Context: an optimization exercise on an open-source flow, tuned for small area. The choices shown serve that exercise and are no tape-out recipe.
At most, simulation tests tie the RTL to the original design; equivalence was not proved.
Not every run is shown, and edits may drop behaviour that the tests do not exercise.
Function not checked in runs 2 to 4: the RTL went through the layout flow alone.
Power figures rest on the tool's default switching activity, not on a simulated workload.

**Run 1: clock routing**

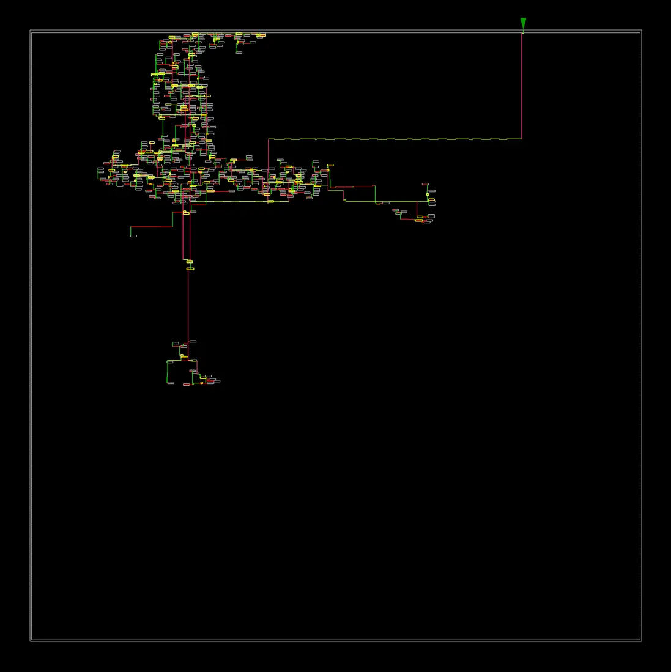
**Run 1: met3 routing**

Scale bar: 200 um.
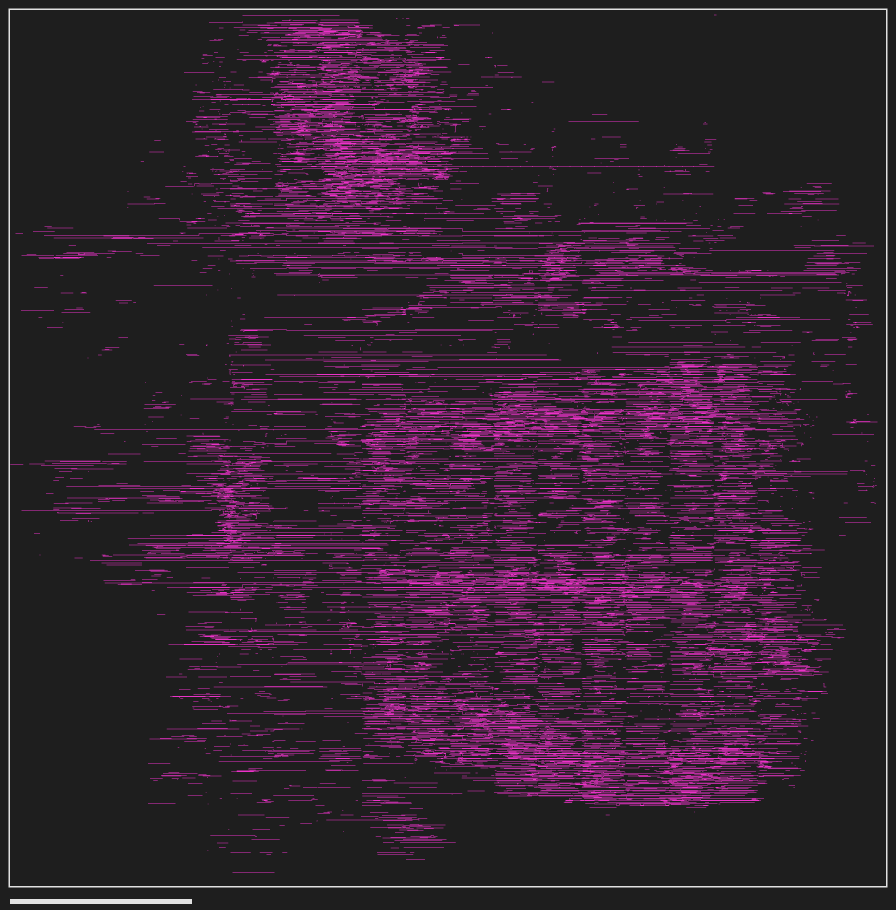
**Run 1: hierarchy map of the flops**

Scale bar: 200 um. Other cells in grey.
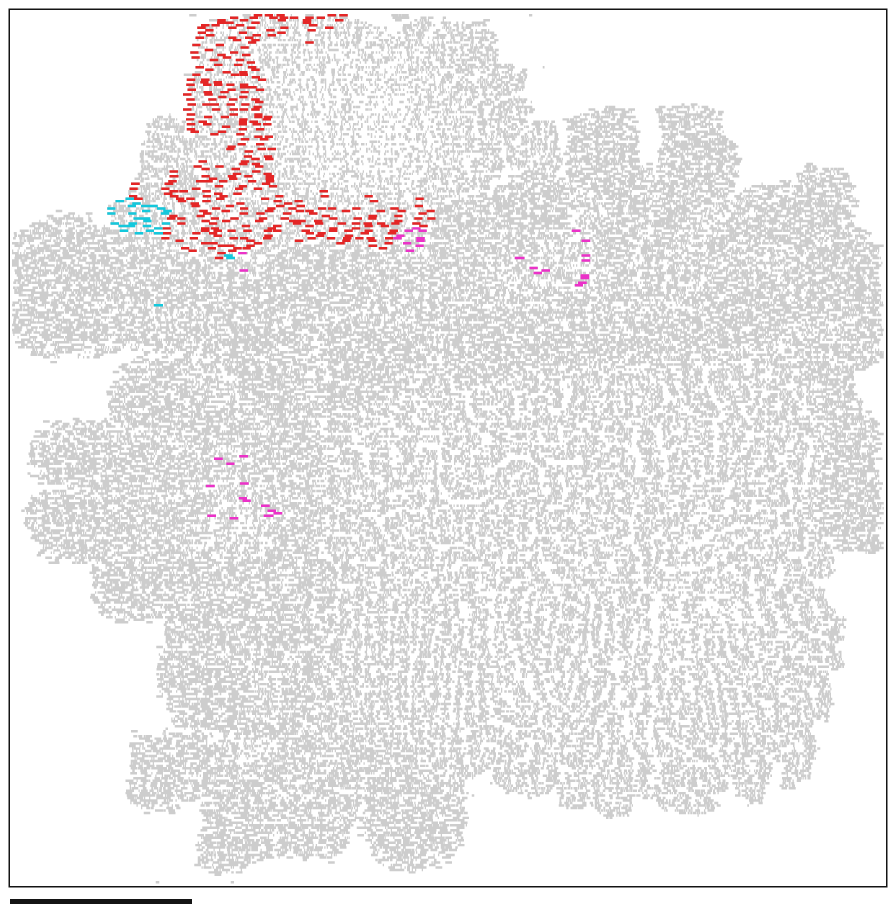
File: flow/constraint.sdc
create_clock -name core_clock -period 25.0 [get_ports {clk}]
set_input_delay 5.0000 -clock core_clock [delete_from_list [all_inputs] [get_ports {clk}]]
set_output_delay 5.0000 -clock core_clock [all_outputs]
set_load 0.01 [all_outputs]
File: flow/design.v
module Keyboard_Driver
(
	input					clk_in,				 
	input					rst_n_in,			 
	input					key_clk,			 
	input					key_data,			 
	output	reg				key_state,			 
	output	reg		[4:0]   key_ctrl
);
reg		key_clk_r0,key_clk_r1; 
reg		key_data_r0,key_data_r1;
always @ (posedge clk_in or negedge rst_n_in) begin
	if(!rst_n_in) begin
		key_clk_r0 <= 1'b1;
		key_clk_r1 <= 1'b1;
		key_data_r0 <= 1'b1;
		key_data_r1 <= 1'b1;
	end else begin
		key_clk_r0 <= key_clk;
		key_clk_r1 <= key_clk_r0;
		key_data_r0 <= key_data;
		key_data_r1 <= key_data_r0;
	end
end
wire	key_clk_neg = key_clk_r1 & (~key_clk_r0); 
reg				[3:0]	cnt; 
reg				[7:0]	temp_data;
always @ (posedge clk_in or negedge rst_n_in) begin
	if(!rst_n_in) begin
		cnt <= 4'd0;
		temp_data <= 8'd0;
	end else if(key_clk_neg) begin 
		if(cnt >= 4'd10) cnt <= 4'd0;
		else cnt <= cnt + 1'b1;
		case (cnt)
			4'd0: ;	 
			4'd1: temp_data[0] <= key_data_r1;   
			4'd2: temp_data[1] <= key_data_r1;   
			4'd3: temp_data[2] <= key_data_r1;   
			4'd4: temp_data[3] <= key_data_r1;   
			4'd5: temp_data[4] <= key_data_r1;   
			4'd6: temp_data[5] <= key_data_r1;   
			4'd7: temp_data[6] <= key_data_r1;   
			4'd8: temp_data[7] <= key_data_r1;   
			4'd9: ;	 
			4'd10:;	 
			default: ;
		endcase
	end
end
reg						key_break;   
reg				[7:0]	key_byte;
always @ (posedge clk_in or negedge rst_n_in) begin 
	if(!rst_n_in) begin
		key_break <= 1'b0;
		key_state <= 1'b0;
		key_byte <= 1'b0;
	end else if(cnt==4'd10 && key_clk_neg) begin 
		if(temp_data == 8'hf0) key_break <= 1'b1;	 
		else if(!key_break) begin 	 
			key_state <= 1'b1;
			key_byte <= temp_data; 
		end else begin				 
			key_state <= 1'b0;
			key_break <= 1'b0;
			key_byte<='b0;
		end
	end
end
always @ (posedge clk_in or negedge rst_n_in) begin
	if(!rst_n_in) key_ctrl <= 5'b00000;
	else case (key_byte)     
		8'h1d: key_ctrl <= 5'b00001; 
		8'h1c: key_ctrl <= 5'b00100; 
		8'h1b: key_ctrl <= 5'b00010; 
		8'h23: key_ctrl <= 5'b01000; 
		8'h3b: key_ctrl <= 5'b10000; 
		default: ;
	endcase
end
endmodule
`timescale 1ns / 1ns
module Game_Control (
    input wire clk,
    input wire rst,
    input wire flag_player,
    input wire [4:0]ctrl,
    output reg [9:0]  ball_x_pos,
    output reg [9:0]  ball_y_pos,
    output reg [99:0] Player_Red,
    output reg [99:0] Player_Green,
    output reg [99:0] former_ball
);
localparam cnt_max=8191;                 
reg        clk_ctrl;
reg [28:0] clk_cnt;	
wire       tick = (clk_cnt == cnt_max) && !clk_ctrl;   
wire [9:0] x_pos;
wire [9:0] y_pos;
assign    x_pos=(ball_x_pos-240)/40;
assign    y_pos=(ball_y_pos-90)/40;
always @ (posedge clk,posedge rst)  begin
  if (rst)  clk_cnt <= 'd0;
  else clk_cnt <= clk_cnt==cnt_max ? 'd0 : clk_cnt+1;
end
always @(posedge clk, posedge rst) begin
  if (rst)  clk_ctrl <= 'd0;
  else clk_ctrl <= clk_cnt==cnt_max ? ~clk_ctrl : clk_ctrl;
end
always@(posedge clk,posedge rst)
begin
  if (rst) begin
    ball_x_pos <= 10'd240 ;
    ball_y_pos <= 10'd90 ;
  end
  else if (tick) begin
    case(ctrl[3:0])
        4'b0100:begin 
            if (ball_x_pos== 10'd240) 
                  ball_x_pos<=10'd600;
            else 
                  ball_x_pos<=ball_x_pos-10'd40;
        end
        4'b1000:begin 
            if (ball_x_pos==10'd600)
                  ball_x_pos<=10'd240;
            else 
                  ball_x_pos<= ball_x_pos+10'd40;
        end 
        4'b0001: begin 
            if (ball_y_pos== 10'd90)
                  ball_y_pos<=10'd450;
            else 
                  ball_y_pos<=ball_y_pos-10'd40;                                                
        end
        4'b0010: begin
            if(ball_y_pos== 10'd450)
                  ball_y_pos<=10'd90;
            else         
                  ball_y_pos<=ball_y_pos+10'd40; 
        end       
        default: begin
                  ball_x_pos<=ball_x_pos;
                  ball_y_pos<=ball_y_pos;
        end
    endcase
  end
end
always @(posedge clk, posedge rst) begin
  if (rst) former_ball <= 'd0;
  else if (tick && ctrl[4]) former_ball[y_pos*10+x_pos] <= 1'b1;
end
always @(posedge clk, posedge rst) begin
  if (rst) Player_Red <= 'd0;
  else if (tick && ctrl[4] && ~former_ball[y_pos*10+x_pos]) Player_Red[y_pos*10+x_pos] <= flag_player;
  else Player_Red<=Player_Red;
end
always @(posedge clk, posedge rst) begin
  if (rst) Player_Green <= 'd0;
  else if (tick && ctrl[4] && ~former_ball[y_pos*10+x_pos]) Player_Green[y_pos*10+x_pos] <= ~flag_player;
  else Player_Green<=Player_Green;
end
endmodule
`timescale 1ns / 1ns
module Vga_Display (
    input wire clk,
    input wire rst,
    input wire flag_player,
    input wire [9:0]  ball_x_pos,
    input wire [9:0]  ball_y_pos,
    input wire [99:0] Player_Red,
    input wire [99:0] Player_Green,
    input wire [99:0] former_ball,
    output wire [11:0]disp_rgb,
    output wire hsync,
    output wire vsync
);
reg[11:0]    hcount;    	 
reg[11:0]    vcount;		 
reg[11:0]    data;
reg[11:0]    data_h;  			 
reg[11:0]    data_v;
reg[11:0]    data_player;
reg[11:0]    data_gameover;
reg         flag_over;				 
wire        hcount_ov;
wire        vcount_ov;
wire        dat_act;
reg         clk_vga;
reg         clk_cnt;
wire        pix = clk_cnt & ~clk_vga;   
function sel100(input [99:0] v, input [31:0] i);
  reg [127:0] p;
  begin
    p = {28'd0, v};
    sel100 = (i < 32'd100) ? p[i[6:0]] : 1'b0;
  end
endfunction
wire [9:0] x_pos;					
wire [9:0] y_pos;
wire [99:0] block;
assign x_pos=(hcount-220)/40;
assign y_pos=(vcount-70)/40;
assign block[0] = ((hcount - 240)*(hcount - 240)+(vcount - 90)*(vcount - 90))<=400;
assign block[1] = ((hcount - 280)*(hcount - 280)+(vcount - 90)*(vcount - 90))<=400;
assign block[2] = ((hcount - 320)*(hcount - 320)+(vcount - 90)*(vcount - 90))<=400;
assign block[3] = ((hcount - 360)*(hcount - 360)+(vcount - 90)*(vcount - 90))<=400;
assign block[4] = ((hcount - 400)*(hcount - 400)+(vcount - 90)*(vcount - 90))<=400;
assign block[5] = ((hcount - 440)*(hcount - 440)+(vcount - 90)*(vcount - 90))<=400;
assign block[6] = ((hcount - 480)*(hcount - 480)+(vcount - 90)*(vcount - 90))<=400;
assign block[7] = ((hcount - 520)*(hcount - 520)+(vcount - 90)*(vcount - 90))<=400;
assign block[8] = ((hcount - 560)*(hcount - 560)+(vcount - 90)*(vcount - 90))<=400;
assign block[9] = ((hcount - 600)*(hcount - 600)+(vcount - 90)*(vcount - 90))<=400;
assign block[10] = (hcount - 240)*(hcount - 240)+(vcount - 130)*(vcount - 130)<=400;
assign block[11] = (hcount - 280)*(hcount - 280)+(vcount - 130)*(vcount - 130)<=400;
assign block[12] = (hcount - 320)*(hcount - 320)+(vcount - 130)*(vcount - 130)<=400;
assign block[13] = (hcount - 360)*(hcount - 360)+(vcount - 130)*(vcount - 130)<=400;
assign block[14] = (hcount - 400)*(hcount - 400)+(vcount - 130)*(vcount - 130)<=400;
assign block[15] = (hcount - 440)*(hcount - 440)+(vcount - 130)*(vcount - 130)<=400;
assign block[16] = (hcount - 480)*(hcount - 480)+(vcount - 130)*(vcount - 130)<=400;
assign block[17] = (hcount - 520)*(hcount - 520)+(vcount - 130)*(vcount - 130)<=400;
assign block[18] = (hcount - 560)*(hcount - 560)+(vcount - 130)*(vcount - 130)<=400;
assign block[19] = (hcount - 600)*(hcount - 600)+(vcount - 130)*(vcount - 130)<=400;
assign block[20] = (hcount - 240)*(hcount - 240)+(vcount -170)*(vcount - 170)<=400;
assign block[21] = (hcount - 280)*(hcount - 280)+(vcount -170)*(vcount - 170)<=400;
assign block[22] = (hcount - 320)*(hcount - 320)+(vcount -170)*(vcount - 170)<=400;
assign block[23] = (hcount - 360)*(hcount - 360)+(vcount -170)*(vcount - 170)<=400;
assign block[24] = (hcount - 400)*(hcount - 400)+(vcount -170)*(vcount - 170)<=400;
assign block[25] = (hcount - 440)*(hcount - 440)+(vcount -170)*(vcount - 170)<=400;
assign block[26] = (hcount - 480)*(hcount - 480)+(vcount -170)*(vcount - 170)<=400;
assign block[27] = (hcount - 520)*(hcount - 520)+(vcount -170)*(vcount - 170)<=400;
assign block[28] = (hcount - 560)*(hcount - 560)+(vcount -170)*(vcount - 170)<=400;
assign block[29] = (hcount - 600)*(hcount - 600)+(vcount -170)*(vcount - 170)<=400;
assign block[30] = (hcount - 240)*(hcount - 240)+(vcount - 210)*(vcount - 210)<=400;
assign block[31] = (hcount - 280)*(hcount - 280)+(vcount - 210)*(vcount - 210)<=400;
assign block[32] = (hcount - 320)*(hcount - 320)+(vcount - 210)*(vcount - 210)<=400;
assign block[33] = (hcount - 360)*(hcount - 360)+(vcount - 210)*(vcount - 210)<=400;
assign block[34] = (hcount - 400)*(hcount - 400)+(vcount - 210)*(vcount - 210)<=400;
assign block[35] = (hcount - 440)*(hcount - 440)+(vcount - 210)*(vcount - 210)<=400;
assign block[36] = (hcount - 480)*(hcount - 480)+(vcount - 210)*(vcount - 210)<=400;
assign block[37] = (hcount - 520)*(hcount - 520)+(vcount - 210)*(vcount - 210)<=400;
assign block[38] = (hcount - 560)*(hcount - 560)+(vcount - 210)*(vcount - 210)<=400;
assign block[39] = (hcount - 600)*(hcount - 600)+(vcount - 210)*(vcount - 210)<=400;
assign block[40] = (hcount - 240)*(hcount - 240)+(vcount - 250)*(vcount - 250)<=400;
assign block[41] = (hcount - 280)*(hcount - 280)+(vcount - 250)*(vcount - 250)<=400;
assign block[42] = (hcount - 320)*(hcount - 320)+(vcount - 250)*(vcount - 250)<=400;
assign block[43] = (hcount - 360)*(hcount - 360)+(vcount - 250)*(vcount - 250)<=400;
assign block[44] = (hcount - 400)*(hcount - 400)+(vcount - 250)*(vcount - 250)<=400;
assign block[45] = (hcount - 440)*(hcount - 440)+(vcount - 250)*(vcount - 250)<=400;
assign block[46] = (hcount - 480)*(hcount - 480)+(vcount - 250)*(vcount - 250)<=400;
assign block[47] = (hcount - 520)*(hcount - 520)+(vcount - 250)*(vcount - 250)<=400;
assign block[48] = (hcount - 560)*(hcount - 560)+(vcount - 250)*(vcount - 250)<=400;
assign block[49] = (hcount - 600)*(hcount - 600)+(vcount - 250)*(vcount - 250)<=400;
assign block[50] = (hcount - 240)*(hcount - 240)+(vcount - 290)*(vcount - 290)<=400;
assign block[51] = (hcount - 280)*(hcount - 280)+(vcount - 290)*(vcount - 290)<=400;
assign block[52] = (hcount - 320)*(hcount - 320)+(vcount - 290)*(vcount - 290)<=400;
assign block[53] = (hcount - 360)*(hcount - 360)+(vcount - 290)*(vcount - 290)<=400;
assign block[54] = (hcount - 400)*(hcount - 400)+(vcount - 290)*(vcount - 290)<=400;
assign block[55] = (hcount - 440)*(hcount - 440)+(vcount - 290)*(vcount - 290)<=400;
assign block[56] = (hcount - 480)*(hcount - 480)+(vcount - 290)*(vcount - 290)<=400;
assign block[57] = (hcount - 520)*(hcount - 520)+(vcount - 290)*(vcount - 290)<=400;
assign block[58] = (hcount - 560)*(hcount - 560)+(vcount - 290)*(vcount - 290)<=400;
assign block[59] = (hcount - 600)*(hcount - 600)+(vcount - 290)*(vcount - 290)<=400;
assign block[60] = (hcount - 240)*(hcount - 240)+(vcount -330)*(vcount - 330)<=400;
assign block[61] = (hcount - 280)*(hcount - 280)+(vcount -330)*(vcount - 330)<=400;
assign block[62] = (hcount - 320)*(hcount - 320)+(vcount -330)*(vcount - 330)<=400;
assign block[63] = (hcount - 360)*(hcount - 360)+(vcount -330)*(vcount - 330)<=400;
assign block[64] = (hcount - 400)*(hcount - 400)+(vcount -330)*(vcount - 330)<=400;
assign block[65] = (hcount - 440)*(hcount - 440)+(vcount -330)*(vcount - 330)<=400;
assign block[66] = (hcount - 480)*(hcount - 480)+(vcount -330)*(vcount - 330)<=400;
assign block[67] = (hcount - 520)*(hcount - 520)+(vcount -330)*(vcount - 330)<=400;
assign block[68] = (hcount - 560)*(hcount - 560)+(vcount -330)*(vcount - 330)<=400;
assign block[69] = (hcount - 600)*(hcount - 600)+(vcount -330)*(vcount - 330)<=400;
assign block[70] = (hcount - 240)*(hcount - 240)+(vcount - 370)*(vcount - 370)<=400;
assign block[71] = (hcount - 280)*(hcount - 280)+(vcount - 370)*(vcount - 370)<=400;
assign block[72] = (hcount - 320)*(hcount - 320)+(vcount - 370)*(vcount - 370)<=400;
assign block[73] = (hcount - 360)*(hcount - 360)+(vcount - 370)*(vcount - 370)<=400;
assign block[74] = (hcount - 400)*(hcount - 400)+(vcount - 370)*(vcount - 370)<=400;
assign block[75] = (hcount - 440)*(hcount - 440)+(vcount - 370)*(vcount - 370)<=400;
assign block[76] = (hcount - 480)*(hcount - 480)+(vcount - 370)*(vcount - 370)<=400;
assign block[77] = (hcount - 520)*(hcount - 520)+(vcount - 370)*(vcount - 370)<=400;
assign block[78] = (hcount - 560)*(hcount - 560)+(vcount - 370)*(vcount - 370)<=400;
assign block[79] = (hcount - 600)*(hcount - 600)+(vcount - 370)*(vcount - 370)<=400;
assign block[80] = (hcount - 240)*(hcount - 240)+(vcount - 410)*(vcount -410)<=400;
assign block[81] = (hcount - 280)*(hcount - 280)+(vcount - 410)*(vcount -410)<=400;
assign block[82] = (hcount - 320)*(hcount - 320)+(vcount - 410)*(vcount -410)<=400;
assign block[83] = (hcount - 360)*(hcount - 360)+(vcount - 410)*(vcount -410)<=400;
assign block[84] = (hcount - 400)*(hcount - 400)+(vcount - 410)*(vcount -410)<=400;
assign block[85] = (hcount - 440)*(hcount - 440)+(vcount - 410)*(vcount -410)<=400;
assign block[86] = (hcount - 480)*(hcount - 480)+(vcount - 410)*(vcount -410)<=400;
assign block[87] = (hcount - 520)*(hcount - 520)+(vcount - 410)*(vcount -410)<=400;
assign block[88] = (hcount - 560)*(hcount - 560)+(vcount - 410)*(vcount -410)<=400;
assign block[89] = (hcount - 600)*(hcount - 600)+(vcount - 410)*(vcount -410)<=400;
assign block[90] = (hcount - 240)*(hcount - 240)+(vcount - 450)*(vcount - 450)<=400;
assign block[91] = (hcount - 280)*(hcount - 280)+(vcount - 450)*(vcount -450)<=400;
assign block[92] = (hcount - 320)*(hcount - 320)+(vcount -450)*(vcount - 450)<=400;
assign block[93] = (hcount - 360)*(hcount - 360)+(vcount - 450)*(vcount - 450)<=400;
assign block[94] = (hcount - 400)*(hcount - 400)+(vcount - 450)*(vcount - 450)<=400;
assign block[95] = (hcount - 440)*(hcount - 440)+(vcount -450)*(vcount - 450)<=400;
assign block[96] = (hcount - 480)*(hcount - 480)+(vcount - 450)*(vcount - 450)<=400;
assign block[97] = (hcount - 520)*(hcount - 520)+(vcount -450)*(vcount - 450)<=400;
assign block[98] = (hcount - 560)*(hcount - 560)+(vcount -450)*(vcount -450)<=400;
assign block[99] = (hcount - 600)*(hcount - 600)+(vcount - 450)*(vcount - 450)<=400;
parameter hsync_end = 10'd95;
parameter hdat_begin = 10'd143;
parameter hdat_end   = 10'd783;
parameter hpixel_end = 10'd799;
parameter vsync_end  = 10'd1;
parameter vdat_begin = 10'd34;
parameter vdat_end   = 10'd514;
parameter vline_end  = 10'd524; 
parameter ball_r=20;
always @(posedge clk, posedge rst) begin
  if (rst) clk_cnt <= 1'b0;
  else clk_cnt <= ~clk_cnt;
end
always@(posedge clk, posedge rst) begin
  if (rst) clk_vga <= 1'b0;
  else clk_vga <= clk_cnt ? ~clk_vga : clk_vga;
end             
always@(posedge clk, posedge rst) begin
  if (rst) hcount <= 'd0;
  else if (!pix) hcount <= hcount;
  else if(hcount_ov) hcount <= 10'd0;
  else hcount <= hcount + 10'd1;
end
assign hcount_ov = (hcount == hpixel_end);
always@(posedge clk, posedge rst) begin
  if (rst) vcount <= 'd0;
  else if (!pix) vcount <= vcount;
  else if(hcount_ov) 
  begin
    if(vcount_ov)
        vcount <= 10'd0;
    else
        vcount <= vcount + 10'd1;
  end
end
assign vcount_ov = (vcount == vline_end);
assign dat_act = ((hcount >= hdat_begin) && (hcount < hdat_end)) && ((vcount > vdat_begin) && (vcount<vdat_end));
assign hsync   = (hcount > hsync_end);                    
assign vsync   = (vcount > vsync_end);
assign disp_rgb = (dat_act)? data : 3'h000;  
always@(posedge clk, posedge rst) begin
  if (rst) data <= 'd0;
  else if (!pix) data <= data;
  else if(flag_over==0) data <= data_v&data_h&data_player;     
  else data <= data_gameover; 
end	 
always@(posedge clk, posedge rst) begin
  if (rst)  data_player <= 'd0;
  else if (!pix) data_player <= data_player;
  else if ((hcount - ball_x_pos)*(hcount - ball_x_pos)+(vcount- ball_y_pos)*(vcount - ball_y_pos)<=(ball_r * ball_r)) 
        data_player<= 12'h000; 
  else if (sel100(block, y_pos*10+x_pos)&&sel100(former_ball, y_pos*10+x_pos)&&sel100(Player_Red, y_pos*10+x_pos)) 
        data_player <= 12'hf00; 
  else if (sel100(block, y_pos*10+x_pos)&&sel100(former_ball, y_pos*10+x_pos)) 
        data_player <= 12'h0f0;       
  else data_player <= 12'hfff;             
end
always@(posedge clk, posedge rst) begin
  if (rst) data_v <= 'd0;
  else if (!pix) data_v <= data_v;
  else if(hcount<=200||hcount>=640)
	    data_v <= 12'h000; 
  else if(hcount ==240||hcount ==280||hcount ==320||hcount ==360||hcount ==400||hcount ==440||hcount ==480||hcount ==520||hcount==560||hcount==600)
      data_v <= 12'h000; 
  else 
      data_v <= 12'hfff; 
end
always@(posedge clk, posedge rst) begin
  if (rst) data_h <= 'd0;
  else if (!pix) data_h <= data_h;
  else if(vcount<=50||vcount>=490)
	    data_h <= 12'h000; 
  else if(vcount ==90||vcount ==130||vcount ==170||vcount==210 ||vcount==250||vcount ==290||vcount ==330||vcount==370 ||vcount==410||vcount==450)
      data_h <= 12'h000;
  else
      data_h <= 12'hfff;
end  
wire U_win_a;
wire U_win_b;
wire U_win_c;
wire U_win_d;
wire V_win_a;
wire V_win_b;
wire V_win_c;
wire V_win_d;
wire U_win;
wire V_win;
assign U_win_a = (x_pos<=5) && (sel100(Player_Red, y_pos*10+x_pos)&&sel100(Player_Red, y_pos*10+x_pos+1)&&sel100(Player_Red, y_pos*10+x_pos+2)&&sel100(Player_Red, y_pos*10+x_pos+3)&&sel100(Player_Red, y_pos*10+x_pos+4));
assign U_win_b = (y_pos<=5) && (sel100(Player_Red, y_pos*10+x_pos)&&sel100(Player_Red, (y_pos+1)*10+x_pos)&&sel100(Player_Red, (y_pos+2)*10+x_pos)&&sel100(Player_Red, (y_pos+3)*10+x_pos)&&sel100(Player_Red, (y_pos+4)*10+x_pos));
assign U_win_c = (x_pos<=5 && y_pos<=5) && (sel100(Player_Red, y_pos*10+x_pos)&&sel100(Player_Red, (y_pos+1)*10+x_pos+1)&&sel100(Player_Red, (y_pos+2)*10+x_pos+2)&&sel100(Player_Red, (y_pos+3)*10+x_pos+3)&&sel100(Player_Red, (y_pos+4)*10+x_pos+4));
assign U_win_d = (x_pos>=4 && x_pos<=9 && y_pos<=5) && (sel100(Player_Red, y_pos*10+x_pos)&&sel100(Player_Red, (y_pos+1)*10+x_pos-1)&&sel100(Player_Red, (y_pos+2)*10+x_pos-2)&&sel100(Player_Red, (y_pos+3)*10+x_pos-3)&&sel100(Player_Red, (y_pos+4)*10+x_pos-4));
assign U_win = U_win_a || U_win_b || U_win_c || U_win_d;
assign V_win_a = (x_pos<=5) && (sel100(Player_Green, y_pos*10+x_pos)&&sel100(Player_Green, y_pos*10+x_pos+1)&&sel100(Player_Green, y_pos*10+x_pos+2)&&sel100(Player_Green, y_pos*10+x_pos+3)&&sel100(Player_Green, y_pos*10+x_pos+4));
assign V_win_b = (y_pos<=5) && (sel100(Player_Green, y_pos*10+x_pos)&&sel100(Player_Green, (y_pos+1)*10+x_pos)&&sel100(Player_Green, (y_pos+2)*10+x_pos)&&sel100(Player_Green, (y_pos+3)*10+x_pos)&&sel100(Player_Green, (y_pos+4)*10+x_pos));
assign V_win_c = (x_pos<=5 && y_pos<=5) && (sel100(Player_Green, y_pos*10+x_pos)&&sel100(Player_Green, (y_pos+1)*10+x_pos+1)&&sel100(Player_Green, (y_pos+2)*10+x_pos+2)&&sel100(Player_Green, (y_pos+3)*10+x_pos+3)&&sel100(Player_Green, (y_pos+4)*10+x_pos+4));
assign V_win_d = (x_pos>=4 && x_pos<=9 && y_pos<=5) && (sel100(Player_Green, y_pos*10+x_pos)&&sel100(Player_Green, (y_pos+1)*10+x_pos-1)&&sel100(Player_Green, (y_pos+2)*10+x_pos-2)&&sel100(Player_Green, (y_pos+3)*10+x_pos-3)&&sel100(Player_Green, (y_pos+4)*10+x_pos-4));
assign V_win = V_win_a || V_win_b || V_win_c || V_win_d;
always@(posedge clk, posedge rst) begin
  if (rst) flag_over <= 0;
  else if (!pix) flag_over <= flag_over;
  else flag_over <= flag_over || (U_win || V_win); 
end
always@(posedge clk, posedge rst) begin
  if (rst) data_gameover <= 'd0;
  else if (!pix) data_gameover <= data_gameover;
  else begin
    if(((hcount>=240&&hcount<=260)||(hcount>=300&&hcount<=320)||(hcount>=360&&hcount<=380)||(hcount>=420&&hcount<=440)||(hcount>=480&&hcount<=500)||(hcount>=560&&hcount<=580))&&(vcount >=200&&vcount <=360))
	    data_gameover <= flag_player ? 12'hf00 : 12'h0f0; 
    else if(hcount>=260&&hcount<=380&&vcount>=340&&vcount <=360)
      data_gameover <= flag_player ? 12'hf00 : 12'h0f0;
    else if(hcount>=500&&hcount<=560&&vcount>=200&&vcount <=220)
      data_gameover <= flag_player ? 12'hf00 : 12'h0f0;
    else
     data_gameover <= 12'h000;
  end
end
endmodule
`timescale 1ns / 1ns
module Top_Module (
    input wire clk,
    input wire rst,
    input wire key_clk,
    input wire key_data,
    input wire flag_player,
    output wire [11:0]disp_rgb,
    output wire hsync,
    output wire vsync
);
    wire [99:0] Player_Red;
    wire [99:0] Player_Green;
    wire [99:0] former_ball;
    wire [9:0]  ball_x_pos;
    wire [9:0]  ball_y_pos;
    wire [4:0] ctrl;
Game_Control game_control(
    .clk                        (clk)          ,
    .rst                        (rst)          ,
    .flag_player                (flag_player)  ,
    .ctrl                       (ctrl),
    .ball_x_pos                 (ball_x_pos)   ,
    .ball_y_pos                 (ball_y_pos)   ,
    .Player_Red                 (Player_Red)   ,
    .Player_Green               (Player_Green) ,
    .former_ball                (former_ball)
);
Vga_Display vga_display(
    .clk                        (clk)          ,
    .rst                        (rst)          ,
    .flag_player                (flag_player)  ,
    .ball_x_pos                 (ball_x_pos)   ,
    .ball_y_pos                 (ball_y_pos)   ,
    .Player_Red                 (Player_Red)   ,
    .Player_Green               (Player_Green) ,
    .former_ball                (former_ball)  ,
    .disp_rgb                   (disp_rgb)     ,
    .hsync                      (hsync)        ,
    .vsync                      (vsync)
);
Keyboard_Driver keyboard_Driver(
    .clk_in(clk),				 
    .rst_n_in(~rst),			 
    .key_clk(key_clk),			 
    .key_data(key_data),			 
    .key_state(),			 
    .key_ctrl(ctrl)
);
endmodule
File: flow/run.sh
#!/bin/bash
# synth_recipe.tcl (not shown) runs the flow's synth.tcl, then flattens the netlist and writes it again
# the make line also repeats each setting of config.mk as NAME=value (left out here)
make -C /OpenROAD-flow-scripts/flow DESIGN_CONFIG=/design/flow/config.mk WORK_HOME=/design/flow/orfs CLKGATE_MAP_FILE= SYNTH_SCRIPT=/design/flow/synth_recipe.tcl finish
File: flow/config.mk
export PLATFORM = sky130hd
export DESIGN_NAME = Top_Module
export DESIGN_NICKNAME = Top_Module
export VERILOG_FILES = /design/flow/design.v
export SDC_FILE = /design/flow/constraint.sdc
export NUM_CORES = 8
export LEC_CHECK = 0
export ABC_AREA = 1
export CAP_MARGIN = 20
export CORE_MARGIN = 2
export CORE_UTILIZATION = 40
export SLEW_MARGIN = 20
==> reports/metrics.yaml, run 1 <==
run_status:
  outcome: "complete, no violations"
min_path:
  holdPathStages: 0
  hp-start: "keyboard_Driver.key_clk_r0$_DFF_PP1_"
  min_to: "keyboard_Driver.key_clk_r1$_DFF_PP1_"
  min_path_type: "reg -> reg"
worst_setup_path:
  path_buf_inv: 12
  slowest_delay_ns: 1.23
  r2r-end: "vga_display.data_player[10]$_DFFE_PP0P_"
  end_kind: "register"
  start_kind: "register"
  critPathSlowestCell: "fa_1"
  worst-path-stages: 58
  cp_top_family: "adder cells"
  reg2reg_depth: 58
  cp_data_required_time_ns: 25.60
  arrival_ns: 16.64
  crit_top_cell: "nand2_1"
  reg2reg_slack_ns: 8.96
  path_class: "reg -> reg"
  rr_startpoint: "vga_display.hcount[4]$_DFFE_PP0P_"
  startpoint: "vga_display.hcount[4]$_DFFE_PP0P_"
  critPathMaxFanout: 27
synthesis:
  synthArstFlopShare_pct: 100
  synth.distinct_cells: 86
  yosysMostFrequentCell: "inv_1"
  synth-simple-area-share_pct: 17.0
  synthCells: 48340
  synthXorXnorAreaFrac_pct: 7.85
  synth_top_family_by_area: "adder cells"
  synth_edf_count: 0
  yosysSeqAreaShare_pct: 2.81
  netlist_top_cells_area: "fa_1 31%, ha_1 18%, inv_1 11%"
  ys_warn_count: 3
  synth_top_cell_area_share_pct: 31.3
  synth-seq-cells: 412
  synth_adder_area_share_pct: 49.0
  avgSynthCellArea_um2: 7.59
  synthMuxAreaShare_pct: 0.0423
  ys.flop_type: "dfrtp_1"
  synth-compound-area-share_pct: 11.6
  ys_top_cells_by_count: "10,565 x inv_1, 6,863 x nand2_1, 5,740 x fa_1, 5,193 x ha_1, 4,007 x a21oi_1"
  yosys.area.top_type: "fa_1"
  synth_area_um2: 367000
power:
  comb_power_share_pct: 53.0
  finalPower_mw: 3.19
  sw_frac_of_total_pct: 42.8
  pwr-share-clk_pct: 25.3
  internal_power_mw: 1.82
  powerDensity_nw_per_um2: 8.12
  p_sw_mw: 1.36
  ir_drop_mv: 0.228
  p_leak_nw: 207
  pwr-share-seq_pct: 21.7
die:
  nWellTaps: 12178
  die_y_um: 962
  core_um2: 914000
  num_rows: 351
  start_util_pct: 40.2
  die_w_um: 962
  ios: 19
  dieArea_um2: 925000
global_route:
  grt_pass1_vias: 319902
  grt_first_pass_wirelength_um: 2080000
  grt.overflow.total: 0
  grt_max_degree: 116
  grtUsageMet1_pct: 40.5
  busiest_layer: "met2"
  antenna_found_initial: 142
  gr-usage-all-layers_pct: 30.1
  grt_use_met2_pct: 44.3
finish:
  drive_above_1_share_pct: 4.19
  multiInputGateArea_um2: 318000
  multi_input_area_share_pct: 81.0
  final_common_cell: "inv_1"
  largest_cell_class: "multi-input gates"
  largestRegisters: "game_control.Player_Green x100, game_control.Player_Red x100, game_control.former_ball x100"
  nFillCells: 93499
  comb.multi_input.count: 36551
  diodes: 103
  n_all_inverters: 10657
  mostFrequentLayoutCells: "10,555 x inv_1, 6,857 x nand2_1, 5,731 x fa_1"
  seq_area_um2: 10400
  fin_nets: 59535
  seqAreaFraction_pct: 2.64
  clkCellAreaFrac_pct: 0.453
  seq_cells: 412
  syn_to_final_growth_pct: 6.88
  buffer_area_share_pct: 1.79
  n_all_buffers: 923
timing:
  drv_slew: 0
  fin_ws_ns: 8.96
  hold_viol_final: 0
  min_period_ns: 16.04
  post-route-period-util_pct: 64.2
  rsz0062_at_grt: "no"
  max_slew_margin_pct: 11.3
  worstMarginPinSlew_ns: 1.33
  setup_viol: 0
  fin_tns_setup_ns: 0
  max_freq_mhz: 62.4
routing:
  post_drt_via_cell_ratio: 5.48
  ant_nets: 0
  top_layer_used: "met5"
  drtIter0Drc: 38582
  wl_per_cell_um: 23.3
  dr_wl_met3_um: 170000
  drc: 0
  wl_met1_um: 567000
  dr.pass1.iters: 10
  dr_wl_met2_um: 585000
cts:
  cts_resized: 0
  post_cts_buffers: 0
  clkTransAtPathRegs_ns: 0.07
  cts_tree: "yes"
  ctsHtreeMaxLevel: 2
  cts.sinks: 412
  cts-root-buf: "clkbuf_16"
  cts_buffer_depth: 3
  holdBufCountCts: 0
run:
  max_cap_violations: 0
placement:
  pre_cts_ws_ns: 9.21
  place.port_buffers: 18
  dpl.cell_count: 60720
  gp_congestion: 1.07
  dpl.hpwl_um: 1180000
-- 'clock routing' (at the start) --
Clock net power: 0.808 mW
Worst-Skew Late Latency: 0.73 ns
CTS Buf Count: 52
Layout clock buffers: 68
Fin Clk Skew: 0.0761 ns

-- 'met3 routing' (at the start) --
main direction = horizontal
share of all routed wire = 12%
longest straight run = 480 um
wire length on this layer = 170 mm
met3 global-route usage: 7.45%
via count: 333,965
Detailed Route WL: 1,420,000 um

-- 'hierarchy map of the flops' (at the start) --
vga_display -> magenta  # flops 37
keyboard_Driver -> cyan  # flops 30, where upper left
game_control -> red  # flops 345, where upper left
Final Non-Filler Cells: 60,920
post-layout util: 42.9%

[run 1: metrics by stage]
step | area (um2) | hold WS, ns
finish | 392000 | 0.373
detailed placement | 390000 | 0.359
CTS | 392000 | 0.373
global route | 392000 | 0.376
global placement | 390000 | 0.361
floorplan | 367000 | 0.345
[run 1: worst max-delay path by stage]
| stage | to | slack [ns] |
|---|---|---|
| CTS | vga_display.data_player[10]$_DFFE_PP0P_ | 9.24 |
| detailed placement | vga_display.data_player[10]$_DFFE_PP0P_ | 9.21 |
| finish | vga_display.data_player[10]$_DFFE_PP0P_ | 8.96 |
| global route | vga_display.data_player[10]$_DFFE_PP0P_ | 8.14 |
| floorplan | game_control.Player_Green[0]$_DFFE_PP0P_ | 8.56 |
| global placement | vga_display.data_player[10]$_DFFE_PP0P_ | 8.40 |
[run 1: power by group through the flow]
stage	Combinational (mW)	Clock [mW]	Sequential [mW]
after floorplan	1.37	0	0.700
after global placement	1.66	0	0.703
after detailed placement	1.69	0	0.703
after CTS	1.71	0.822	0.691
after global routing	1.98	0.841	0.693
final	1.69	0.808	0.691
**Run 1: cells coloured by class**

Scale bar: 200 um. Fill, decap, tap and diode cells in grey.
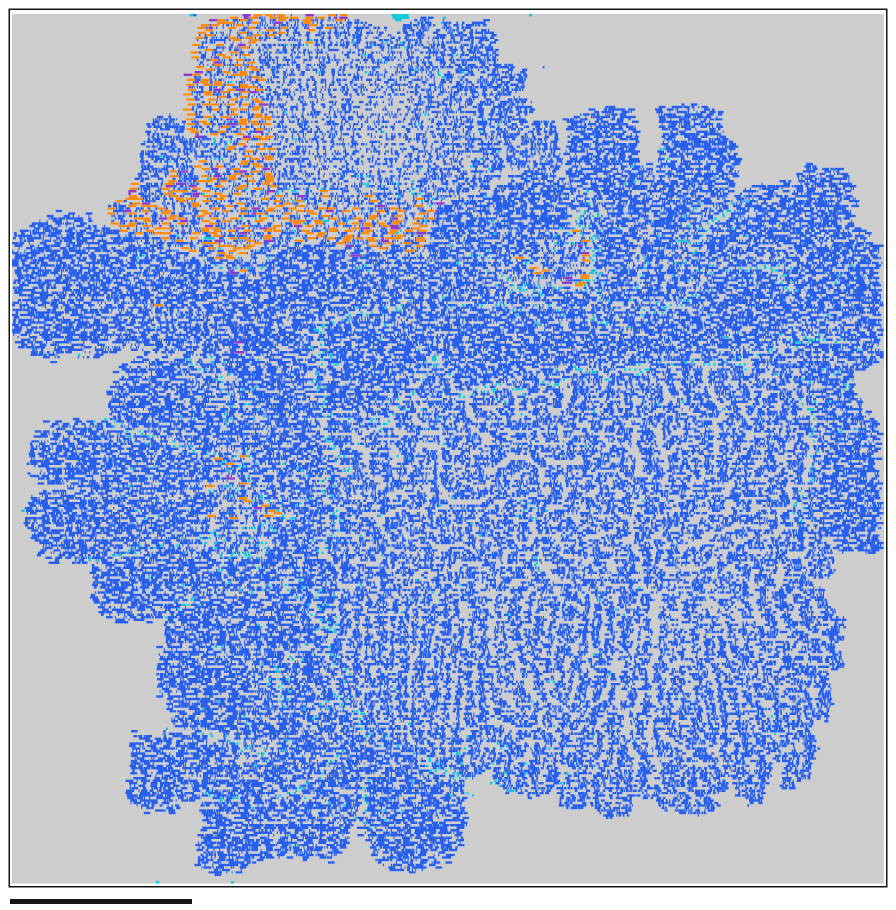

## Run 2: files that changed since run 1, shown whole
==> flow/design.v <==
module Keyboard_Driver
(
	input					clk_in,
	input					rst_n_in,
	input					key_clk,
	input					key_data,
	output	reg		[2:0]   key_ctrl
);
reg key_clk_r0, key_clk_r1;
reg key_data_r0, key_data_r1;
always @(posedge clk_in or negedge rst_n_in) begin
	if (!rst_n_in) begin
		key_clk_r0 <= 1'b1;
		key_clk_r1 <= 1'b1;
	end else begin
		key_clk_r0 <= key_clk;
		key_clk_r1 <= key_clk_r0;
	end
end
always @(posedge clk_in) begin
	key_data_r0 <= key_data;
	key_data_r1 <= key_data_r0;
end
wire key_clk_neg = key_clk_r1 & ~key_clk_r0;
reg [3:0] cnt;
always @(posedge clk_in or negedge rst_n_in) begin
	if (!rst_n_in) cnt <= 4'd0;
	else if (cnt == 4'd11) cnt <= 4'd0;
	else if (key_clk_neg) cnt <= cnt + 4'd1;
end
reg [7:0] temp_data;
always @(posedge clk_in) begin
	if (key_clk_neg && cnt >= 4'd1 && cnt <= 4'd8)
		temp_data <= {key_data_r1, temp_data[7:1]};
end
reg key_break;
always @(posedge clk_in or negedge rst_n_in) begin
	if (!rst_n_in) begin
		key_break <= 1'b0;
		key_ctrl <= 3'd0;
	end else if (cnt == 4'd11) begin
		if (temp_data == 8'hf0) key_break <= 1'b1;
		else if (!key_break) begin
			case (temp_data)
				8'h1d: key_ctrl <= 3'd1;
				8'h1b: key_ctrl <= 3'd2;
				8'h1c: key_ctrl <= 3'd3;
				8'h23: key_ctrl <= 3'd4;
				8'h3b: key_ctrl <= 3'd5;
				default: ;
			endcase
		end else key_break <= 1'b0;
	end
end
endmodule
`timescale 1ns / 1ns
module Game_Control (
    input  wire       clk,
    input  wire       rst,
    input  wire [2:0] ctrl,
    output reg [13:0] cnt,
    output wire       tick,
    output reg  [3:0] cur_x,
    output reg  [3:0] cur_y
);
always @(posedge clk, posedge rst) begin
  if (rst) cnt <= 14'd18;
  else cnt <= cnt + 14'd1;
end
assign tick = (cnt == 14'd8209);
always @(posedge clk, posedge rst) begin
  if (rst) begin
    cur_x <= 4'd6;
    cur_y <= 4'd2;
  end else if (tick) begin
    case (ctrl)
      3'd1: cur_y <= (cur_y == 4'd2)  ? 4'd11 : cur_y - 4'd1;
      3'd2: cur_y <= (cur_y == 4'd11) ? 4'd2  : cur_y + 4'd1;
      3'd3: cur_x <= (cur_x == 4'd6)  ? 4'd15 : cur_x - 4'd1;
      3'd4: cur_x <= (cur_x == 4'd15) ? 4'd6  : cur_x + 4'd1;
      default: ;
    endcase
  end
end
endmodule
`timescale 1ns / 1ns
module Vga_Display (
    input  wire        clk,
    input  wire        rst,
    input  wire        flag_player,
    input  wire [2:0]  ctrl,
    input  wire [13:0] cnt,
    input  wire        tick,
    input  wire [3:0]  cur_x,
    input  wire [3:0]  cur_y,
    output wire [11:0] disp_rgb,
    output wire        hsync,
    output wire        vsync
);
function hge(input [4:0] q_, input [5:0] r_, input [9:0] c);
  hge = (q_ > c / 40) || (q_ == c / 40 && r_ >= c % 40);
endfunction
function vge(input [3:0] q_, input [5:0] r_, input [9:0] c);
  vge = (q_ > c / 40) || (q_ == c / 40 && r_ >= c % 40);
endfunction
wire       pix = (cnt[1:0] == 2'b11);
wire [2:0] b   = cnt[4:2];
reg  [2:0] a;
reg  [4:0] q;
reg  [5:0] rv;
reg  [3:0] qv;
wire [5:0] r = {a, b};
wire line_end = pix && q == 5'd20 && a == 3'd2 && b == 3'd3;    
wire seg_end  = pix && ((b == 3'd7 && a == 3'd4) || line_end);   
always @(posedge clk, posedge rst) begin
  if (rst) begin
    a <= 3'd2;
    q <= 5'd0;
  end else if (line_end) q <= 5'd0;
  else if (pix && b == 3'd7) begin
    if (a == 3'd4) begin
      a <= 3'd0;
      q <= q + 5'd1;
    end else a <= a + 3'd1;
  end
end
always @(posedge clk, posedge rst) begin
  if (rst) begin
    qv <= 4'd0;
    rv <= 6'd10;
  end else if (line_end) begin
    if (qv == 4'd13 && rv == 6'd14) begin
      qv <= 4'd0;
      rv <= 6'd10;
    end else if (rv == 6'd39) begin
      rv <= 6'd0;
      qv <= qv + 4'd1;
    end else rv <= rv + 6'd1;
  end
end
reg [99:0] ring_r, ring_g;
reg [3:0]  ph_x, ph_y;
reg        clearing, pend, pc, pocc;
always @(posedge clk, posedge rst) begin
  if (rst) begin
    ph_x <= 4'd6;
    ph_y <= 4'd2;
  end else if (ph_x == 4'd15) begin
    ph_x <= 4'd6;
    ph_y <= (ph_y == 4'd11) ? 4'd2 : ph_y + 4'd1;
  end else ph_x <= ph_x + 4'd1;
end
wire [3:0] dx = cur_x - ph_x;
wire [3:0] dy = cur_y - ph_y;
wire eq0 = (dx == 4'd0) && (dy == 4'd0);
wire y0 = ~pocc && dy == 4'd0;
wire y1 = ~pocc && dy == 4'd1;
wire y2 = ~pocc && dy == 4'd2;
wire y3 = ~pocc && dy == 4'd3;
wire y4 = ~pocc && dy == 4'd4;
wire x0 = dx == 4'd0;
wire x1 = dx == 4'd1;
wire x2 = dx == 4'd2;
wire x3 = dx == 4'd3;
wire x4 = dx == 4'd4;
wire xm1 = dx == 4'd15;
wire xm2 = dx == 4'd14;
wire xm3 = dx == 4'd13;
wire xm4 = dx == 4'd12;
wire h0 = y0 & x0;
wire ha1 = y0 & x1, ha2 = y0 & x2, ha3 = y0 & x3, ha4 = y0 & x4;
wire hb1 = y1 & x0, hb2 = y2 & x0, hb3 = y3 & x0, hb4 = y4 & x0;
wire hc1 = y1 & x1, hc2 = y2 & x2, hc3 = y3 & x3, hc4 = y4 & x4;
wire hd1 = y1 & xm1, hd2 = y2 & xm2, hd3 = y3 & xm3, hd4 = y4 & xm4;
always @(posedge clk) begin
  ring_r <= {~clearing & (ring_r[0] | (pend & h0 & pc)),  ring_r[99:1]};
  ring_g <= {~clearing & (ring_g[0] | (pend & h0 & ~pc)), ring_g[99:1]};
end
wire is_move = (ctrl != 3'd0) && (ctrl != 3'd5);
wire place   = tick && ctrl == 3'd5 && !pocc;
always @(posedge clk, posedge rst) begin
  if (rst) begin
    clearing <= 1'b1;
    pend <= 1'b0;
    pocc <= 1'b1;
  end else begin
    clearing <= clearing & ~cnt[7];
    if (place) pend <= 1'b1;
    else if (h0) pend <= 1'b0;
    if (tick && is_move) pocc <= 1'b1;
    else if (eq0) pocc <= ring_r[0] | ring_g[0] | pend;
  end
end
always @(posedge clk) begin
  if (place) pc <= flag_player;
end
wire r0 = ring_r[0] | h0;
wire g0 = ring_g[0] | h0;
wire lr_a = r0 & (ring_r[1]|ha1) & (ring_r[2]|ha2) & (ring_r[3]|ha3) & (ring_r[4]|ha4);
wire lg_a = g0 & (ring_g[1]|ha1) & (ring_g[2]|ha2) & (ring_g[3]|ha3) & (ring_g[4]|ha4);
wire lr_b = r0 & (ring_r[10]|hb1) & (ring_r[20]|hb2) & (ring_r[30]|hb3) & (ring_r[40]|hb4);
wire lg_b = g0 & (ring_g[10]|hb1) & (ring_g[20]|hb2) & (ring_g[30]|hb3) & (ring_g[40]|hb4);
wire lr_c = r0 & (ring_r[11]|hc1) & (ring_r[22]|hc2) & (ring_r[33]|hc3) & (ring_r[44]|hc4);
wire lg_c = g0 & (ring_g[11]|hc1) & (ring_g[22]|hc2) & (ring_g[33]|hc3) & (ring_g[44]|hc4);
wire lr_d = r0 & (ring_r[9]|hd1) & (ring_r[18]|hd2) & (ring_r[27]|hd3) & (ring_r[36]|hd4);
wire lg_d = g0 & (ring_g[9]|hd1) & (ring_g[18]|hd2) & (ring_g[27]|hd3) & (ring_g[36]|hd4);
wire in_a = h0 | ha1 | ha2 | ha3 | ha4;
wire in_b = h0 | hb1 | hb2 | hb3 | hb4;
wire in_c = h0 | hc1 | hc2 | hc3 | hc4;
wire in_d = h0 | hd1 | hd2 | hd3 | hd4;
wire       tw    = (q >= 5'd15);
wire [4:0] q1    = q + 5'd1;
wire [4:0] q9    = q - 5'd9;
wire [3:0] cap_x = tw ? q9[3:0] : q1[3:0];
wire [3:0] cap_y = tw ? qv + 4'd1 : qv;
wire       cap   = (ph_x == cap_x) && (ph_y == cap_y);
wire ga = (ph_x <= 4'd11) & ~tw;                
wire gb = (ph_y <= 4'd7);                       
wire gc = ga & gb;
wire gd = (ph_x >= 4'd10) & gb & ~tw;           
wire w_red = (ga & (lr_a | (lg_a & ~in_a))) | (gb & (lr_b | (lg_b & ~in_b)))
           | (gc & (lr_c | (lg_c & ~in_c))) | (gd & (lr_d | (lg_d & ~in_d)));
wire w_grn = (ga & ((lr_a & ~in_a) | lg_a)) | (gb & ((lr_b & ~in_b) | lg_b))
           | (gc & ((lr_c & ~in_c) | lg_c)) | (gd & ((lr_d & ~in_d) | lg_d));
wire w_non = (ga & (lr_a | lg_a) & ~in_a) | (gb & (lr_b | lg_b) & ~in_b)
           | (gc & (lr_c | lg_c) & ~in_c) | (gd & (lr_d | lg_d) & ~in_d);
wire c_w  = pend ? (pc ? w_red : w_grn) : w_non;
wire c_r  = ring_r[0] | (pend & h0 & pc);
wire c_g  = ring_g[0] | (pend & h0 & ~pc);
reg n_w, n_wr, n_wg, n_r, n_g, n_p;
reg u_w, u_wr, u_wg, u_r, u_g, u_p;
wire s_w  = cap ? c_w   : n_w;
wire s_wr = cap ? w_red : n_wr;
wire s_wg = cap ? w_grn : n_wg;
wire s_r  = cap ? c_r   : n_r;
wire s_g  = cap ? c_g   : n_g;
wire s_p  = cap ? h0    : n_p;
wire t_w  = seg_end ? n_w  : u_w;
wire t_wr = seg_end ? n_wr : u_wr;
wire t_wg = seg_end ? n_wg : u_wg;
wire t_r  = seg_end ? n_r  : u_r;
wire t_g  = seg_end ? n_g  : u_g;
wire t_p  = seg_end ? n_p  : u_p;
always @(posedge clk) begin
  n_wr <= s_wr;
  n_wg <= s_wg;
  n_p  <= s_p;
  u_wr <= t_wr;
  u_wg <= t_wg;
  u_p  <= t_p;
  if (place) begin
    n_w <= flag_player ? s_wr : s_wg;
    n_r <= s_r | (s_p & flag_player);
    n_g <= s_g | (s_p & ~flag_player);
    u_w <= flag_player ? t_wr : t_wg;
    u_r <= t_r | (t_p & flag_player);
    u_g <= t_g | (t_p & ~flag_player);
  end else begin
    n_w <= s_w;
    n_r <= s_r;
    n_g <= s_g;
    u_w <= t_w;
    u_r <= t_r;
    u_g <= t_g;
  end
end
wire normal  = (q >= 5'd6) && (q <= 5'd15) && (qv >= 4'd2) && (qv <= 4'd11);
wire weirdok = (q >= 5'd16) && (qv >= 4'd2) && (qv <= 4'd7);
wire wscan   = (normal | weirdok) & u_w;
reg flag_over;
wire fo_new = flag_over | wscan;
wire signed [7:0] ex = $signed({2'b00, r}) - 8'sd20;
wire signed [7:0] ey = $signed({2'b00, rv}) - 8'sd20;
wire [15:0] e2 = ex * ex + ey * ey;
wire incirc = (e2 <= 16'd400);
wire [4:0] cur_x1 = {1'b0, cur_x} + 5'd1;
wire cursor = (qv == cur_y && q == {1'b0, cur_x} && incirc)
            | (qv == cur_y && q == cur_x1 && r == 6'd0 && rv == 6'd20)
            | (qv == cur_y + 4'd1 && q == {1'b0, cur_x} && r == 6'd20 && rv == 6'd0);
wire stone = normal & incirc & (u_r | u_g);
wire line_v = ~hge(q, r, 221) | hge(q, r, 660) | (r == 6'd20 && q >= 5'd6 && q <= 5'd15);
wire line_h = ~vge(qv, rv, 61) | vge(qv, rv, 500) | (rv == 6'd20 && qv >= 4'd2 && qv <= 4'd11);
wire white  = ~line_v & ~line_h & ~cursor;
wire b_r = white & (~stone | u_r);
wire b_g = white & (~stone | u_g);
wire go = (((hge(q, r, 260) && !hge(q, r, (280) + 1)) || (hge(q, r, 320) && !hge(q, r, (340) + 1)) || (hge(q, r, 380) && !hge(q, r, (400) + 1)) || (hge(q, r, 440) && !hge(q, r, (460) + 1))
            || (hge(q, r, 500) && !hge(q, r, (520) + 1)) || (hge(q, r, 580) && !hge(q, r, (600) + 1))) && (vge(qv, rv, 210) && !vge(qv, rv, (370) + 1)))
       || ((hge(q, r, 280) && !hge(q, r, (400) + 1)) && (vge(qv, rv, 350) && !vge(qv, rv, (370) + 1)))
       || ((hge(q, r, 520) && !hge(q, r, (580) + 1)) && (vge(qv, rv, 210) && !vge(qv, rv, (230) + 1)));
reg s1_r, s1_g, d_r, d_g;
always @(posedge clk, posedge rst) begin
  if (rst) flag_over <= 1'b0;
  else if (pix) flag_over <= fo_new;
end
always @(posedge clk) begin
  if (pix) begin
    s1_r <= fo_new ? (go & flag_player)  : b_r;
    s1_g <= fo_new ? (go & ~flag_player) : b_g;
    d_r  <= s1_r;
    d_g  <= s1_g;
  end
end
wire act = (hge(q, r, 163) && !hge(q, r, (802) + 1)) && (vge(qv, rv, 45) && !vge(qv, rv, (523) + 1));
assign disp_rgb = act ? {{4{d_r}}, {4{d_g}}, {4{d_r & d_g}}} : 12'd0;
assign hsync = hge(q, r, 116);
assign vsync = vge(qv, rv, 12);
endmodule
`timescale 1ns / 1ns
module Top_Module (
    input wire clk,
    input wire rst,
    input wire key_clk,
    input wire key_data,
    input wire flag_player,
    output wire [11:0]disp_rgb,
    output wire hsync,
    output wire vsync
);
wire [2:0]  ctrl;
wire [13:0] cnt;
wire        tick;
wire [3:0]  cur_x, cur_y;
Keyboard_Driver keyboard_Driver(
    .clk_in   (clk),
    .rst_n_in (~rst),
    .key_clk  (key_clk),
    .key_data (key_data),
    .key_ctrl (ctrl)
);
Game_Control game_control(
    .clk   (clk),
    .rst   (rst),
    .ctrl  (ctrl),
    .cnt   (cnt),
    .tick  (tick),
    .cur_x (cur_x),
    .cur_y (cur_y)
);
Vga_Display vga_display(
    .clk         (clk),
    .rst         (rst),
    .flag_player (flag_player),
    .ctrl        (ctrl),
    .cnt         (cnt),
    .tick        (tick),
    .cur_x       (cur_x),
    .cur_y       (cur_y),
    .disp_rgb    (disp_rgb),
    .hsync       (hsync),
    .vsync       (vsync)
);
endmodule
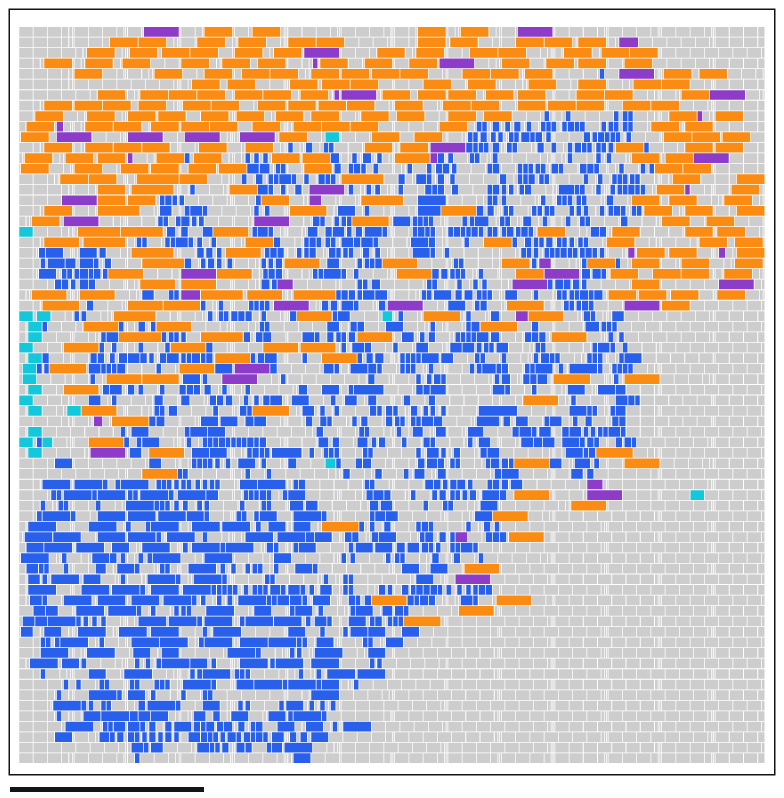
**Above:** run 2 (cells coloured by class).
Scale bar: 50 um. Fill, decap, tap and diode cells in grey.
other buffers and delay cells -> cyan  # cells 21, share of their area 1.3%
combinational and other logic -> blue  # cells 1,351, share of their area 54%
clock drivers and dummy loads -> purple  # cells 47, share of their area 5.4%
flops -> orange  # cells 289, share of their area 40%
Cell Rows: 70
Core ar.: 36,700 um2
sequential cell area share: 38.1%
post-layout util: 44.8%

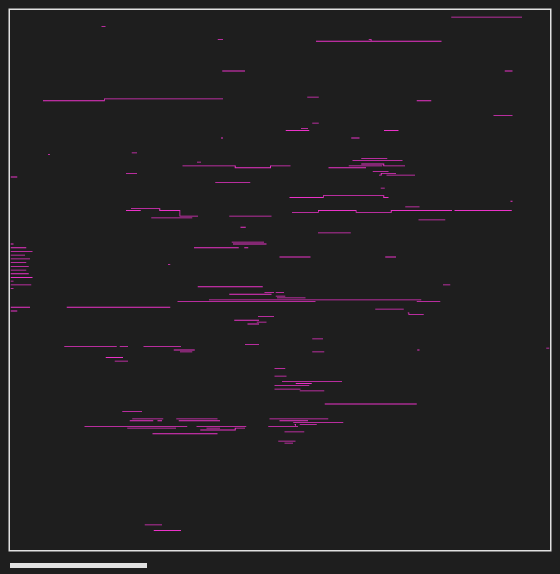
**Above:** run 2 (met3 routing).
Scale bar: 50 um.
via count: 10,393
met3 global-route usage: 2.58%
Detailed Route WL: 30,800 um

==> reports/metrics.yaml, run 2 <==
timing:
  min_period_ns: 9.12  # -6.92 ns
  drv_slew: 0  # unchanged
  max_freq_mhz: 110  # +76%
  rsz0062_at_grt: "no"
  post-route-period-util_pct: 36.5  # -28 points
  fin_ws_ns: 15.88  # +6.92 ns
  holdWs_ns: 0.315  # -0.0585 ns
  max_slew_margin_pct: 33.5  # +22 points
  fin_tns_setup_ns: 0  # unchanged
finish:
  syn_to_final_growth_pct: 9.78
  seq_area_um2: 6260  # -39%
  stdcell_area_um2: 16400  # -96%
  finalNonFillerCells: 2176  # -96%
  clkCellAreaFrac_pct: 5.21  # +4.8 points
  fin_nets: 1883  # -97%
  nFillCells: 3537  # -96%
  largestRegisters: "vga_display.ring_g x100, vga_display.ring_r x100, game_control.cnt x14"
  multiInputGateArea_um2: 7290  # -98%
  drive_above_1_share_pct: 6.03  # +1.8 points
  largest_cell_class: "multi-input gates"
  nClkBuffers: 36  # -47%
  n_all_inverters: 326  # -97%
cts:
  clock_latency_ns: 0.54  # -0.19 ns
  cts_resized: 0  # unchanged
  cts_buffer_depth: 3  # unchanged
  cts_made_buffers: 27  # -48%
  holdBufCountCts: 0  # unchanged
  post_cts_buffers: 0  # unchanged
  cts-root-buf: "clkbuf_16"
  clkTransAtPathRegs_ns: 0.07  # about the same
  cts_tree: "yes"
  cts.sinks: 289  # -30%
synthesis:
  avgSynthCellArea_um2: 8.96  # +18%
  synth.distinct_cells: 61  # -29%
  synth_edf_count: 15  # +15
  ys.flop_type: "dfxtp_1"
  synth_top_cell_area_share_pct: 28.4  # -2.9 points
  synthCells: 1670  # -97%
  netlist_top_cells_area: "dfxtp_1 28%, fa_1 13%, dfrtp_1 7.9%"
  ys_top_cells_by_count: "312 x inv_1, 253 x nand2_1, 212 x dfxtp_1, 173 x nor2_1"
  synthArstFlopShare_pct: 21.5  # -79 points
  yosysMostFrequentCell: "inv_1"
  yosysSeqAreaShare_pct: 41.9  # +39 points
  yosys.area.top_type: "dfxtp_1"
  synth_area_um2: 15000  # -96%
  synth-seq-cells: 289  # -30%
placement:
  dpl.hpwl_um: 24100  # -98%
  pre_cts_ws_ns: 16.45  # +7.24 ns
  post_dp_cell_area_um2: 15600  # -96%
  place.port_buffers: 18  # unchanged
  gp_congestion: 0.916  # -15%
power:
  pwr-share-seq_pct: 53.6  # +32 points
  p_sw_mw: 0.191  # -86%
  seq-power_mw: 0.477  # -31%
  powerDensity_nw_per_um2: 54.2  # +570%
  power_leader: "sequential cells"
  comb_power_share_pct: 2.1  # -51 points
  internal_power_mw: 0.698  # -62%
  finalPower_mw: 0.890  # -72%
  pg_comb_mw: 0.0188
  sw_frac_of_total_pct: 21.5  # -21 points
  clock_power_mw: 0.394  # -51%
  p_leak_nw: 7.60  # -96%
die:
  die_w_um: 197  # -79%
  die_y_um: 197  # -79%
  dieArea_um2: 39000  # -96%
  ios: 19  # unchanged
  start_util_pct: 40.8  # +0.61 points
worst_setup_path:
  path_class: "reg -> out"
  cp_data_required_time_ns: 20.00  # -5.60 ns
  end_kind: "output pin"
  arrival_ns: 4.12  # -12.52 ns
  slowest_delay_ns: 0.74  # -0.49 ns
  path_buf_inv: 3  # -9
  cp_top_family: "buffers and inverters"
  start_kind: "register"
  critPathMaxFanout: 15  # -44%
  crit_top_cell: "nor2_1"
  critPathSlowestCell: "dfstp_2"
global_route:
  grt_max_degree: 63  # -46%
  grt_first_pass_wirelength_um: 51500  # -98%
  gr-usage-all-layers_pct: 16.4  # -14 points
  grtUsageMet1_pct: 23.6  # -17 points
  grt_pass1_vias: 10204  # -97%
  antenna_found_initial: 0  # -100%
routing:
  wl_met1_um: 15000  # -97%
  dr_wl_met2_um: 13800  # -98%
  wl_per_cell_um: 14.1  # -39%
  dr.pass1.iters: 5  # -5
  drc: 0  # unchanged
  dr_wl_met3_um: 1390  # -99%
min_path:
  min_path_type: "reg -> reg"
run_status:
  outcome: "complete, no violations"
==> run 2: final timing paths <==
| kind | from | end | slack (ns) | depth (start not counted) |
|---|---|---|---|---|
| setup / recovery | game_control.cnt[4]$_DFF_PP1_ | disp_rgb[3] | 15.88 | 10 |
| hold / removal | vga_display.ring_g[49]$_DFF_P_ | vga_display.ring_g[48]$_DFF_P_ | 0.31 | 0 |
| setup reg to reg | vga_display.rv[2]$_DFFE_PP0P_ | vga_display.s1_g$_DFFE_PP_ | 17.04 | 27 |
| hold reg to reg | vga_display.ring_g[49]$_DFF_P_ | vga_display.ring_g[48]$_DFF_P_ | 0.31 | 0 |
| max in group asynchronous | rst | game_control.cur_y[0]$_DFFE_PP0P_ | 19.39 | 3 |
| min in group asynchronous | rst | vga_display.rv[0]$_DFFE_PP0P_ | 5.04 | 3 |
==> run 2: cell families (layout without fill, tap and decap cells) <==
kind of cell | after synthesis | in the layout | share of synthesized area, %
AOI/OAI and AO/OA | 180 | 180 | 7.25
adders and majority gates | 188 | 188 | 20.4
and+or+nand+nor | 593 | 593 | 17.1
xor gates and xnor gates | 62 | 62 | 3.81
buffers and inverters | 356 | 394 | 9.42
DFF | 289 | 289 | 41.9
muxes | 2 | 2 | 0.142
**Run 2: pin map**

Scale bar: 50 um. Pins as bars across the die edge, other pins in grey.
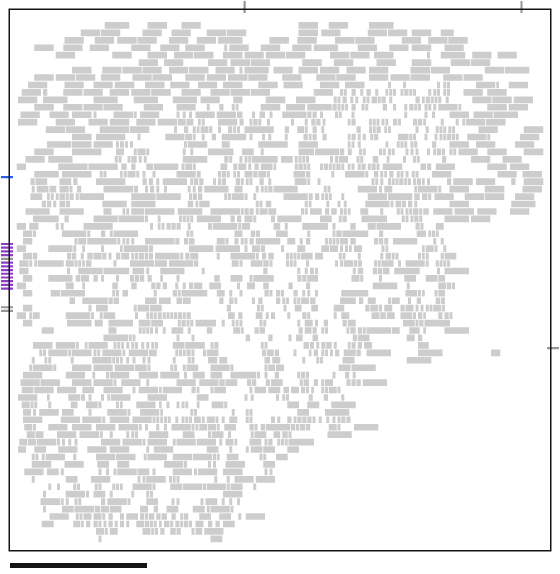

==> run 3: changes to the inputs <==
--- a/flow/design.v
+++ b/flow/design.v
@@ -270,8 +270,34 @@
 reg flag_over;
 wire fo_new = flag_over | wscan;
-wire signed [7:0] ex = $signed({2'b00, r}) - 8'sd20;
-wire signed [7:0] ey = $signed({2'b00, rv}) - 8'sd20;
-wire [15:0] e2 = ex * ex + ey * ey;
-wire incirc = (e2 <= 16'd400);
+wire [5:0] adx = (r  >= 6'd20) ? r  - 6'd20 : 6'd20 - r;
+wire [5:0] ady = (rv >= 6'd20) ? rv - 6'd20 : 6'd20 - rv;
+reg  [4:0] lim;
+always @* begin
+  case (ady[4:0])
+    5'd0: lim = 5'd20;
+    5'd1: lim = 5'd19;
+    5'd2: lim = 5'd19;
+    5'd3: lim = 5'd19;
+    5'd4: lim = 5'd19;
+    5'd5: lim = 5'd19;
+    5'd6: lim = 5'd19;
+    5'd7: lim = 5'd18;
+    5'd8: lim = 5'd18;
+    5'd9: lim = 5'd17;
+    5'd10: lim = 5'd17;
+    5'd11: lim = 5'd16;
+    5'd12: lim = 5'd16;
+    5'd13: lim = 5'd15;
+    5'd14: lim = 5'd14;
+    5'd15: lim = 5'd13;
+    5'd16: lim = 5'd12;
+    5'd17: lim = 5'd10;
+    5'd18: lim = 5'd8;
+    5'd19: lim = 5'd6;
+    5'd20: lim = 5'd0;
+    default: lim = 5'd0;
+  endcase
+end
+wire incirc = (adx <= {1'b0, lim});
 wire [4:0] cur_x1 = {1'b0, cur_x} + 5'd1;
 wire cursor = (qv == cur_y && q == {1'b0, cur_x} && incirc)
--- a/flow/config.mk
+++ b/flow/config.mk
@@ -10,3 +10,4 @@
 export CORE_MARGIN = 2
 export CORE_UTILIZATION = 40
+export CTS_BUF_LIST = sky130_fd_sc_hd__clkbuf_4
 export SLEW_MARGIN = 20
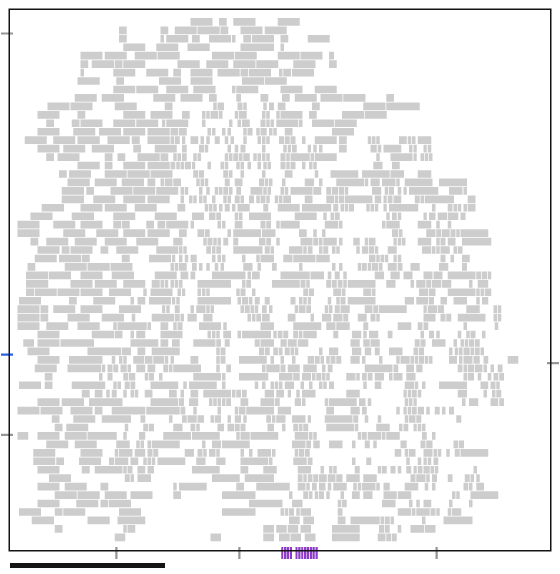
**Above:** run 3 (pin map).
Scale bar: 50 um. Pins as bars across the die edge, other pins in grey.
key_data -> blue  # pins 1, direction input, edge left
disp_rgb -> purple  # pins 12, direction output, edge bottom
all pins by edge = 15 bottom, 3 left, 1 right
die width: 174 um
Port Buffer Count: 18

==> reports/metrics.yaml, run 3 <==
worst_setup_path:
  worst-path-stages: 7  # -3
  rr_startpoint: "vga_display.rv[0]$_DFFE_PP0P_"
  reg2reg_slack_ns: 20.13  # +3.09 ns
  cp_data_required_time_ns: 20.00  # about the same
  critPathMaxFanout: 12  # -3
  path_buf_inv: 2  # -1
  arrival_ns: 3.74  # -0.38 ns
  startpoint: "vga_display.q[2]$_DFFE_PP0P_"
  slowest_delay_ns: 0.67  # -0.07 ns
  worstPathCellList: "inv_1 > nor2_1 > nand3_1 > a2111oi_0 > nand4_1 > nor3_1 > clkdlybuf4s50_1"
  r2r-end: "vga_display.s1_g$_DFFE_PP_"
  cp-endpoint: "disp_rgb[2]"
  start_kind: "register"
  end_kind: "output pin"
  reg2reg_depth: 22  # -19%
  cp_top_family: "simple AND/OR/NAND/NOR gates"
  path_class: "reg -> out"
  critPathSlowestCell: "dfrtp_1"
run_status:
  outcome: "complete, no violations"
routing:
  drc: 0  # unchanged
  drt-total-wl_um: 24300  # -21%
  drtIter0Drc: 683
  dr_wl_met3_um: 1200  # -14%
  wl_met1_um: 12000  # -20%
  vias: 8504  # -18%
  ant_nets: 0
  wl_per_cell_um: 13.7  # -2.9%
  top_layer_used: "met4"
  post_drt_via_cell_ratio: 4.80
  dr.pass1.iters: 5  # unchanged
  dr_wl_met2_um: 10600  # -23%
power:
  p_leak_nw: 5.71  # -25%
  powerDensity_nw_per_um2: 68.7  # +27%
  finalPower_mw: 0.894  # +0.44%
  ir_drop_mv: 0.0495
finish:
  mostFrequentLayoutCells: "212 x dfxtp_1, 199 x nand2_1, 162 x inv_1"
  drive_above_1_share_pct: 12.0  # +5.9 points
  finalNonFillerCells: 1771  # -19%
  stdcell_area_um2: 13000  # -21%
  fin_nets: 1398  # -26%
  syn_to_final_growth_pct: 12.7
  largestRegisters: "vga_display.ring_g x100, vga_display.ring_r x100, game_control.cnt x14"
  fin_util_pct: 45.5  # +0.79 points
  final_common_cell: "dfxtp_1"
  nFillCells: 2847  # -20%
run:
  max_cap_violations: 0
global_route:
  busiest_layer: "met2"
  grtUsageMet1_pct: 22.3  # -1.3 points
  grt_pass1_vias: 8460  # -17%
  grt_first_pass_wirelength_um: 40900  # -20%
  grt_use_met2_pct: 25.2
  antenna_found_initial: 1  # +1
  gr-usage-all-layers_pct: 16.6  # +0.22 points
  grt.overflow.total: 0
  grt_max_degree: 63  # unchanged
  grt_use_met3_pct: 4.43  # +1.9 points
synthesis:
  synth_adder_area_share_pct: 6.31  # -14 points
  synth-compound-area-share_pct: 9.30  # +2.0 points
  synth_area_um2: 11500  # -23%
  yosys.area.top_type: "dfxtp_1"
  synth_top_cell_area_share_pct: 36.8  # +8.4 points
  ys_top_cells_by_count: "212 x dfxtp_1, 199 x nand2_1, 163 x inv_1, 120 x nor2_1, 81 x nand3_1"
  yosysMostFrequentCell: "dfxtp_1"
  synthCells: 1265  # -24%
  ys_warn_count: 3
  synth-simple-area-share_pct: 19.2  # +2.2 points
  synth_top_family_by_area: "simple AND/OR/NAND/NOR gates"
  synthArstFlopShare_pct: 21.5  # unchanged
  avgSynthCellArea_um2: 9.12  # +1.8%
  synthXorXnorAreaFrac_pct: 3.71  # -0.096 points
  yosysSeqAreaShare_pct: 54.3  # +12 points
  synth-seq-cells: 289  # unchanged
  synth.distinct_cells: 61  # unchanged
  synth_edf_count: 15  # unchanged
  synthMuxAreaShare_pct: 0.174  # +0.031 points
  ys.flop_type: "dfxtp_1"
  netlist_top_cells_area: "dfxtp_1 37%, dfrtp_1 10%, nand2_1 6.5%"
die:
  core_um2: 28500  # -22%
  num_rows: 62  # -11%
  ios: 19  # unchanged
  start_util_pct: 40.4  # -0.36 points
  dieArea_um2: 30200  # -22%
placement:
  dpl.hpwl_um: 17000  # -29%
  gp_congestion: 0.894  # -2.3%
  dpl.cell_count: 1645
  post_dp_cell_area_um2: 12100  # -23%
  pre_cts_ws_ns: 16.95  # +0.501 ns
cts:
  post_cts_buffers: 0  # unchanged
  cts_made_buffers: 73  # +170%
  holdBufCountCts: 0  # unchanged
  cts_resized: 0  # unchanged
  clkTransAtPathRegs_ns: 0.06  # about the same
  cts_buffer_depth: 3  # unchanged
  cts.sinks: 289  # unchanged
  cts_tree: "yes"
  ctsHtreeMaxLevel: 3
  clock_latency_ns: 0.68  # +0.14 ns
  cts-root-buf: "clkbuf_4"
timing:
  drv_slew: 0  # unchanged
  post-route-period-util_pct: 35.0  # -1.5 points
  min_period_ns: 8.74  # -0.384 ns
  fin_ws_ns: 16.26  # +0.384 ns
  max_slew_margin_pct: 38.2  # +4.8 points
  fin_tns_setup_ns: 0  # unchanged
  max_freq_mhz: 114  # +4.4%
  hold_viol_final: 0
  setup_viol: 0
  holdWs_ns: 0.310  # -0.00457 ns
  rsz0062_at_grt: "no"
  worstMarginPinSlew_ns: 0.923
min_path:
  hp-start: "vga_display.ring_g[43]$_DFF_P_"
  min_path_type: "reg -> reg"
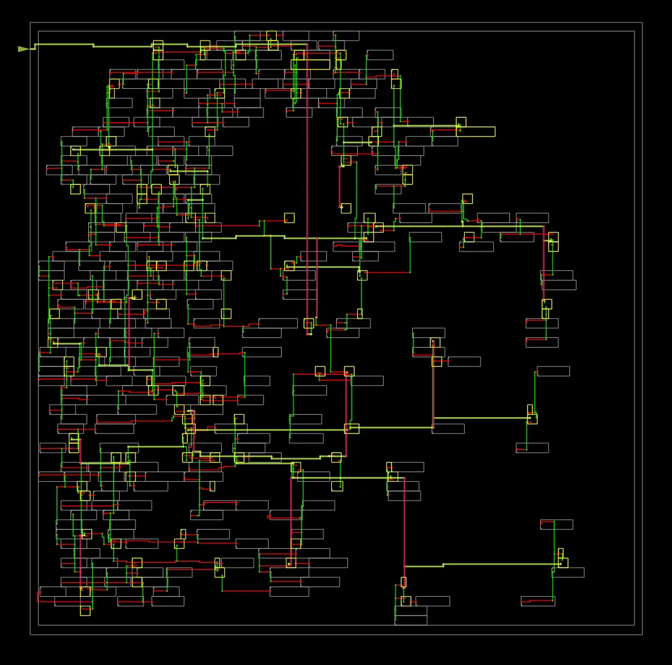
**Above:** run 3 (clock routing).
Layout clock buffers: 102
Fin Clk Skew: 0.0406 ns

-- run 3: worst min path at each step --
| stage | endpoint | slack (ns) | cells after the start |
|---|---|---|---|
| after floorplan | keyboard_Driver.key_data_r1$_DFF_P_ | 0.31 | 0 |
| after global placement | vga_display.ring_r[45]$_DFF_P_ | 0.31 | 0 |
| after detailed placement | vga_display.ring_g[23]$_DFF_P_ | 0.31 | 0 |
| after CTS | vga_display.ring_g[42]$_DFF_P_ | 0.31 | 0 |
| after global routing | vga_display.ring_g[42]$_DFF_P_ | 0.32 | 0 |
| final | vga_display.ring_g[42]$_DFF_P_ | 0.31 | 0 |
-- run 3: final cells by class --
type | count | area [um2] | area share, %
repair buffers | 19 | 188 | 1.44
clock buffers | 102 | 766 | 5.89
flip-flops and latches | 289 | 6260 | 48.2
inverters | 175 | 661 | 5.08
diodes | 1 | 2.50 | 0.0192
clock inverters | 23 | 168 | 1.29
multi-input cells | 778 | 4470 | 34.4
well taps | 384 | 480 | 3.70
-- run 3: power breakdown --
group          total [mW]  switching [mW]  internal (mW)
Sequential          0.477         0.00496          0.472
Combinational      0.0190          0.0129        0.00605
Clock               0.397           0.185          0.212
**Run 3: met3 routing**

Scale bar: 50 um.
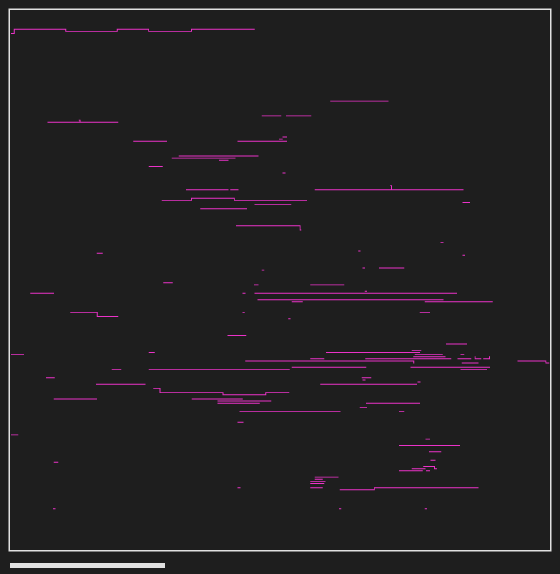

==> run 4: changes to the inputs <==
==> flow/flow/run.sh (new file) <==
#!/bin/bash
# Layout flow: the standard synthesis, its combinational logic re-mapped for
# area by ABC (flip-flops untouched), then the standard layout steps.
set -euo pipefail
W=$(pwd)
R=$W/orfs/results/$FLOW_PLATFORM/Top_Module/base
LIB=$FLOW_HOME/platforms/$FLOW_PLATFORM/lib/sky130_fd_sc_hd__tt_025C_1v80.lib

bash standard.sh synth > $W/std_synth.log 2>&1
cp $R/1_2_yosys.v $W/std_1_2_yosys.v
sed -e "s#@IN@#$W/std_1_2_yosys.v#" -e "s#@OUT@#$W/reopt_1_2_yosys.v#" \
    -e "s#@LIB@#$LIB#g" -e "s#@TOP@#$FLOW_TOP#" $W/flow/reopt.ys > $W/reopt_run.ys
yosys -s $W/reopt_run.ys > $W/reopt.log 2>&1
cp $W/reopt_1_2_yosys.v $R/1_2_yosys.v
touch $R/1_2_yosys.v
bash standard.sh finish > $W/std_layout.log 2>&1
==> flow/flow/reopt.ys (new file) <==
# Re-map the combinational logic of the standard synthesis for area.
# The flip-flops of the standard synthesis are kept as they are (same
# instances, names and cell types); only the gates between them change.
read_liberty -ignore_miss_func @LIB@
blackbox sky130_fd_sc_hd__df* sky130_fd_sc_hd__edf* sky130_fd_sc_hd__sdf* sky130_fd_sc_hd__dl* sky130_fd_sc_hd__sedf* sky130_fd_sc_hd__lpflow_inputisolatch_1
read_verilog @IN@
hierarchy -top @TOP@
flatten
delete t:$scopeinfo
opt_clean
opt -full
abc -liberty @LIB@ -dont_use *lpflow* -dont_use *probe* -script "+strash;&get -n;&deepsyn -T 120;&put;dch;map -a;topo"
opt_clean -purge
setundef -zero
hilomap -singleton -hicell sky130_fd_sc_hd__conb_1 HI -locell sky130_fd_sc_hd__conb_1 LO
splitnets
opt_clean -purge
stat -liberty @LIB@
write_verilog -noattr -nohex -nodec @OUT@
==> flow/standard.sh (new file) <==
#!/bin/bash
# synth_recipe.tcl (not shown) runs the flow's synth.tcl, then flattens the netlist and writes it again
# the make line also repeats each setting of config.mk as NAME=value (left out here)
make -C /OpenROAD-flow-scripts/flow DESIGN_CONFIG=/design/flow/config.mk WORK_HOME=/design/flow/orfs CLKGATE_MAP_FILE= SYNTH_SCRIPT=/design/flow/synth_recipe.tcl "${@:-finish}"
removed: flow/run.sh
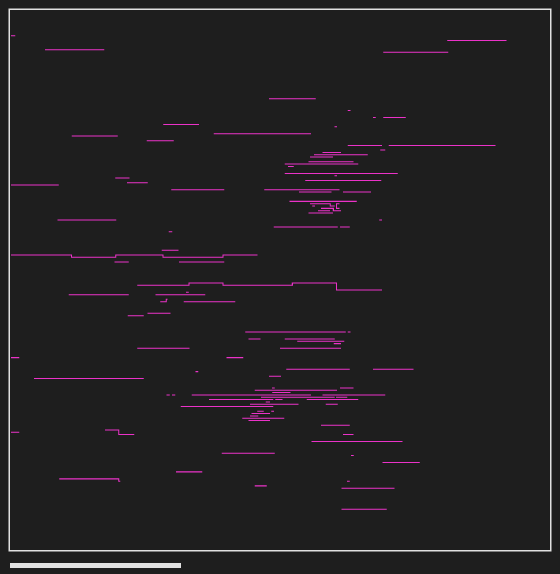
**Above:** run 4 (met3 routing).
Scale bar: 50 um.
Detailed Route WL: 19,400 um
via count: 6,885
met3 global-route usage: 4.35%

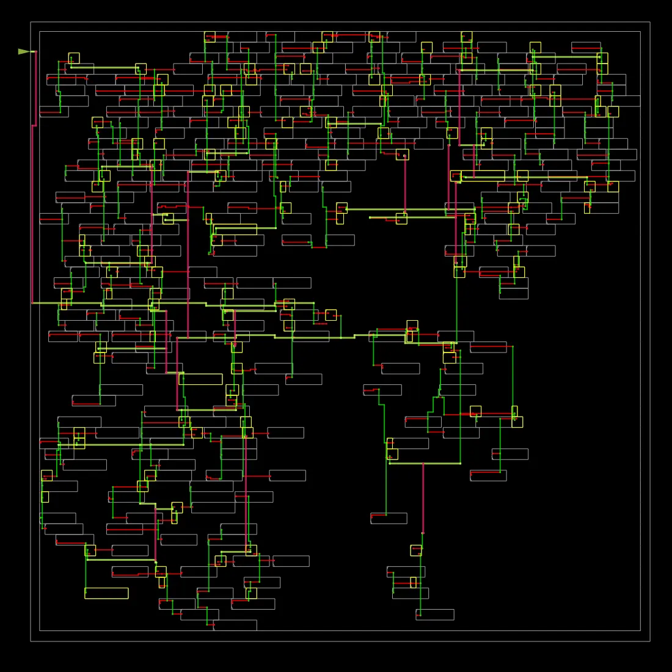
**Above:** run 4 (clock routing).
CTS Buf Count: 72
FFs & Latches: 289
Clock net power: 0.418 mW
Layout clock buffers: 104

==> reports/metrics.yaml, run 4 <==
cts:
  cts_resized: 0  # unchanged
  ctsHtreeMaxLevel: 3  # unchanged
  post_cts_buffers: 0  # unchanged
  holdBufCountCts: 0  # unchanged
  cts.sinks: 289  # unchanged
  clkTransAtPathRegs_ns: 0.06  # about the same
  cts_buffer_depth: 3  # unchanged
  cts-root-buf: "clkbuf_4"
  cts_tree: "yes"
  clock_latency_ns: 0.68  # about the same
worst_setup_path:
  end_kind: "output pin"
  start_kind: "register"
  startpoint: "vga_display.rv[5]$_DFFE_PP0P_"
  rr_startpoint: "game_control.cur_y[3]$_DFFE_PP0P_"
  arrival_ns: 3.28  # -0.46 ns
  critPathMaxFanout: 11  # -1
  path_class: "reg -> out"
  cp_data_required_time_ns: 20.00  # about the same
die:
  ios: 19  # unchanged
  dieArea_um2: 24800  # -18%
  die_w_um: 157  # -9.4%
  num_rows: 56  # -9.7%
  die_y_um: 157
  nWellTaps: 319  # -17%
  start_util_pct: 40.5  # +0.091 points
  core_um2: 23300  # -19%
routing:
  post_drt_via_cell_ratio: 4.80  # about the same
  drc: 0  # unchanged
  dr_wl_met3_um: 1200  # about the same
  dr_wl_met2_um: 8450  # -20%
  dr.pass1.iters: 5  # unchanged
  wl_per_cell_um: 13.6  # -1.2%
  top_layer_used: "met4"
  ant_nets: 0  # unchanged
  wl_met1_um: 9310  # -22%
  drtIter0Drc: 574  # -16%
timing:
  post-route-period-util_pct: 33.1  # -1.8 points
  max_slew_margin_pct: 32.5  # -5.7 points
  worstMarginPinSlew_ns: 1.01  # +0.0882 ns
  setup_viol: 0  # unchanged
  min_period_ns: 8.28  # -0.457 ns
  fin_tns_setup_ns: 0  # unchanged
  holdWs_ns: 0.309  # -0.00116 ns
  skew_ns: 0.0390  # -0.00162 ns
  hold_viol_final: 0  # unchanged
  max_freq_mhz: 121  # +5.5%
  fin_ws_ns: 16.72  # +0.457 ns
  drv_slew: 0  # unchanged
  rsz0062_at_grt: "no"
global_route:
  antenna_found_initial: 1  # unchanged
  grt.overflow.total: 0  # unchanged
  grt_pass1_vias: 6666  # -21%
  gr-usage-all-layers_pct: 16.6  # +0.018 points
  grt_max_degree: 63  # unchanged
  grt_first_pass_wirelength_um: 32400  # -21%
finish:
  nFillCells: 2254  # -21%
  largest_cell_class: "registers"
  buffer_area_share_pct: 1.70  # +0.26 points
  syn_to_final_growth_pct: 17.1
  multiInputGateArea_um2: 2690  # -40%
  largestRegisters: "vga_display.ring_g x100, vga_display.ring_r x100, game_control.cnt x14"
  diodes: 5  # +4
  clkCellAreaFrac_pct: 9.18  # +2.0 points
  seq_area_um2: 6260  # unchanged
  n_all_buffers: 19  # unchanged
  fin_nets: 1057  # -24%
  final_common_cell: "dfxtp_1"
  fin_util_pct: 47.4  # +1.9 points
  multi_input_area_share_pct: 24.4  # -10 points
  drive_above_1_share_pct: 12.3  # +0.37 points
  stdcell_area_um2: 11000  # -15%
  comb.multi_input.count: 545  # -30%
  seqAreaFraction_pct: 56.8  # +8.6 points
  mostFrequentLayoutCells: "212 x dfxtp_1, 185 x nor2_1, 142 x clkinv_1"
  n_all_inverters: 125  # -29%
  finalNonFillerCells: 1434  # -19%
placement:
  dpl.hpwl_um: 13600  # -20%
  pre_cts_ws_ns: 17.42  # +0.476 ns
  gp_congestion: 0.923  # +3.2%
  place.port_buffers: 18  # unchanged
  post_dp_cell_area_um2: 10000  # -17%
  dpl.cell_count: 1297  # -21%
synthesis:
  avgSynthCellArea_um2: 9.82  # +7.7%
  synth_area_um2: 9420  # -18%
  ys_warn_count: 3  # unchanged
  synthCells: 959  # -24%
power:
  ir_drop_mv: 0.0381  # -23%
  powerDensity_nw_per_um2: 82.5  # +20%
  p_leak_nw: 4.35  # -24%
  finalPower_mw: 0.911  # +1.9%
run:
  max_cap_violations: 0  # unchanged
min_path:
  hp-start: "vga_display.ring_r[66]$_DFF_P_"
  min_path_type: "reg -> reg"
run_status:
  outcome: "complete, no violations"
## run 4: layer usage
metal,vias up,global-route usage [%]
met5,-,0
met4,0,7.58
met3,50,4.35
li1,3450,-
met1,3193,23.2
met2,192,24.1
## run 4: report_power, final
group / internal, mW / switching (mW) / leakage [nW]
registers: 0.472 / 0.00530 / 2.62
logic: 0.00504 / 0.00983 / 1.14
clock network: 0.236 / 0.182 / 0.589
## run 4: path summary, 6_finish.rpt
kind / to / slack, ns / depth (start not counted)
hold / removal: vga_display.ring_r[65]$_DFF_P_ / 0.31 / 0
max in group asynchronous: game_control.cur_x[3]$_DFFE_PP0P_ / 19.56 / 3
setup / recovery: disp_rgb[1] / 16.72 / 9
min in group asynchronous: game_control.cnt[10]$_DFF_PP0_ / 4.88 / 3
hold reg to reg: vga_display.ring_r[65]$_DFF_P_ / 0.31 / 0
setup reg to reg: vga_display.n_w$_DFFE_PP_ / 20.97 / 16
## run 4: critical path, stage by stage, from the launching register on
cell and delay [ns]:
dfrtp_1 0.56, clkinv_1 0.21, a31oi_1 0.23, clkinv_1 0.13
nor3_1 0.16, nor3_1 0.09, o311ai_0 0.12, nand2_1 0.18
nor3_1 0.33, clkdlybuf4s50_1 0.62
**Run 4: hierarchy map of the flops**

Scale bar: 50 um. Other cells in grey.
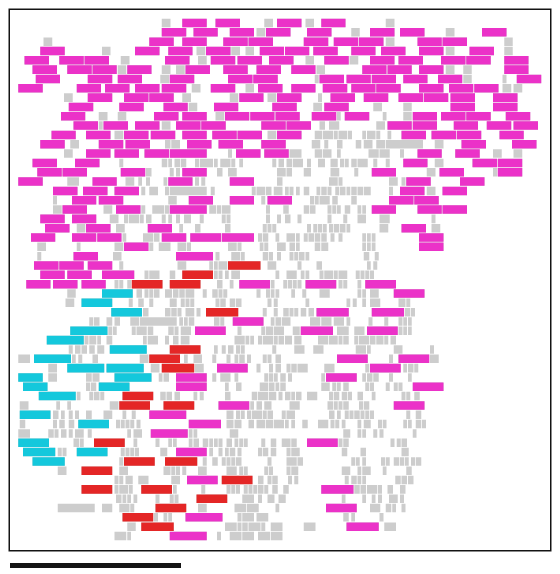

==> run 5: changes to the inputs <==
--- a/flow/design.v
+++ b/flow/design.v
@@ -151,29 +151,10 @@
   end else ph_x <= ph_x + 4'd1;
 end
-wire [3:0] dx = cur_x - ph_x;
-wire [3:0] dy = cur_y - ph_y;
-wire eq0 = (dx == 4'd0) && (dy == 4'd0);
-wire y0 = ~pocc && dy == 4'd0;
-wire y1 = ~pocc && dy == 4'd1;
-wire y2 = ~pocc && dy == 4'd2;
-wire y3 = ~pocc && dy == 4'd3;
-wire y4 = ~pocc && dy == 4'd4;
-wire x0 = dx == 4'd0;
-wire x1 = dx == 4'd1;
-wire x2 = dx == 4'd2;
-wire x3 = dx == 4'd3;
-wire x4 = dx == 4'd4;
-wire xm1 = dx == 4'd15;
-wire xm2 = dx == 4'd14;
-wire xm3 = dx == 4'd13;
-wire xm4 = dx == 4'd12;
-wire h0 = y0 & x0;
-wire ha1 = y0 & x1, ha2 = y0 & x2, ha3 = y0 & x3, ha4 = y0 & x4;
-wire hb1 = y1 & x0, hb2 = y2 & x0, hb3 = y3 & x0, hb4 = y4 & x0;
-wire hc1 = y1 & x1, hc2 = y2 & x2, hc3 = y3 & x3, hc4 = y4 & x4;
-wire hd1 = y1 & xm1, hd2 = y2 & xm2, hd3 = y3 & xm3, hd4 = y4 & xm4;
+wire at_cur = (ph_x == cur_x) && (ph_y == cur_y);    
+wire r0 = ring_r[0];
+wire g0 = ring_g[0];
 always @(posedge clk) begin
-  ring_r <= {~clearing & (ring_r[0] | (pend & h0 & pc)),  ring_r[99:1]};
-  ring_g <= {~clearing & (ring_g[0] | (pend & h0 & ~pc)), ring_g[99:1]};
+  ring_r <= {~clearing & (at_cur ? (pend ? pc  : (r0 | ~g0)) : (r0 & ~g0)), ring_r[99:1]};
+  ring_g <= {~clearing & (at_cur ? (pend ? ~pc : (g0 | ~r0)) : (g0 & ~r0)), ring_g[99:1]};
 end
 wire is_move = (ctrl != 3'd0) && (ctrl != 3'd5);
@@ -187,7 +168,7 @@
     clearing <= clearing & ~cnt[7];
     if (place) pend <= 1'b1;
-    else if (h0) pend <= 1'b0;
+    else if (at_cur) pend <= 1'b0;
     if (tick && is_move) pocc <= 1'b1;
-    else if (eq0) pocc <= ring_r[0] | ring_g[0] | pend;
+    else if (at_cur) pocc <= (r0 ^ g0) | pend;
   end
 end
@@ -195,18 +176,12 @@
   if (place) pc <= flag_player;
 end
-wire r0 = ring_r[0] | h0;
-wire g0 = ring_g[0] | h0;
-wire lr_a = r0 & (ring_r[1]|ha1) & (ring_r[2]|ha2) & (ring_r[3]|ha3) & (ring_r[4]|ha4);
-wire lg_a = g0 & (ring_g[1]|ha1) & (ring_g[2]|ha2) & (ring_g[3]|ha3) & (ring_g[4]|ha4);
-wire lr_b = r0 & (ring_r[10]|hb1) & (ring_r[20]|hb2) & (ring_r[30]|hb3) & (ring_r[40]|hb4);
-wire lg_b = g0 & (ring_g[10]|hb1) & (ring_g[20]|hb2) & (ring_g[30]|hb3) & (ring_g[40]|hb4);
-wire lr_c = r0 & (ring_r[11]|hc1) & (ring_r[22]|hc2) & (ring_r[33]|hc3) & (ring_r[44]|hc4);
-wire lg_c = g0 & (ring_g[11]|hc1) & (ring_g[22]|hc2) & (ring_g[33]|hc3) & (ring_g[44]|hc4);
-wire lr_d = r0 & (ring_r[9]|hd1) & (ring_r[18]|hd2) & (ring_r[27]|hd3) & (ring_r[36]|hd4);
-wire lg_d = g0 & (ring_g[9]|hd1) & (ring_g[18]|hd2) & (ring_g[27]|hd3) & (ring_g[36]|hd4);
-wire in_a = h0 | ha1 | ha2 | ha3 | ha4;
-wire in_b = h0 | hb1 | hb2 | hb3 | hb4;
-wire in_c = h0 | hc1 | hc2 | hc3 | hc4;
-wire in_d = h0 | hd1 | hd2 | hd3 | hd4;
+wire ar_a = (ring_r[0] & ring_r[1] & ring_r[2] & ring_r[3] & ring_r[4]),     ag_a = (ring_g[0] & ring_g[1] & ring_g[2] & ring_g[3] & ring_g[4]);
+wire nr_a = ~(ring_r[0] | ring_r[1] | ring_r[2] | ring_r[3] | ring_r[4]),     ng_a = ~(ring_g[0] | ring_g[1] | ring_g[2] | ring_g[3] | ring_g[4]);
+wire ar_b = (ring_r[0] & ring_r[10] & ring_r[20] & ring_r[30] & ring_r[40]), ag_b = (ring_g[0] & ring_g[10] & ring_g[20] & ring_g[30] & ring_g[40]);
+wire nr_b = ~(ring_r[0] | ring_r[10] | ring_r[20] | ring_r[30] | ring_r[40]), ng_b = ~(ring_g[0] | ring_g[10] | ring_g[20] | ring_g[30] | ring_g[40]);
+wire ar_c = (ring_r[0] & ring_r[11] & ring_r[22] & ring_r[33] & ring_r[44]), ag_c = (ring_g[0] & ring_g[11] & ring_g[22] & ring_g[33] & ring_g[44]);
+wire nr_c = ~(ring_r[0] | ring_r[11] | ring_r[22] | ring_r[33] | ring_r[44]), ng_c = ~(ring_g[0] | ring_g[11] | ring_g[22] | ring_g[33] | ring_g[44]);
+wire ar_d = (ring_r[0] & ring_r[9] & ring_r[18] & ring_r[27] & ring_r[36]),  ag_d = (ring_g[0] & ring_g[9] & ring_g[18] & ring_g[27] & ring_g[36]);
+wire nr_d = ~(ring_r[0] | ring_r[9] | ring_r[18] | ring_r[27] | ring_r[36]),  ng_d = ~(ring_g[0] | ring_g[9] | ring_g[18] | ring_g[27] | ring_g[36]);
 wire       tw    = (q >= 5'd15);
 wire [4:0] q1    = q + 5'd1;
@@ -219,13 +194,15 @@
 wire gc = ga & gb;
 wire gd = (ph_x >= 4'd10) & gb & ~tw;           
-wire w_red = (ga & (lr_a | (lg_a & ~in_a))) | (gb & (lr_b | (lg_b & ~in_b)))
-           | (gc & (lr_c | (lg_c & ~in_c))) | (gd & (lr_d | (lg_d & ~in_d)));
-wire w_grn = (ga & ((lr_a & ~in_a) | lg_a)) | (gb & ((lr_b & ~in_b) | lg_b))
-           | (gc & ((lr_c & ~in_c) | lg_c)) | (gd & ((lr_d & ~in_d) | lg_d));
-wire w_non = (ga & (lr_a | lg_a) & ~in_a) | (gb & (lr_b | lg_b) & ~in_b)
-           | (gc & (lr_c | lg_c) & ~in_c) | (gd & (lr_d | lg_d) & ~in_d);
+wire pr_a = ar_a & ng_a, pg_a = ag_a & nr_a;
+wire pr_b = ar_b & ng_b, pg_b = ag_b & nr_b;
+wire pr_c = ar_c & ng_c, pg_c = ag_c & nr_c;
+wire pr_d = ar_d & ng_d, pg_d = ag_d & nr_d;
+wire w_red = (ga & (ar_a | pg_a)) | (gb & (ar_b | pg_b)) | (gc & (ar_c | pg_c)) | (gd & (ar_d | pg_d));
+wire w_grn = (ga & (pr_a | ag_a)) | (gb & (pr_b | ag_b)) | (gc & (pr_c | ag_c)) | (gd & (pr_d | ag_d));
+wire w_non = (ga & (pr_a | pg_a)) | (gb & (pr_b | pg_b)) | (gc & (pr_c | pg_c)) | (gd & (pr_d | pg_d));
+wire mark = r0 & g0;
 wire c_w  = pend ? (pc ? w_red : w_grn) : w_non;
-wire c_r  = ring_r[0] | (pend & h0 & pc);
-wire c_g  = ring_g[0] | (pend & h0 & ~pc);
+wire c_r  = (r0 & ~g0) | (pend & mark & pc);
+wire c_g  = (g0 & ~r0) | (pend & mark & ~pc);
 reg n_w, n_wr, n_wg, n_r, n_g, n_p;
 reg u_w, u_wr, u_wg, u_r, u_g, u_p;
@@ -235,5 +212,5 @@
 wire s_r  = cap ? c_r   : n_r;
 wire s_g  = cap ? c_g   : n_g;
-wire s_p  = cap ? h0    : n_p;
+wire s_p  = cap ? mark  : n_p;
 wire t_w  = seg_end ? n_w  : u_w;
 wire t_wr = seg_end ? n_wr : u_wr;
--- a/flow/flow/run.sh
+++ b/flow/flow/run.sh
@@ -14,3 +14,7 @@
 cp $W/reopt_1_2_yosys.v $R/1_2_yosys.v
 touch $R/1_2_yosys.v
+# clock tree: clusters of at most 10 flip-flops on sky130 clkbuf_4, no dummy
+# loads; ports buffered with the smallest buffer
+export CTS_ARGS="-sink_clustering_enable -repair_clock_nets -buf_list sky130_fd_sc_hd__clkbuf_4 -sink_clustering_size 10 -sink_clustering_max_diameter 40 -dont_use_dummy_load"
+export BUFFER_PORTS_ARGS="-buffer_cell sky130_fd_sc_hd__buf_1"
 bash standard.sh finish > $W/std_layout.log 2>&1
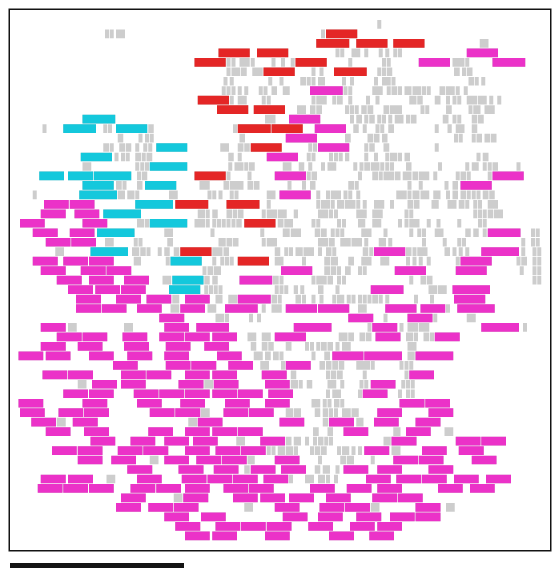
**Above:** run 5 (hierarchy map of the flops).
Scale bar: 50 um. Other cells in grey.
game_control -> red  # flops 22, where top centre
vga_display -> magenta  # flops 247
keyboard_Driver -> cyan  # flops 20
post-layout util: 43.9%
die area: 24,100 um2

==> reports/metrics.yaml, run 5 <==
placement:
  place.port_buffers: 18  # unchanged
  pre_cts_ws_ns: 17.74  # +0.314 ns
  post_dp_cell_area_um2: 9570  # -4.4%
  dpl.cell_count: 1196  # -7.8%
  gp_congestion: 0.892  # -3.4%
  dpl.hpwl_um: 11600  # -15%
power:
  powerDensity_nw_per_um2: 71.0  # -14%
  finalPower_mw: 0.701  # -23%
  p_leak_nw: 3.76  # -13%
  ir_drop_mv: 0.0457  # +20%
finish:
  multiInputGateArea_um2: 2410  # -10%
  nFillCells: 2156  # -4.3%
  final_common_cell: "dfxtp_1"
  largestRegisters: "vga_display.ring_g x100, vga_display.ring_r x100, game_control.cnt x14"
  drive_above_1_share_pct: 6.73  # -5.6 points
  stdcell_area_um2: 9870  # -11%
  mostFrequentLayoutCells: "212 x dfxtp_1, 137 x nor2_1, 122 x clkinv_1"
  seq_area_um2: 6260  # unchanged
  fin_nets: 958  # -9.4%
  finalNonFillerCells: 1237  # -14%
  syn_to_final_growth_pct: 8.12
min_path:
  holdPathStages: 0  # unchanged
  hp-start: "vga_display.ring_g[89]$_DFF_P_"
  min_to: "vga_display.ring_g[88]$_DFF_P_"
  min_path_type: "reg -> reg"
global_route:
  grt_first_pass_wirelength_um: 28300  # -13%
  gr-usage-all-layers_pct: 14.5  # -2.1 points
  grt.overflow.total: 0  # unchanged
  grt_max_degree: 63  # unchanged
  grt_pass1_vias: 5791  # -13%
  antenna_found_initial: 1  # unchanged
timing:
  hold_viol_final: 0  # unchanged
  max_freq_mhz: 126  # +4.6%
  min_period_ns: 7.92  # -0.363 ns
  worstMarginPinSlew_ns: 0.800  # -0.211 ns
  post-route-period-util_pct: 31.7  # -1.5 points
  rsz0062_at_grt: "no"
  setup_viol: 0  # unchanged
  drv_slew: 0  # unchanged
  skew_ns: 0.0881  # +0.0491 ns
  holdWs_ns: 0.275  # -0.0342 ns
  max_slew_margin_pct: 46.7  # +14 points
  fin_tns_setup_ns: 0  # unchanged
  fin_ws_ns: 17.08  # +0.363 ns
cts:
  cts_resized: 0  # unchanged
  clock_latency_ns: 0.65  # -0.03 ns
  cts_made_buffers: 40  # -44%
  post_cts_buffers: 0  # unchanged
  cts_buffer_depth: 3  # unchanged
  ctsHtreeMaxLevel: 2  # -1
  holdBufCountCts: 0  # unchanged
  cts.sinks: 289  # unchanged
  clkTransAtPathRegs_ns: 0.10  # +0.04 ns
  cts-root-buf: "clkbuf_4"
  cts_tree: "yes"
worst_setup_path:
  rr_startpoint: "vga_display.a[1]$_DFFE_PP1P_"
  r2r-end: "vga_display.u_g$_DFF_P_"
  cp-endpoint: "disp_rgb[2]"
  path_buf_inv: 4  # +1
  worstPathCellList: "clkinv_1 > nor2_1 > clkinv_1 > nand2_1 > clkinv_1 > nand2_1 > o21ai_0 > xor2_1 > o211ai_1 > nor3_1 > buf_1"
  cp_data_required_time_ns: 20.00  # about the same
  end_kind: "output pin"
  critPathMaxFanout: 8  # -3
  reg2reg_depth: 13  # -3
  startpoint: "vga_display.a[1]$_DFFE_PP1P_"
  arrival_ns: 2.92  # -0.36 ns
  critPathSlowestCell: "dfstp_2"
  cp_top_family: "simple AND/OR/NAND/NOR gates"
  path_class: "reg -> out"
  crit_top_cell: "clkinv_1"
  slowest_delay_ns: 0.62  # about the same
  reg2reg_slack_ns: 21.74  # +0.77 ns
  start_kind: "register"
  worst-path-stages: 11  # +2
die:
  start_util_pct: 40.6  # +0.083 points
  die_w_um: 155  # -1.5%
  core_um2: 22500  # -3.3%
  die_y_um: 155  # -1.5%
  ios: 19  # unchanged
  num_rows: 55  # -1.8%
routing:
  post_drt_via_cell_ratio: 4.93  # +2.7%
  ant_nets: 0  # unchanged
  dr.pass1.iters: 5  # unchanged
  drtIter0Drc: 355  # -38%
  drc: 0  # unchanged
  wl_per_cell_um: 13.5  # -0.22%
synthesis:
  synth_area_um2: 9130  # -3.1%
  ys_warn_count: 3  # unchanged
  avgSynthCellArea_um2: 10.2  # +4.3%
  synthCells: 891  # -7.1%
run_status:
  outcome: "complete, no violations"
run:
  max_cap_violations: 0  # unchanged
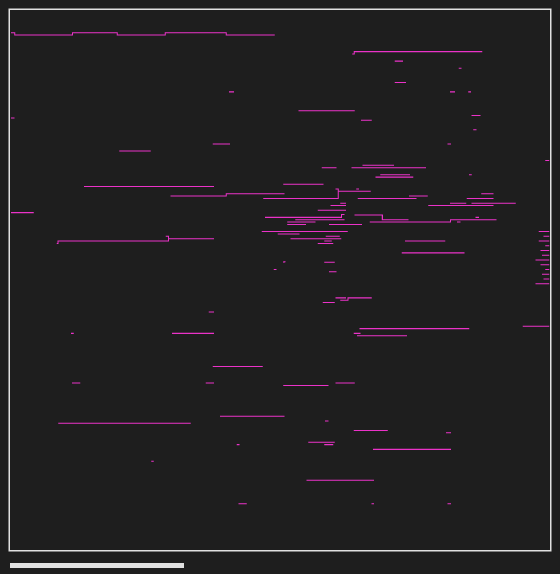
**Above:** run 5 (met3 routing).
Scale bar: 50 um.
wire length on this layer = 931 um
share of all routed wire = 5.6%
main direction = horizontal
longest straight run = 37.7 um
met3 global-route usage: 3.73%
via count: 6,100
Detailed Route WL: 16,700 um

[run 5: cell count changes in the layout (fill, tap and decap cells not counted), sizes merged, moves of 8 or more]
cell           change
clkbuf            -64
clkdlybuf4s50     -18
buf               +19
nor2              -48
nand3              -9
clkinv            -23
nand2              -8
[run 5: worst register-to-register path: cells and delay by family, from the launching register on]
family | cells | cell delay (ns)
AOI/OAI and AO/OA | 2 | 0.50
buffers and inverters | 6 | 0.89
DFF | 1 | 0.62
and+or+nand+nor | 5 | 1.12
[run 5: cell type report]
cell class	instances	share of cell area (%)
antenna	1	0.0253
sequential	289	63.4
inverter	123	4.68
multi-input combinational	479	24.4
clock buffer	40	3.04
timing repair buffer	20	0.836
tap	285	3.61
[run 5: routing by layer]
| metal | GRT usage, % | part of all wire (%) | vias to the layer above |
|---|---|---|---|
| met4 | 6.83 | 3.9 | 0 |
| met1 | 20.6 | 49 | 2783 |
| met3 | 3.73 | 5.6 | 54 |
| met2 | 20.7 | 41 | 153 |
| li1 | - | - | 3110 |
| met5 | 0 | 0 | - |
[run 5: report_power, final]
group / switching [mW] / internal [mW]
Sequential: 0.00508 / 0.472
Combinational: 0.00976 / 0.00459
Clock: 0.136 / 0.0737
**Run 5: cells coloured by class**

Scale bar: 50 um. Fill, decap, tap and diode cells in grey.
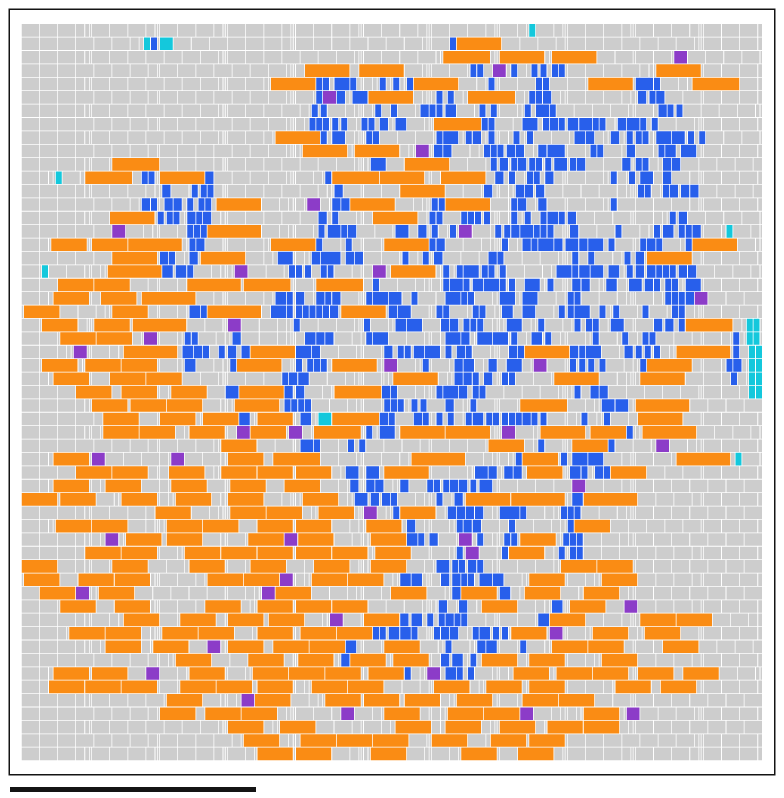

==> run 6: changes to the inputs <==
--- a/flow/design.v
+++ b/flow/design.v
@@ -200,48 +200,43 @@
 wire w_red = (ga & (ar_a | pg_a)) | (gb & (ar_b | pg_b)) | (gc & (ar_c | pg_c)) | (gd & (ar_d | pg_d));
 wire w_grn = (ga & (pr_a | ag_a)) | (gb & (pr_b | ag_b)) | (gc & (pr_c | ag_c)) | (gd & (pr_d | ag_d));
-wire w_non = (ga & (pr_a | pg_a)) | (gb & (pr_b | pg_b)) | (gc & (pr_c | pg_c)) | (gd & (pr_d | pg_d));
 wire mark = r0 & g0;
-wire c_w  = pend ? (pc ? w_red : w_grn) : w_non;
-wire c_r  = (r0 & ~g0) | (pend & mark & pc);
-wire c_g  = (g0 & ~r0) | (pend & mark & ~pc);
-reg n_w, n_wr, n_wg, n_r, n_g, n_p;
-reg u_w, u_wr, u_wg, u_r, u_g, u_p;
-wire s_w  = cap ? c_w   : n_w;
-wire s_wr = cap ? w_red : n_wr;
-wire s_wg = cap ? w_grn : n_wg;
-wire s_r  = cap ? c_r   : n_r;
-wire s_g  = cap ? c_g   : n_g;
-wire s_p  = cap ? mark  : n_p;
-wire t_w  = seg_end ? n_w  : u_w;
+wire c_wr = (pend & ~pc) ? w_grn : w_red;
+wire c_wg = (pend & pc)  ? w_red : w_grn;
+wire c_r  = (pend & mark) ? pc  : r0;
+wire c_g  = (pend & mark) ? ~pc : g0;
+reg n_wr, n_wg, n_r, n_g;
+reg u_wr, u_wg, u_r, u_g;
+wire s_wr = cap ? c_wr : n_wr;
+wire s_wg = cap ? c_wg : n_wg;
+wire s_r  = cap ? c_r  : n_r;
+wire s_g  = cap ? c_g  : n_g;
 wire t_wr = seg_end ? n_wr : u_wr;
 wire t_wg = seg_end ? n_wg : u_wg;
 wire t_r  = seg_end ? n_r  : u_r;
 wire t_g  = seg_end ? n_g  : u_g;
-wire t_p  = seg_end ? n_p  : u_p;
 always @(posedge clk) begin
-  n_wr <= s_wr;
-  n_wg <= s_wg;
-  n_p  <= s_p;
-  u_wr <= t_wr;
-  u_wg <= t_wg;
-  u_p  <= t_p;
   if (place) begin
-    n_w <= flag_player ? s_wr : s_wg;
-    n_r <= s_r | (s_p & flag_player);
-    n_g <= s_g | (s_p & ~flag_player);
-    u_w <= flag_player ? t_wr : t_wg;
-    u_r <= t_r | (t_p & flag_player);
-    u_g <= t_g | (t_p & ~flag_player);
+    n_wr <= flag_player ? s_wr : s_wg;
+    n_wg <= flag_player ? s_wr : s_wg;
+    n_r  <= (s_r & s_g) ? flag_player  : s_r;
+    n_g  <= (s_r & s_g) ? ~flag_player : s_g;
+    u_wr <= flag_player ? t_wr : t_wg;
+    u_wg <= flag_player ? t_wr : t_wg;
+    u_r  <= (t_r & t_g) ? flag_player  : t_r;
+    u_g  <= (t_r & t_g) ? ~flag_player : t_g;
   end else begin
-    n_w <= s_w;
-    n_r <= s_r;
-    n_g <= s_g;
-    u_w <= t_w;
-    u_r <= t_r;
-    u_g <= t_g;
+    n_wr <= s_wr;
+    n_wg <= s_wg;
+    n_r  <= s_r;
+    n_g  <= s_g;
+    u_wr <= t_wr;
+    u_wg <= t_wg;
+    u_r  <= t_r;
+    u_g  <= t_g;
   end
 end
 wire normal  = (q >= 5'd6) && (q <= 5'd15) && (qv >= 4'd2) && (qv <= 4'd11);
 wire weirdok = (q >= 5'd16) && (qv >= 4'd2) && (qv <= 4'd7);
+wire u_w     = u_wr & u_wg & ~(u_r & u_g);
 wire wscan   = (normal | weirdok) & u_w;
 reg flag_over;
@@ -281,10 +276,10 @@
             | (qv == cur_y && q == cur_x1 && r == 6'd0 && rv == 6'd20)
             | (qv == cur_y + 4'd1 && q == {1'b0, cur_x} && r == 6'd20 && rv == 6'd0);
-wire stone = normal & incirc & (u_r | u_g);
+wire stone = normal & incirc & (u_r ^ u_g);
 wire line_v = ~hge(q, r, 221) | hge(q, r, 660) | (r == 6'd20 && q >= 5'd6 && q <= 5'd15);
 wire line_h = ~vge(qv, rv, 61) | vge(qv, rv, 500) | (rv == 6'd20 && qv >= 4'd2 && qv <= 4'd11);
 wire white  = ~line_v & ~line_h & ~cursor;
-wire b_r = white & (~stone | u_r);
-wire b_g = white & (~stone | u_g);
+wire b_r = white & (~stone | ~u_g);
+wire b_g = white & (~stone | ~u_r);
 wire go = (((hge(q, r, 260) && !hge(q, r, (280) + 1)) || (hge(q, r, 320) && !hge(q, r, (340) + 1)) || (hge(q, r, 380) && !hge(q, r, (400) + 1)) || (hge(q, r, 440) && !hge(q, r, (460) + 1))
             || (hge(q, r, 500) && !hge(q, r, (520) + 1)) || (hge(q, r, 580) && !hge(q, r, (600) + 1))) && (vge(qv, rv, 210) && !vge(qv, rv, (370) + 1)))
==> flow/flow/run.sh (replaced) <==
#!/bin/bash
# Layout flow: the standard synthesis, its combinational logic re-mapped for
# area by ABC (flip-flops untouched; several random seeds, the smallest
# result kept), then the standard layout steps with a smaller clock tree.
set -euo pipefail
W=$(pwd)
R=$W/orfs/results/$FLOW_PLATFORM/Top_Module/base
LIB=$FLOW_HOME/platforms/$FLOW_PLATFORM/lib/sky130_fd_sc_hd__tt_025C_1v80.lib

bash standard.sh synth > $W/std_synth.log 2>&1
cp $R/1_2_yosys.v $W/std_1_2_yosys.v

best=""
best_area=""
for seed in 1 3 5 7; do
  sed -e "s#@IN@#$W/std_1_2_yosys.v#" -e "s#@OUT@#$W/reopt_$seed.v#" \
      -e "s#@LIB@#$LIB#g" -e "s#@TOP@#$FLOW_TOP#" -e "s#@SEED@#$seed#" \
      $W/flow/reopt.ys > $W/reopt_$seed.ys
  yosys -s $W/reopt_$seed.ys > $W/reopt_$seed.log 2>&1 &
done
wait
for seed in 1 3 5 7; do
  a=$(grep "Chip area" $W/reopt_$seed.log | tail -1 | awk '{print $NF}')
  if [ -n "$a" ] && { [ -z "$best_area" ] || awk "BEGIN{exit !($a < $best_area)}"; }; then
    best=$seed
    best_area=$a
  fi
done
echo "kept seed $best, area $best_area" > $W/reopt_choice.log
cp $W/reopt_$best.v $R/1_2_yosys.v
touch $R/1_2_yosys.v

# clock tree: clusters of at most 10 flip-flops on clkbuf_4, no dummy loads;
# ports buffered with the smallest buffer
export CTS_ARGS="-sink_clustering_enable -repair_clock_nets -buf_list sky130_fd_sc_hd__clkbuf_4 -sink_clustering_size 10 -sink_clustering_max_diameter 40 -dont_use_dummy_load"
export BUFFER_PORTS_ARGS="-buffer_cell sky130_fd_sc_hd__buf_1"
bash standard.sh finish > $W/std_layout.log 2>&1
--- a/flow/flow/reopt.ys
+++ b/flow/flow/reopt.ys
@@ -10,5 +10,5 @@
 opt_clean
 opt -full
-abc -liberty @LIB@ -dont_use *lpflow* -dont_use *probe* -script "+strash;&get -n;&deepsyn -T 120;&put;dch;map -a;topo"
+abc -liberty @LIB@ -dont_use *lpflow* -dont_use *probe* -script "+strash;&get -n;&deepsyn -T 90 -S @SEED@;&put;dch -f;amap;topo"
 opt_clean -purge
 setundef -zero
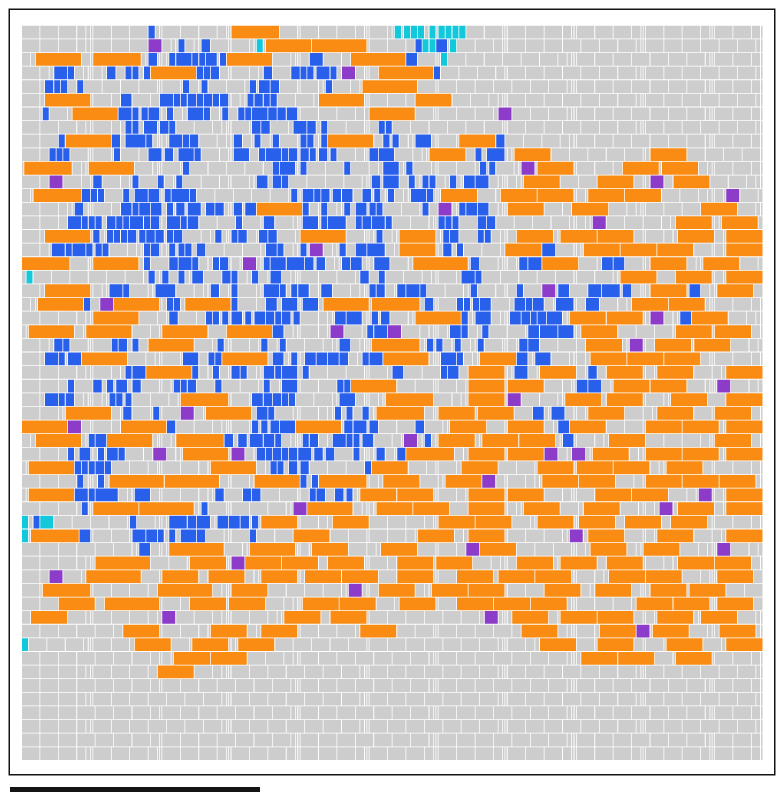
**Above:** run 6 (cells coloured by class).
Scale bar: 50 um. Fill, decap, tap and diode cells in grey.
other buffers and delay cells -> cyan  # cells 19, share of their area 0.81%
clock drivers -> purple  # cells 39, share of their area 3.2%
flops -> orange  # cells 285, share of their area 67%
combinational and other logic -> blue  # cells 524, share of their area 29%
sequential cell area share: 64.5%
design area: 9560 um2
Core ar.: 21,800 um2
Cell Rows: 54
post-layout util: 44.0%

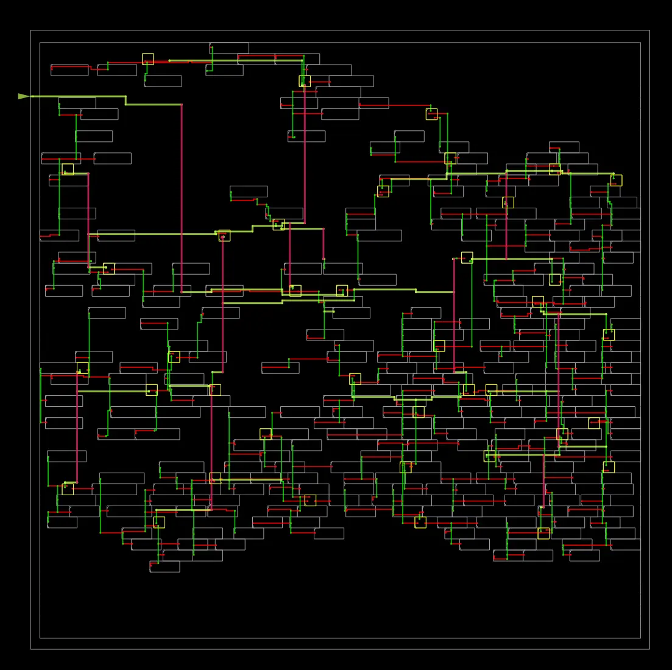
**Above:** run 6 (clock routing).
Clock net power: 0.203 mW
Fin Clk Skew: 0.0984 ns
# clock sinks: 285
Layout clock buffers: 39

==> reports/metrics.yaml, run 6 <==
placement:
  pre_cts_ws_ns: 17.54  # -0.196 ns
  dpl.hpwl_um: 11000  # -5.2%
  gp_congestion: 0.923  # +3.5%
  place.port_buffers: 18  # unchanged
  post_dp_cell_area_um2: 9270  # -3.2%
power:
  pwr-share-seq_pct: 68.3  # +0.2 points
  seq-power_mw: 0.470  # -1%
  p_sw_mw: 0.147  # -2.8%
  powerDensity_nw_per_um2: 72.0  # +1.5%
  ir_drop_mv: 0.0367  # -20%
  internal_power_mw: 0.542  # -1.5%
  sw_frac_of_total_pct: 21.3  # -0.22 points
  p_leak_nw: 3.72  # -1.1%
  comb_power_share_pct: 2.2  # +0.2 points
  pwr-share-clk_pct: 29.5  # -0.4 points
  pg_comb_mw: 0.0152  # +6%
routing:
  drc: 0  # unchanged
  drt-total-wl_um: 15900  # -4.9%
  dr.pass1.iters: 8  # +3
  post_drt_via_cell_ratio: 5.15  # +4.3%
  ant_nets: 0  # unchanged
  wl_per_cell_um: 13.9  # +2.5%
  drtIter0Drc: 354  # -0.28%
cts:
  cts_tree: "yes"
  ctsHtreeMaxLevel: 2  # unchanged
  holdBufCountCts: 0  # unchanged
  cts_buffer_depth: 3  # unchanged
  clock_latency_ns: 0.64  # about the same
  clkTransAtPathRegs_ns: 0.10  # about the same
  post_cts_buffers: 0  # unchanged
  cts_resized: 0  # unchanged
  cts-root-buf: "clkbuf_4"
global_route:
  grt_first_pass_wirelength_um: 27100  # -4.4%
  grt_pass1_vias: 5631  # -2.8%
  grt_max_degree: 63  # unchanged
  grt.overflow.total: 0  # unchanged
  antenna_found_initial: 0  # -1
  gr-usage-all-layers_pct: 13.9  # -0.60 points
worst_setup_path:
  reg2reg_slack_ns: 21.02  # -0.72 ns
  critPathMaxFanout: 8  # unchanged
  arrival_ns: 3.07  # +0.15 ns
  startpoint: "vga_display.q[3]$_DFFE_PP0P_"
  cp-endpoint: "disp_rgb[2]"
  path_class: "reg -> out"
  rr_startpoint: "vga_display.a[1]$_DFFE_PP1P_"
  end_kind: "output pin"
  cp_data_required_time_ns: 20.00  # about the same
  r2r-end: "vga_display.s1_r$_DFFE_PP_"
  start_kind: "register"
  reg2reg_depth: 12  # -1
min_path:
  min_to: "vga_display.ring_r[6]$_DFF_P_"
  hp-start: "vga_display.ring_r[7]$_DFF_P_"
  holdPathStages: 0  # unchanged
  min_path_type: "reg -> reg"
timing:
  min_period_ns: 8.07  # +0.154 ns
  setup_viol: 0  # unchanged
  hold_viol_final: 0  # unchanged
  fin_tns_setup_ns: 0  # unchanged
  worstMarginPinSlew_ns: 0.798  # -0.00210 ns
  drv_slew: 0  # unchanged
  post-route-period-util_pct: 32.3  # +0.61 points
  fin_ws_ns: 16.93  # -0.154 ns
  max_freq_mhz: 124  # -1.9%
  rsz0062_at_grt: "no"
die:
  die_y_um: 153  # -1.6%
  start_util_pct: 40.6  # +0.048 points
  ios: 19  # unchanged
  die_w_um: 153  # -1.6%
  dieArea_um2: 23300  # -3.1%
finish:
  diodes: 0  # -1
  syn_to_final_growth_pct: 8.18  # about the same
  drive_above_1_share_pct: 6.57  # -0.16 points
  largestRegisters: "vga_display.ring_g x100, vga_display.ring_r x100, game_control.cnt x14"
  mostFrequentLayoutCells: "210 x dfxtp_1, 113 x nor2_1, 95 x clkinv_1"
  final_common_cell: "dfxtp_1"
run_status:
  outcome: "complete, no violations"
synthesis:
  avgSynthCellArea_um2: 10.9  # +6.6%
  synthCells: 809  # -9.2%
  ys_warn_count: 3  # unchanged
  synth_area_um2: 8840  # -3.2%
run:
  max_cap_violations: 0  # unchanged
-- run 6: per-layer routing --
metal	up-vias	global-route usage [%]	share of wire [%]	wire, um
li1	2952	-	-	-
met4	0	4.94	2.3	363
met2	156	20.9	44	6940
met1	2755	19.6	49	7800
met3	39	3.30	5.2	820
met5	-	0	0	0
-- run 6: per-stage QoR --
stage	hold slack [ns]	utilization, %	total power, mW	std cells
3_5_place_dp	0.312	42.6	0.495	1108
6_report	0.283	44.0	0.689	1147
5_1_grt	0.286	44.0	0.723	1147
2_1_floorplan	0.310	-	0.491	809
3_3_place_gp	0.310	42.6	0.495	1108
4_1_cts	0.275	43.9	0.702	1147
-- run 6: final cells by class --
type,count,area (um2)
fill,2060,12200
inverter,96,360
tap,280,350
multi-input combinational,428,2320
sequential,285,6160
clock buffer,39,293
timing repair buffer,19,75.1
-- run 6: critical path: stages (launching register included) --
cell	delay (ns)
dfrtp_1	0.46
nor2_1	0.26
clkinv_1	0.12
nor2_1	0.19
nand2_1	0.07
o41ai_1	0.34
a21oi_1	0.11
or2_0	0.26
nor2b_1	0.25
nor2b_1	0.25
buf_1	0.18
**Run 6: hierarchy map of the flops**

Scale bar: 50 um. Other cells in grey.
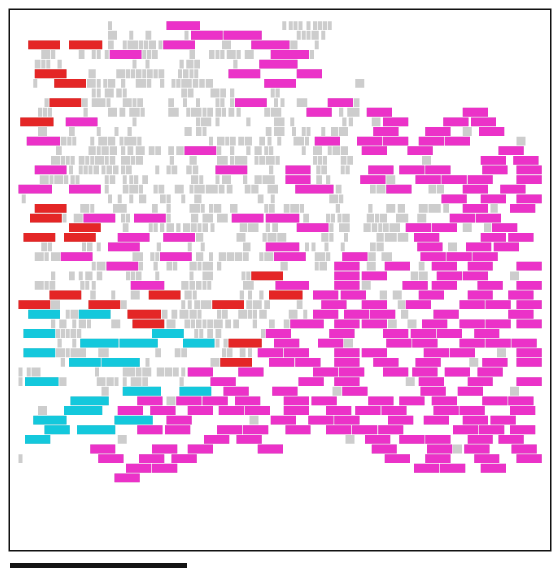

==> run 7: changes to the inputs <==
--- a/flow/design.v
+++ b/flow/design.v
@@ -7,30 +7,22 @@
 	output	reg		[2:0]   key_ctrl
 );
-reg key_clk_r0, key_clk_r1;
-reg key_data_r0, key_data_r1;
+reg key_clk_r0;
+reg key_data_r0;
 always @(posedge clk_in or negedge rst_n_in) begin
-	if (!rst_n_in) begin
-		key_clk_r0 <= 1'b1;
-		key_clk_r1 <= 1'b1;
-	end else begin
-		key_clk_r0 <= key_clk;
-		key_clk_r1 <= key_clk_r0;
-	end
+	if (!rst_n_in) key_clk_r0 <= 1'b1;
+	else key_clk_r0 <= key_clk;
 end
-always @(posedge clk_in) begin
-	key_data_r0 <= key_data;
-	key_data_r1 <= key_data_r0;
-end
-wire key_clk_neg = key_clk_r1 & ~key_clk_r0;
+always @(posedge clk_in) key_data_r0 <= key_data;
+wire key_clk_neg = key_clk_r0 & ~key_clk;
 reg [3:0] cnt;
 always @(posedge clk_in or negedge rst_n_in) begin
 	if (!rst_n_in) cnt <= 4'd0;
-	else if (cnt == 4'd11) cnt <= 4'd0;
-	else if (key_clk_neg) cnt <= cnt + 4'd1;
+	else if (cnt == 4'd12) cnt <= key_clk_neg ? 4'd1 : 4'd0;
+	else if (cnt == 4'd11 || key_clk_neg) cnt <= cnt + 4'd1;
 end
 reg [7:0] temp_data;
 always @(posedge clk_in) begin
 	if (key_clk_neg && cnt >= 4'd1 && cnt <= 4'd8)
-		temp_data <= {key_data_r1, temp_data[7:1]};
+		temp_data <= {key_data_r0, temp_data[7:1]};
 end
 reg key_break;
@@ -39,5 +31,5 @@
 		key_break <= 1'b0;
 		key_ctrl <= 3'd0;
-	end else if (cnt == 4'd11) begin
+	end else if (cnt == 4'd12) begin
 		if (temp_data == 8'hf0) key_break <= 1'b1;
 		else if (!key_break) begin
@@ -142,9 +134,6 @@
 reg [3:0]  ph_x, ph_y;
 reg        clearing, pend, pc, pocc;
-always @(posedge clk, posedge rst) begin
-  if (rst) begin
-    ph_x <= 4'd6;
-    ph_y <= 4'd2;
-  end else if (ph_x == 4'd15) begin
+always @(posedge clk) begin
+  if (ph_x == 4'd15) begin
     ph_x <= 4'd6;
     ph_y <= (ph_y == 4'd11) ? 4'd2 : ph_y + 4'd1;
@@ -164,14 +153,15 @@
     clearing <= 1'b1;
     pend <= 1'b0;
-    pocc <= 1'b1;
   end else begin
     clearing <= clearing & ~cnt[7];
     if (place) pend <= 1'b1;
     else if (at_cur) pend <= 1'b0;
-    if (tick && is_move) pocc <= 1'b1;
-    else if (at_cur) pocc <= (r0 ^ g0) | pend;
   end
 end
 always @(posedge clk) begin
+  if (tick && is_move) pocc <= 1'b1;
+  else if (at_cur) pocc <= (r0 ^ g0) | pend;
+end
+always @(posedge clk) begin
   if (place) pc <= flag_player;
 end
--- a/flow/flow/run.sh
+++ b/flow/flow/run.sh
@@ -31,7 +31,16 @@
 touch $R/1_2_yosys.v
 
-# clock tree: clusters of at most 10 flip-flops on clkbuf_4, no dummy loads;
-# ports buffered with the smallest buffer
-export CTS_ARGS="-sink_clustering_enable -repair_clock_nets -buf_list sky130_fd_sc_hd__clkbuf_4 -sink_clustering_size 10 -sink_clustering_max_diameter 40 -dont_use_dummy_load"
 export BUFFER_PORTS_ARGS="-buffer_cell sky130_fd_sc_hd__buf_1"
-bash standard.sh finish > $W/std_layout.log 2>&1
+bash standard.sh place > $W/std_place.log 2>&1
+n=0
+for cfg in "12 60" "11 60" "11 50" "10 50" "10 40" "8 30" "6 20"; do
+  set -- $cfg
+  n=$((n + 1))
+  export CTS_ARGS="-sink_clustering_enable -repair_clock_nets -buf_list sky130_fd_sc_hd__clkbuf_4 -sink_clustering_size $1 -sink_clustering_max_diameter $2 -dont_use_dummy_load"
+  rm -f $R/4_* $R/5_* $R/6_* $W/out/final.def
+  bash standard.sh finish > $W/std_layout_$n.log 2>&1
+  LIBF=$LIB RDIR=$R openroad -no_init -exit $W/flow/clkslew.tcl > $W/clkslew_$n.log 2>&1
+  slew=$(grep CLKSLEW $W/clkslew_$n.log | awk '{print $2}')
+  echo "try $n: cluster $1, diameter $2: clock-pin slew $slew ps" >> $W/cts_tries.log
+  if awk "BEGIN{exit !($slew <= 118)}"; then break; fi
+done
==> flow/flow/clkslew.tcl (new file) <==
read_liberty $::env(LIBF)
read_db $::env(RDIR)/6_final.odb
read_sdc $::env(RDIR)/6_final.sdc
read_spef $::env(RDIR)/6_final.spef
set_propagated_clock [all_clocks]
set mx 0
foreach pin [all_registers -clock_pins -edge_triggered] {
  foreach edge {rise fall} {
    foreach analysis {min max} {
      set s [get_property $pin slew_${analysis}_$edge]
      set ps [expr {[sta::time_ui_sta $s] * 1e12}]
      if {$ps > $mx} {set mx $ps}
    }
  }
}
puts "CLKSLEW $mx"
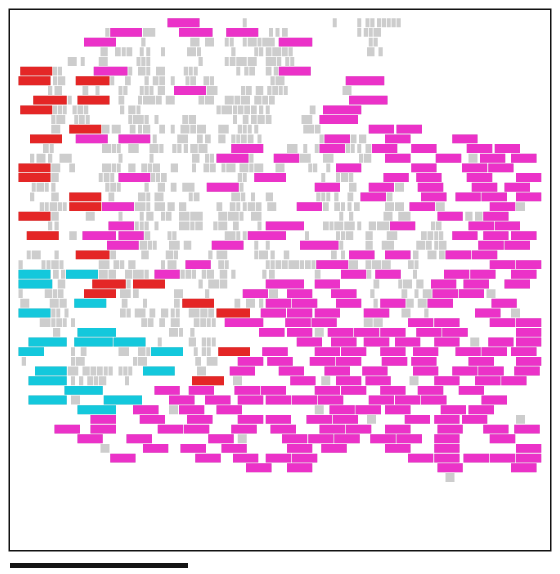
**Above:** run 7 (hierarchy map of the flops).
Scale bar: 50 um. Other cells in grey.
game_control -> red  # flops 22
vga_display -> magenta  # flops 243
keyboard_Driver -> cyan  # flops 18
Final Non-Filler Cells: 1,137
post-layout util: 43.8%
die area: 23,100 um2

==> reports/metrics.yaml, run 7 <==
routing:
  ant_nets: 0  # unchanged
  drc: 0  # unchanged
  top_layer_used: "met4"
  dr.pass1.iters: 5  # -3
  drt-total-wl_um: 16000  # +0.62%
  wl_met1_um: 7950  # +1.9%
  dr_wl_met2_um: 6660  # -4.0%
  dr_wl_met3_um: 1020  # +25%
  wl_per_cell_um: 14.1  # +1.5%
  post_drt_via_cell_ratio: 5.11  # -0.69%
  vias: 5810
  drtIter0Drc: 465  # +31%
finish:
  fin_nets: 863
  final_common_cell: "dfxtp_1"
  syn_to_final_growth_pct: 8.25  # about the same
  largestRegisters: "vga_display.ring_g x100, vga_display.ring_r x100, game_control.cnt x14"
  mostFrequentLayoutCells: "214 x dfxtp_1, 125 x nor2_1, 88 x clkinv_1"
  drive_above_1_share_pct: 5.96  # -0.62 points
  stdcell_area_um2: 9460  # -1.1%
timing:
  post-route-period-util_pct: 32.0  # -0.31 points
  drv_slew: 0  # unchanged
  fin_tns_setup_ns: 0  # unchanged
  holdWs_ns: 0.316  # +0.0335 ns
  max_slew_margin_pct: 44.4
  setup_viol: 0  # unchanged
  min_period_ns: 7.99  # -0.0780 ns
  max_freq_mhz: 125  # +0.98%
  skew_ns: 0.0551  # -0.0432 ns
  rsz0062_at_grt: "no"
  hold_viol_final: 0  # unchanged
  worstMarginPinSlew_ns: 0.827  # +0.0292 ns
cts:
  cts_made_buffers: 38
  cts_resized: 0  # unchanged
  ctsHtreeMaxLevel: 2  # unchanged
  cts_buffer_depth: 3  # unchanged
  clkTransAtPathRegs_ns: 0.09  # about the same
  cts.sinks: 283  # -0.70%
  cts-root-buf: "clkbuf_4"
  clock_latency_ns: 0.62  # -0.02 ns
  cts_tree: "yes"
  post_cts_buffers: 0  # unchanged
  holdBufCountCts: 0  # unchanged
min_path:
  min_path_type: "reg -> reg"
worst_setup_path:
  cp_top_family: "simple AND/OR/NAND/NOR gates"
  worstPathCellList: "nor2_1 > nand2_1 > nand2_1 > nor3_1 > a31oi_1 > a211o_1 > nor2b_1 > nor2b_1 > buf_1"
  arrival_ns: 2.99  # -0.08 ns
  path_buf_inv: 1  # -1
  reg2reg_slack_ns: 21.58  # +0.56 ns
  cp_data_required_time_ns: 20.00  # about the same
  start_kind: "register"
  path_class: "reg -> out"
  critPathSlowestCell: "dfstp_2"
  end_kind: "output pin"
  slowest_delay_ns: 0.59  # +0.13 ns
  critPathMaxFanout: 6  # -2
die:
  ios: 19  # unchanged
  num_rows: 54  # unchanged
  start_util_pct: 40.4  # -0.20 points
  core_um2: 21600  # -0.62%
power:
  comb_power_share_pct: 3.2  # +1.0 points
  ir_drop_mv: 0.0437  # +19%
  clock_power_mw: 0.202  # about the same
  powerDensity_nw_per_um2: 73.4  # +2.0%
  internal_power_mw: 0.543  # about the same
  pwr-share-clk_pct: 29.1  # -0.4 points
  pwr-share-seq_pct: 67.7  # -0.6 points
  sw_frac_of_total_pct: 21.9  # +0.61 points
  p_sw_mw: 0.152  # +3.8%
  seq-power_mw: 0.470  # about the same
  pg_comb_mw: 0.0220  # +45%
  power_leader: "sequential cells"
  p_leak_nw: 3.55  # -4.7%
global_route:
  grt_use_met3_pct: 3.31  # +0.0094 points
  grt.overflow.total: 0  # unchanged
  busiest_layer: "met1"
  grt_pass1_vias: 5405  # -4.0%
  grt_use_met2_pct: 20.2  # -0.70 points
  grtUsageMet1_pct: 20.8  # +1.1 points
  grt_max_degree: 53  # -16%
  antenna_found_initial: 1  # +1
  gr-usage-all-layers_pct: 14.0  # +0.16 points
  grt_first_pass_wirelength_um: 26800  # -1.1%
synthesis:
  ys_warn_count: 3  # unchanged
  avgSynthCellArea_um2: 11.0  # +0.24%
  synthCells: 798  # -1.4%
  synth_area_um2: 8740  # -1.1%
placement:
  place.port_buffers: 18  # unchanged
  gp_congestion: 0.861  # -6.8%
  dpl.hpwl_um: 10900  # -0.65%
  post_dp_cell_area_um2: 9170  # -0.99%
run_status:
  outcome: "complete, no violations"
run:
  max_cap_violations: 0  # unchanged
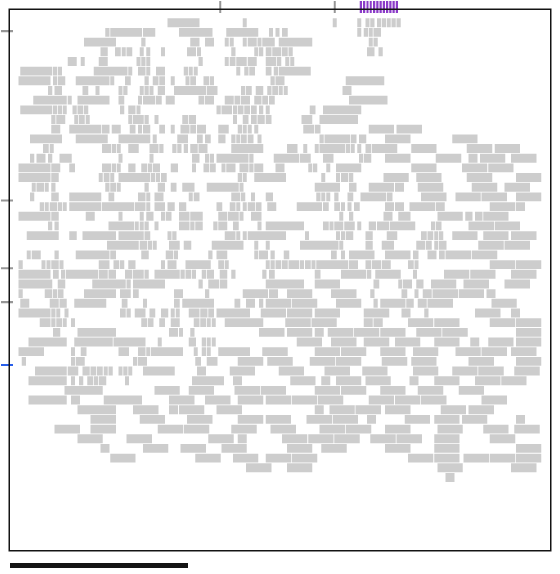
**Above:** run 7 (pin map).
Scale bar: 50 um. Pins as bars across the die edge, other pins in grey.
key_data -> blue  # pins 1, direction input, edge left
disp_rgb -> purple  # pins 12, direction output, edge top
all pins by edge = 14 top, 5 left
Die H: 152 um
die width: 152 um

run 7: path summary, 6_finish.rpt:
path	from	endpoint	depth (start not counted)
min in group asynchronous	rst	game_control.cur_y[2]$_DFFE_PP0P_	3
worst min register to register	vga_display.ring_g[5]$_DFF_P_	vga_display.ring_g[4]$_DFF_P_	0
max in group asynchronous	rst	vga_display.qv[3]$_DFFE_PP0P_	3
worst min-delay path	vga_display.ring_g[5]$_DFF_P_	vga_display.ring_g[4]$_DFF_P_	0
worst max register to register	game_control.cnt[4]$_DFF_PP1_	game_control.cur_y[3]$_DFFE_PP0P_	12
worst max-delay path	vga_display.a[1]$_DFFE_PP1P_	disp_rgb[0]	9
run 7: stage by stage:
step	util [%]	std cells	power [mW]	setup slack, ns
2_1_floorplan	-	798	0.497	17.26
3_3_place_gp	42.4	1098	0.502	17.68
3_5_place_dp	42.4	1098	0.503	17.61
4_1_cts	43.8	1136	0.707	16.98
5_1_grt	43.8	1137	0.728	16.76
6_report	43.8	1137	0.695	17.01
run 7: area by class of cell:
type	instances	area, um2
inverters	89	334
multi-input cells	426	2300
well taps	280	350
clock buffers	38	285
fillers	2049	12200
flip-flops and latches	283	6110
repair buffers	20	82.6
diodes	1	2.50

static timing again, ports no longer ideal:
In the flow no input, the clock included, has a driving cell. The finished layouts below were timed again as built, in two steps.
Step 1, drivers: a clkbuf_16 drives clk and a buf_2 each remaining input, both assumed.
Step 2 times the ports against the registers' clock, not the clock port: input delays grow and output delays shrink by t, the midpoint of the rising clock arrivals with the driver on.
a / b / c = ideal ports / drivers / drivers and shift; a / b = the first two.
run | t, ns | setup WS [ns] | worst setup path at the end | worst slew at a driven data input, ns
run 1 | 0.835 | 8.962 / 8.962 / 8.962 | register to register | 0.07
run 2 | 0.584 | 15.878 / 15.827 / 16.411 | register to output | 0.04
run 3 | 0.699 | 16.262 / 16.217 / 16.916 | register to output | 0.03
run 4 | 0.697 | 16.719 / 16.678 / 17.375 | register to output | 0.03
run 5 | 0.646 | 17.083 / 17.044 / 17.690 | register to output | 0.03
run 6 | 0.633 | 16.929 / 16.890 / 17.523 | register to output | 0.03
run 7 | 0.635 | 17.007 / 16.966 / 17.601 | register to output | 0.03
After both steps setup and hold are still met in every run listed.
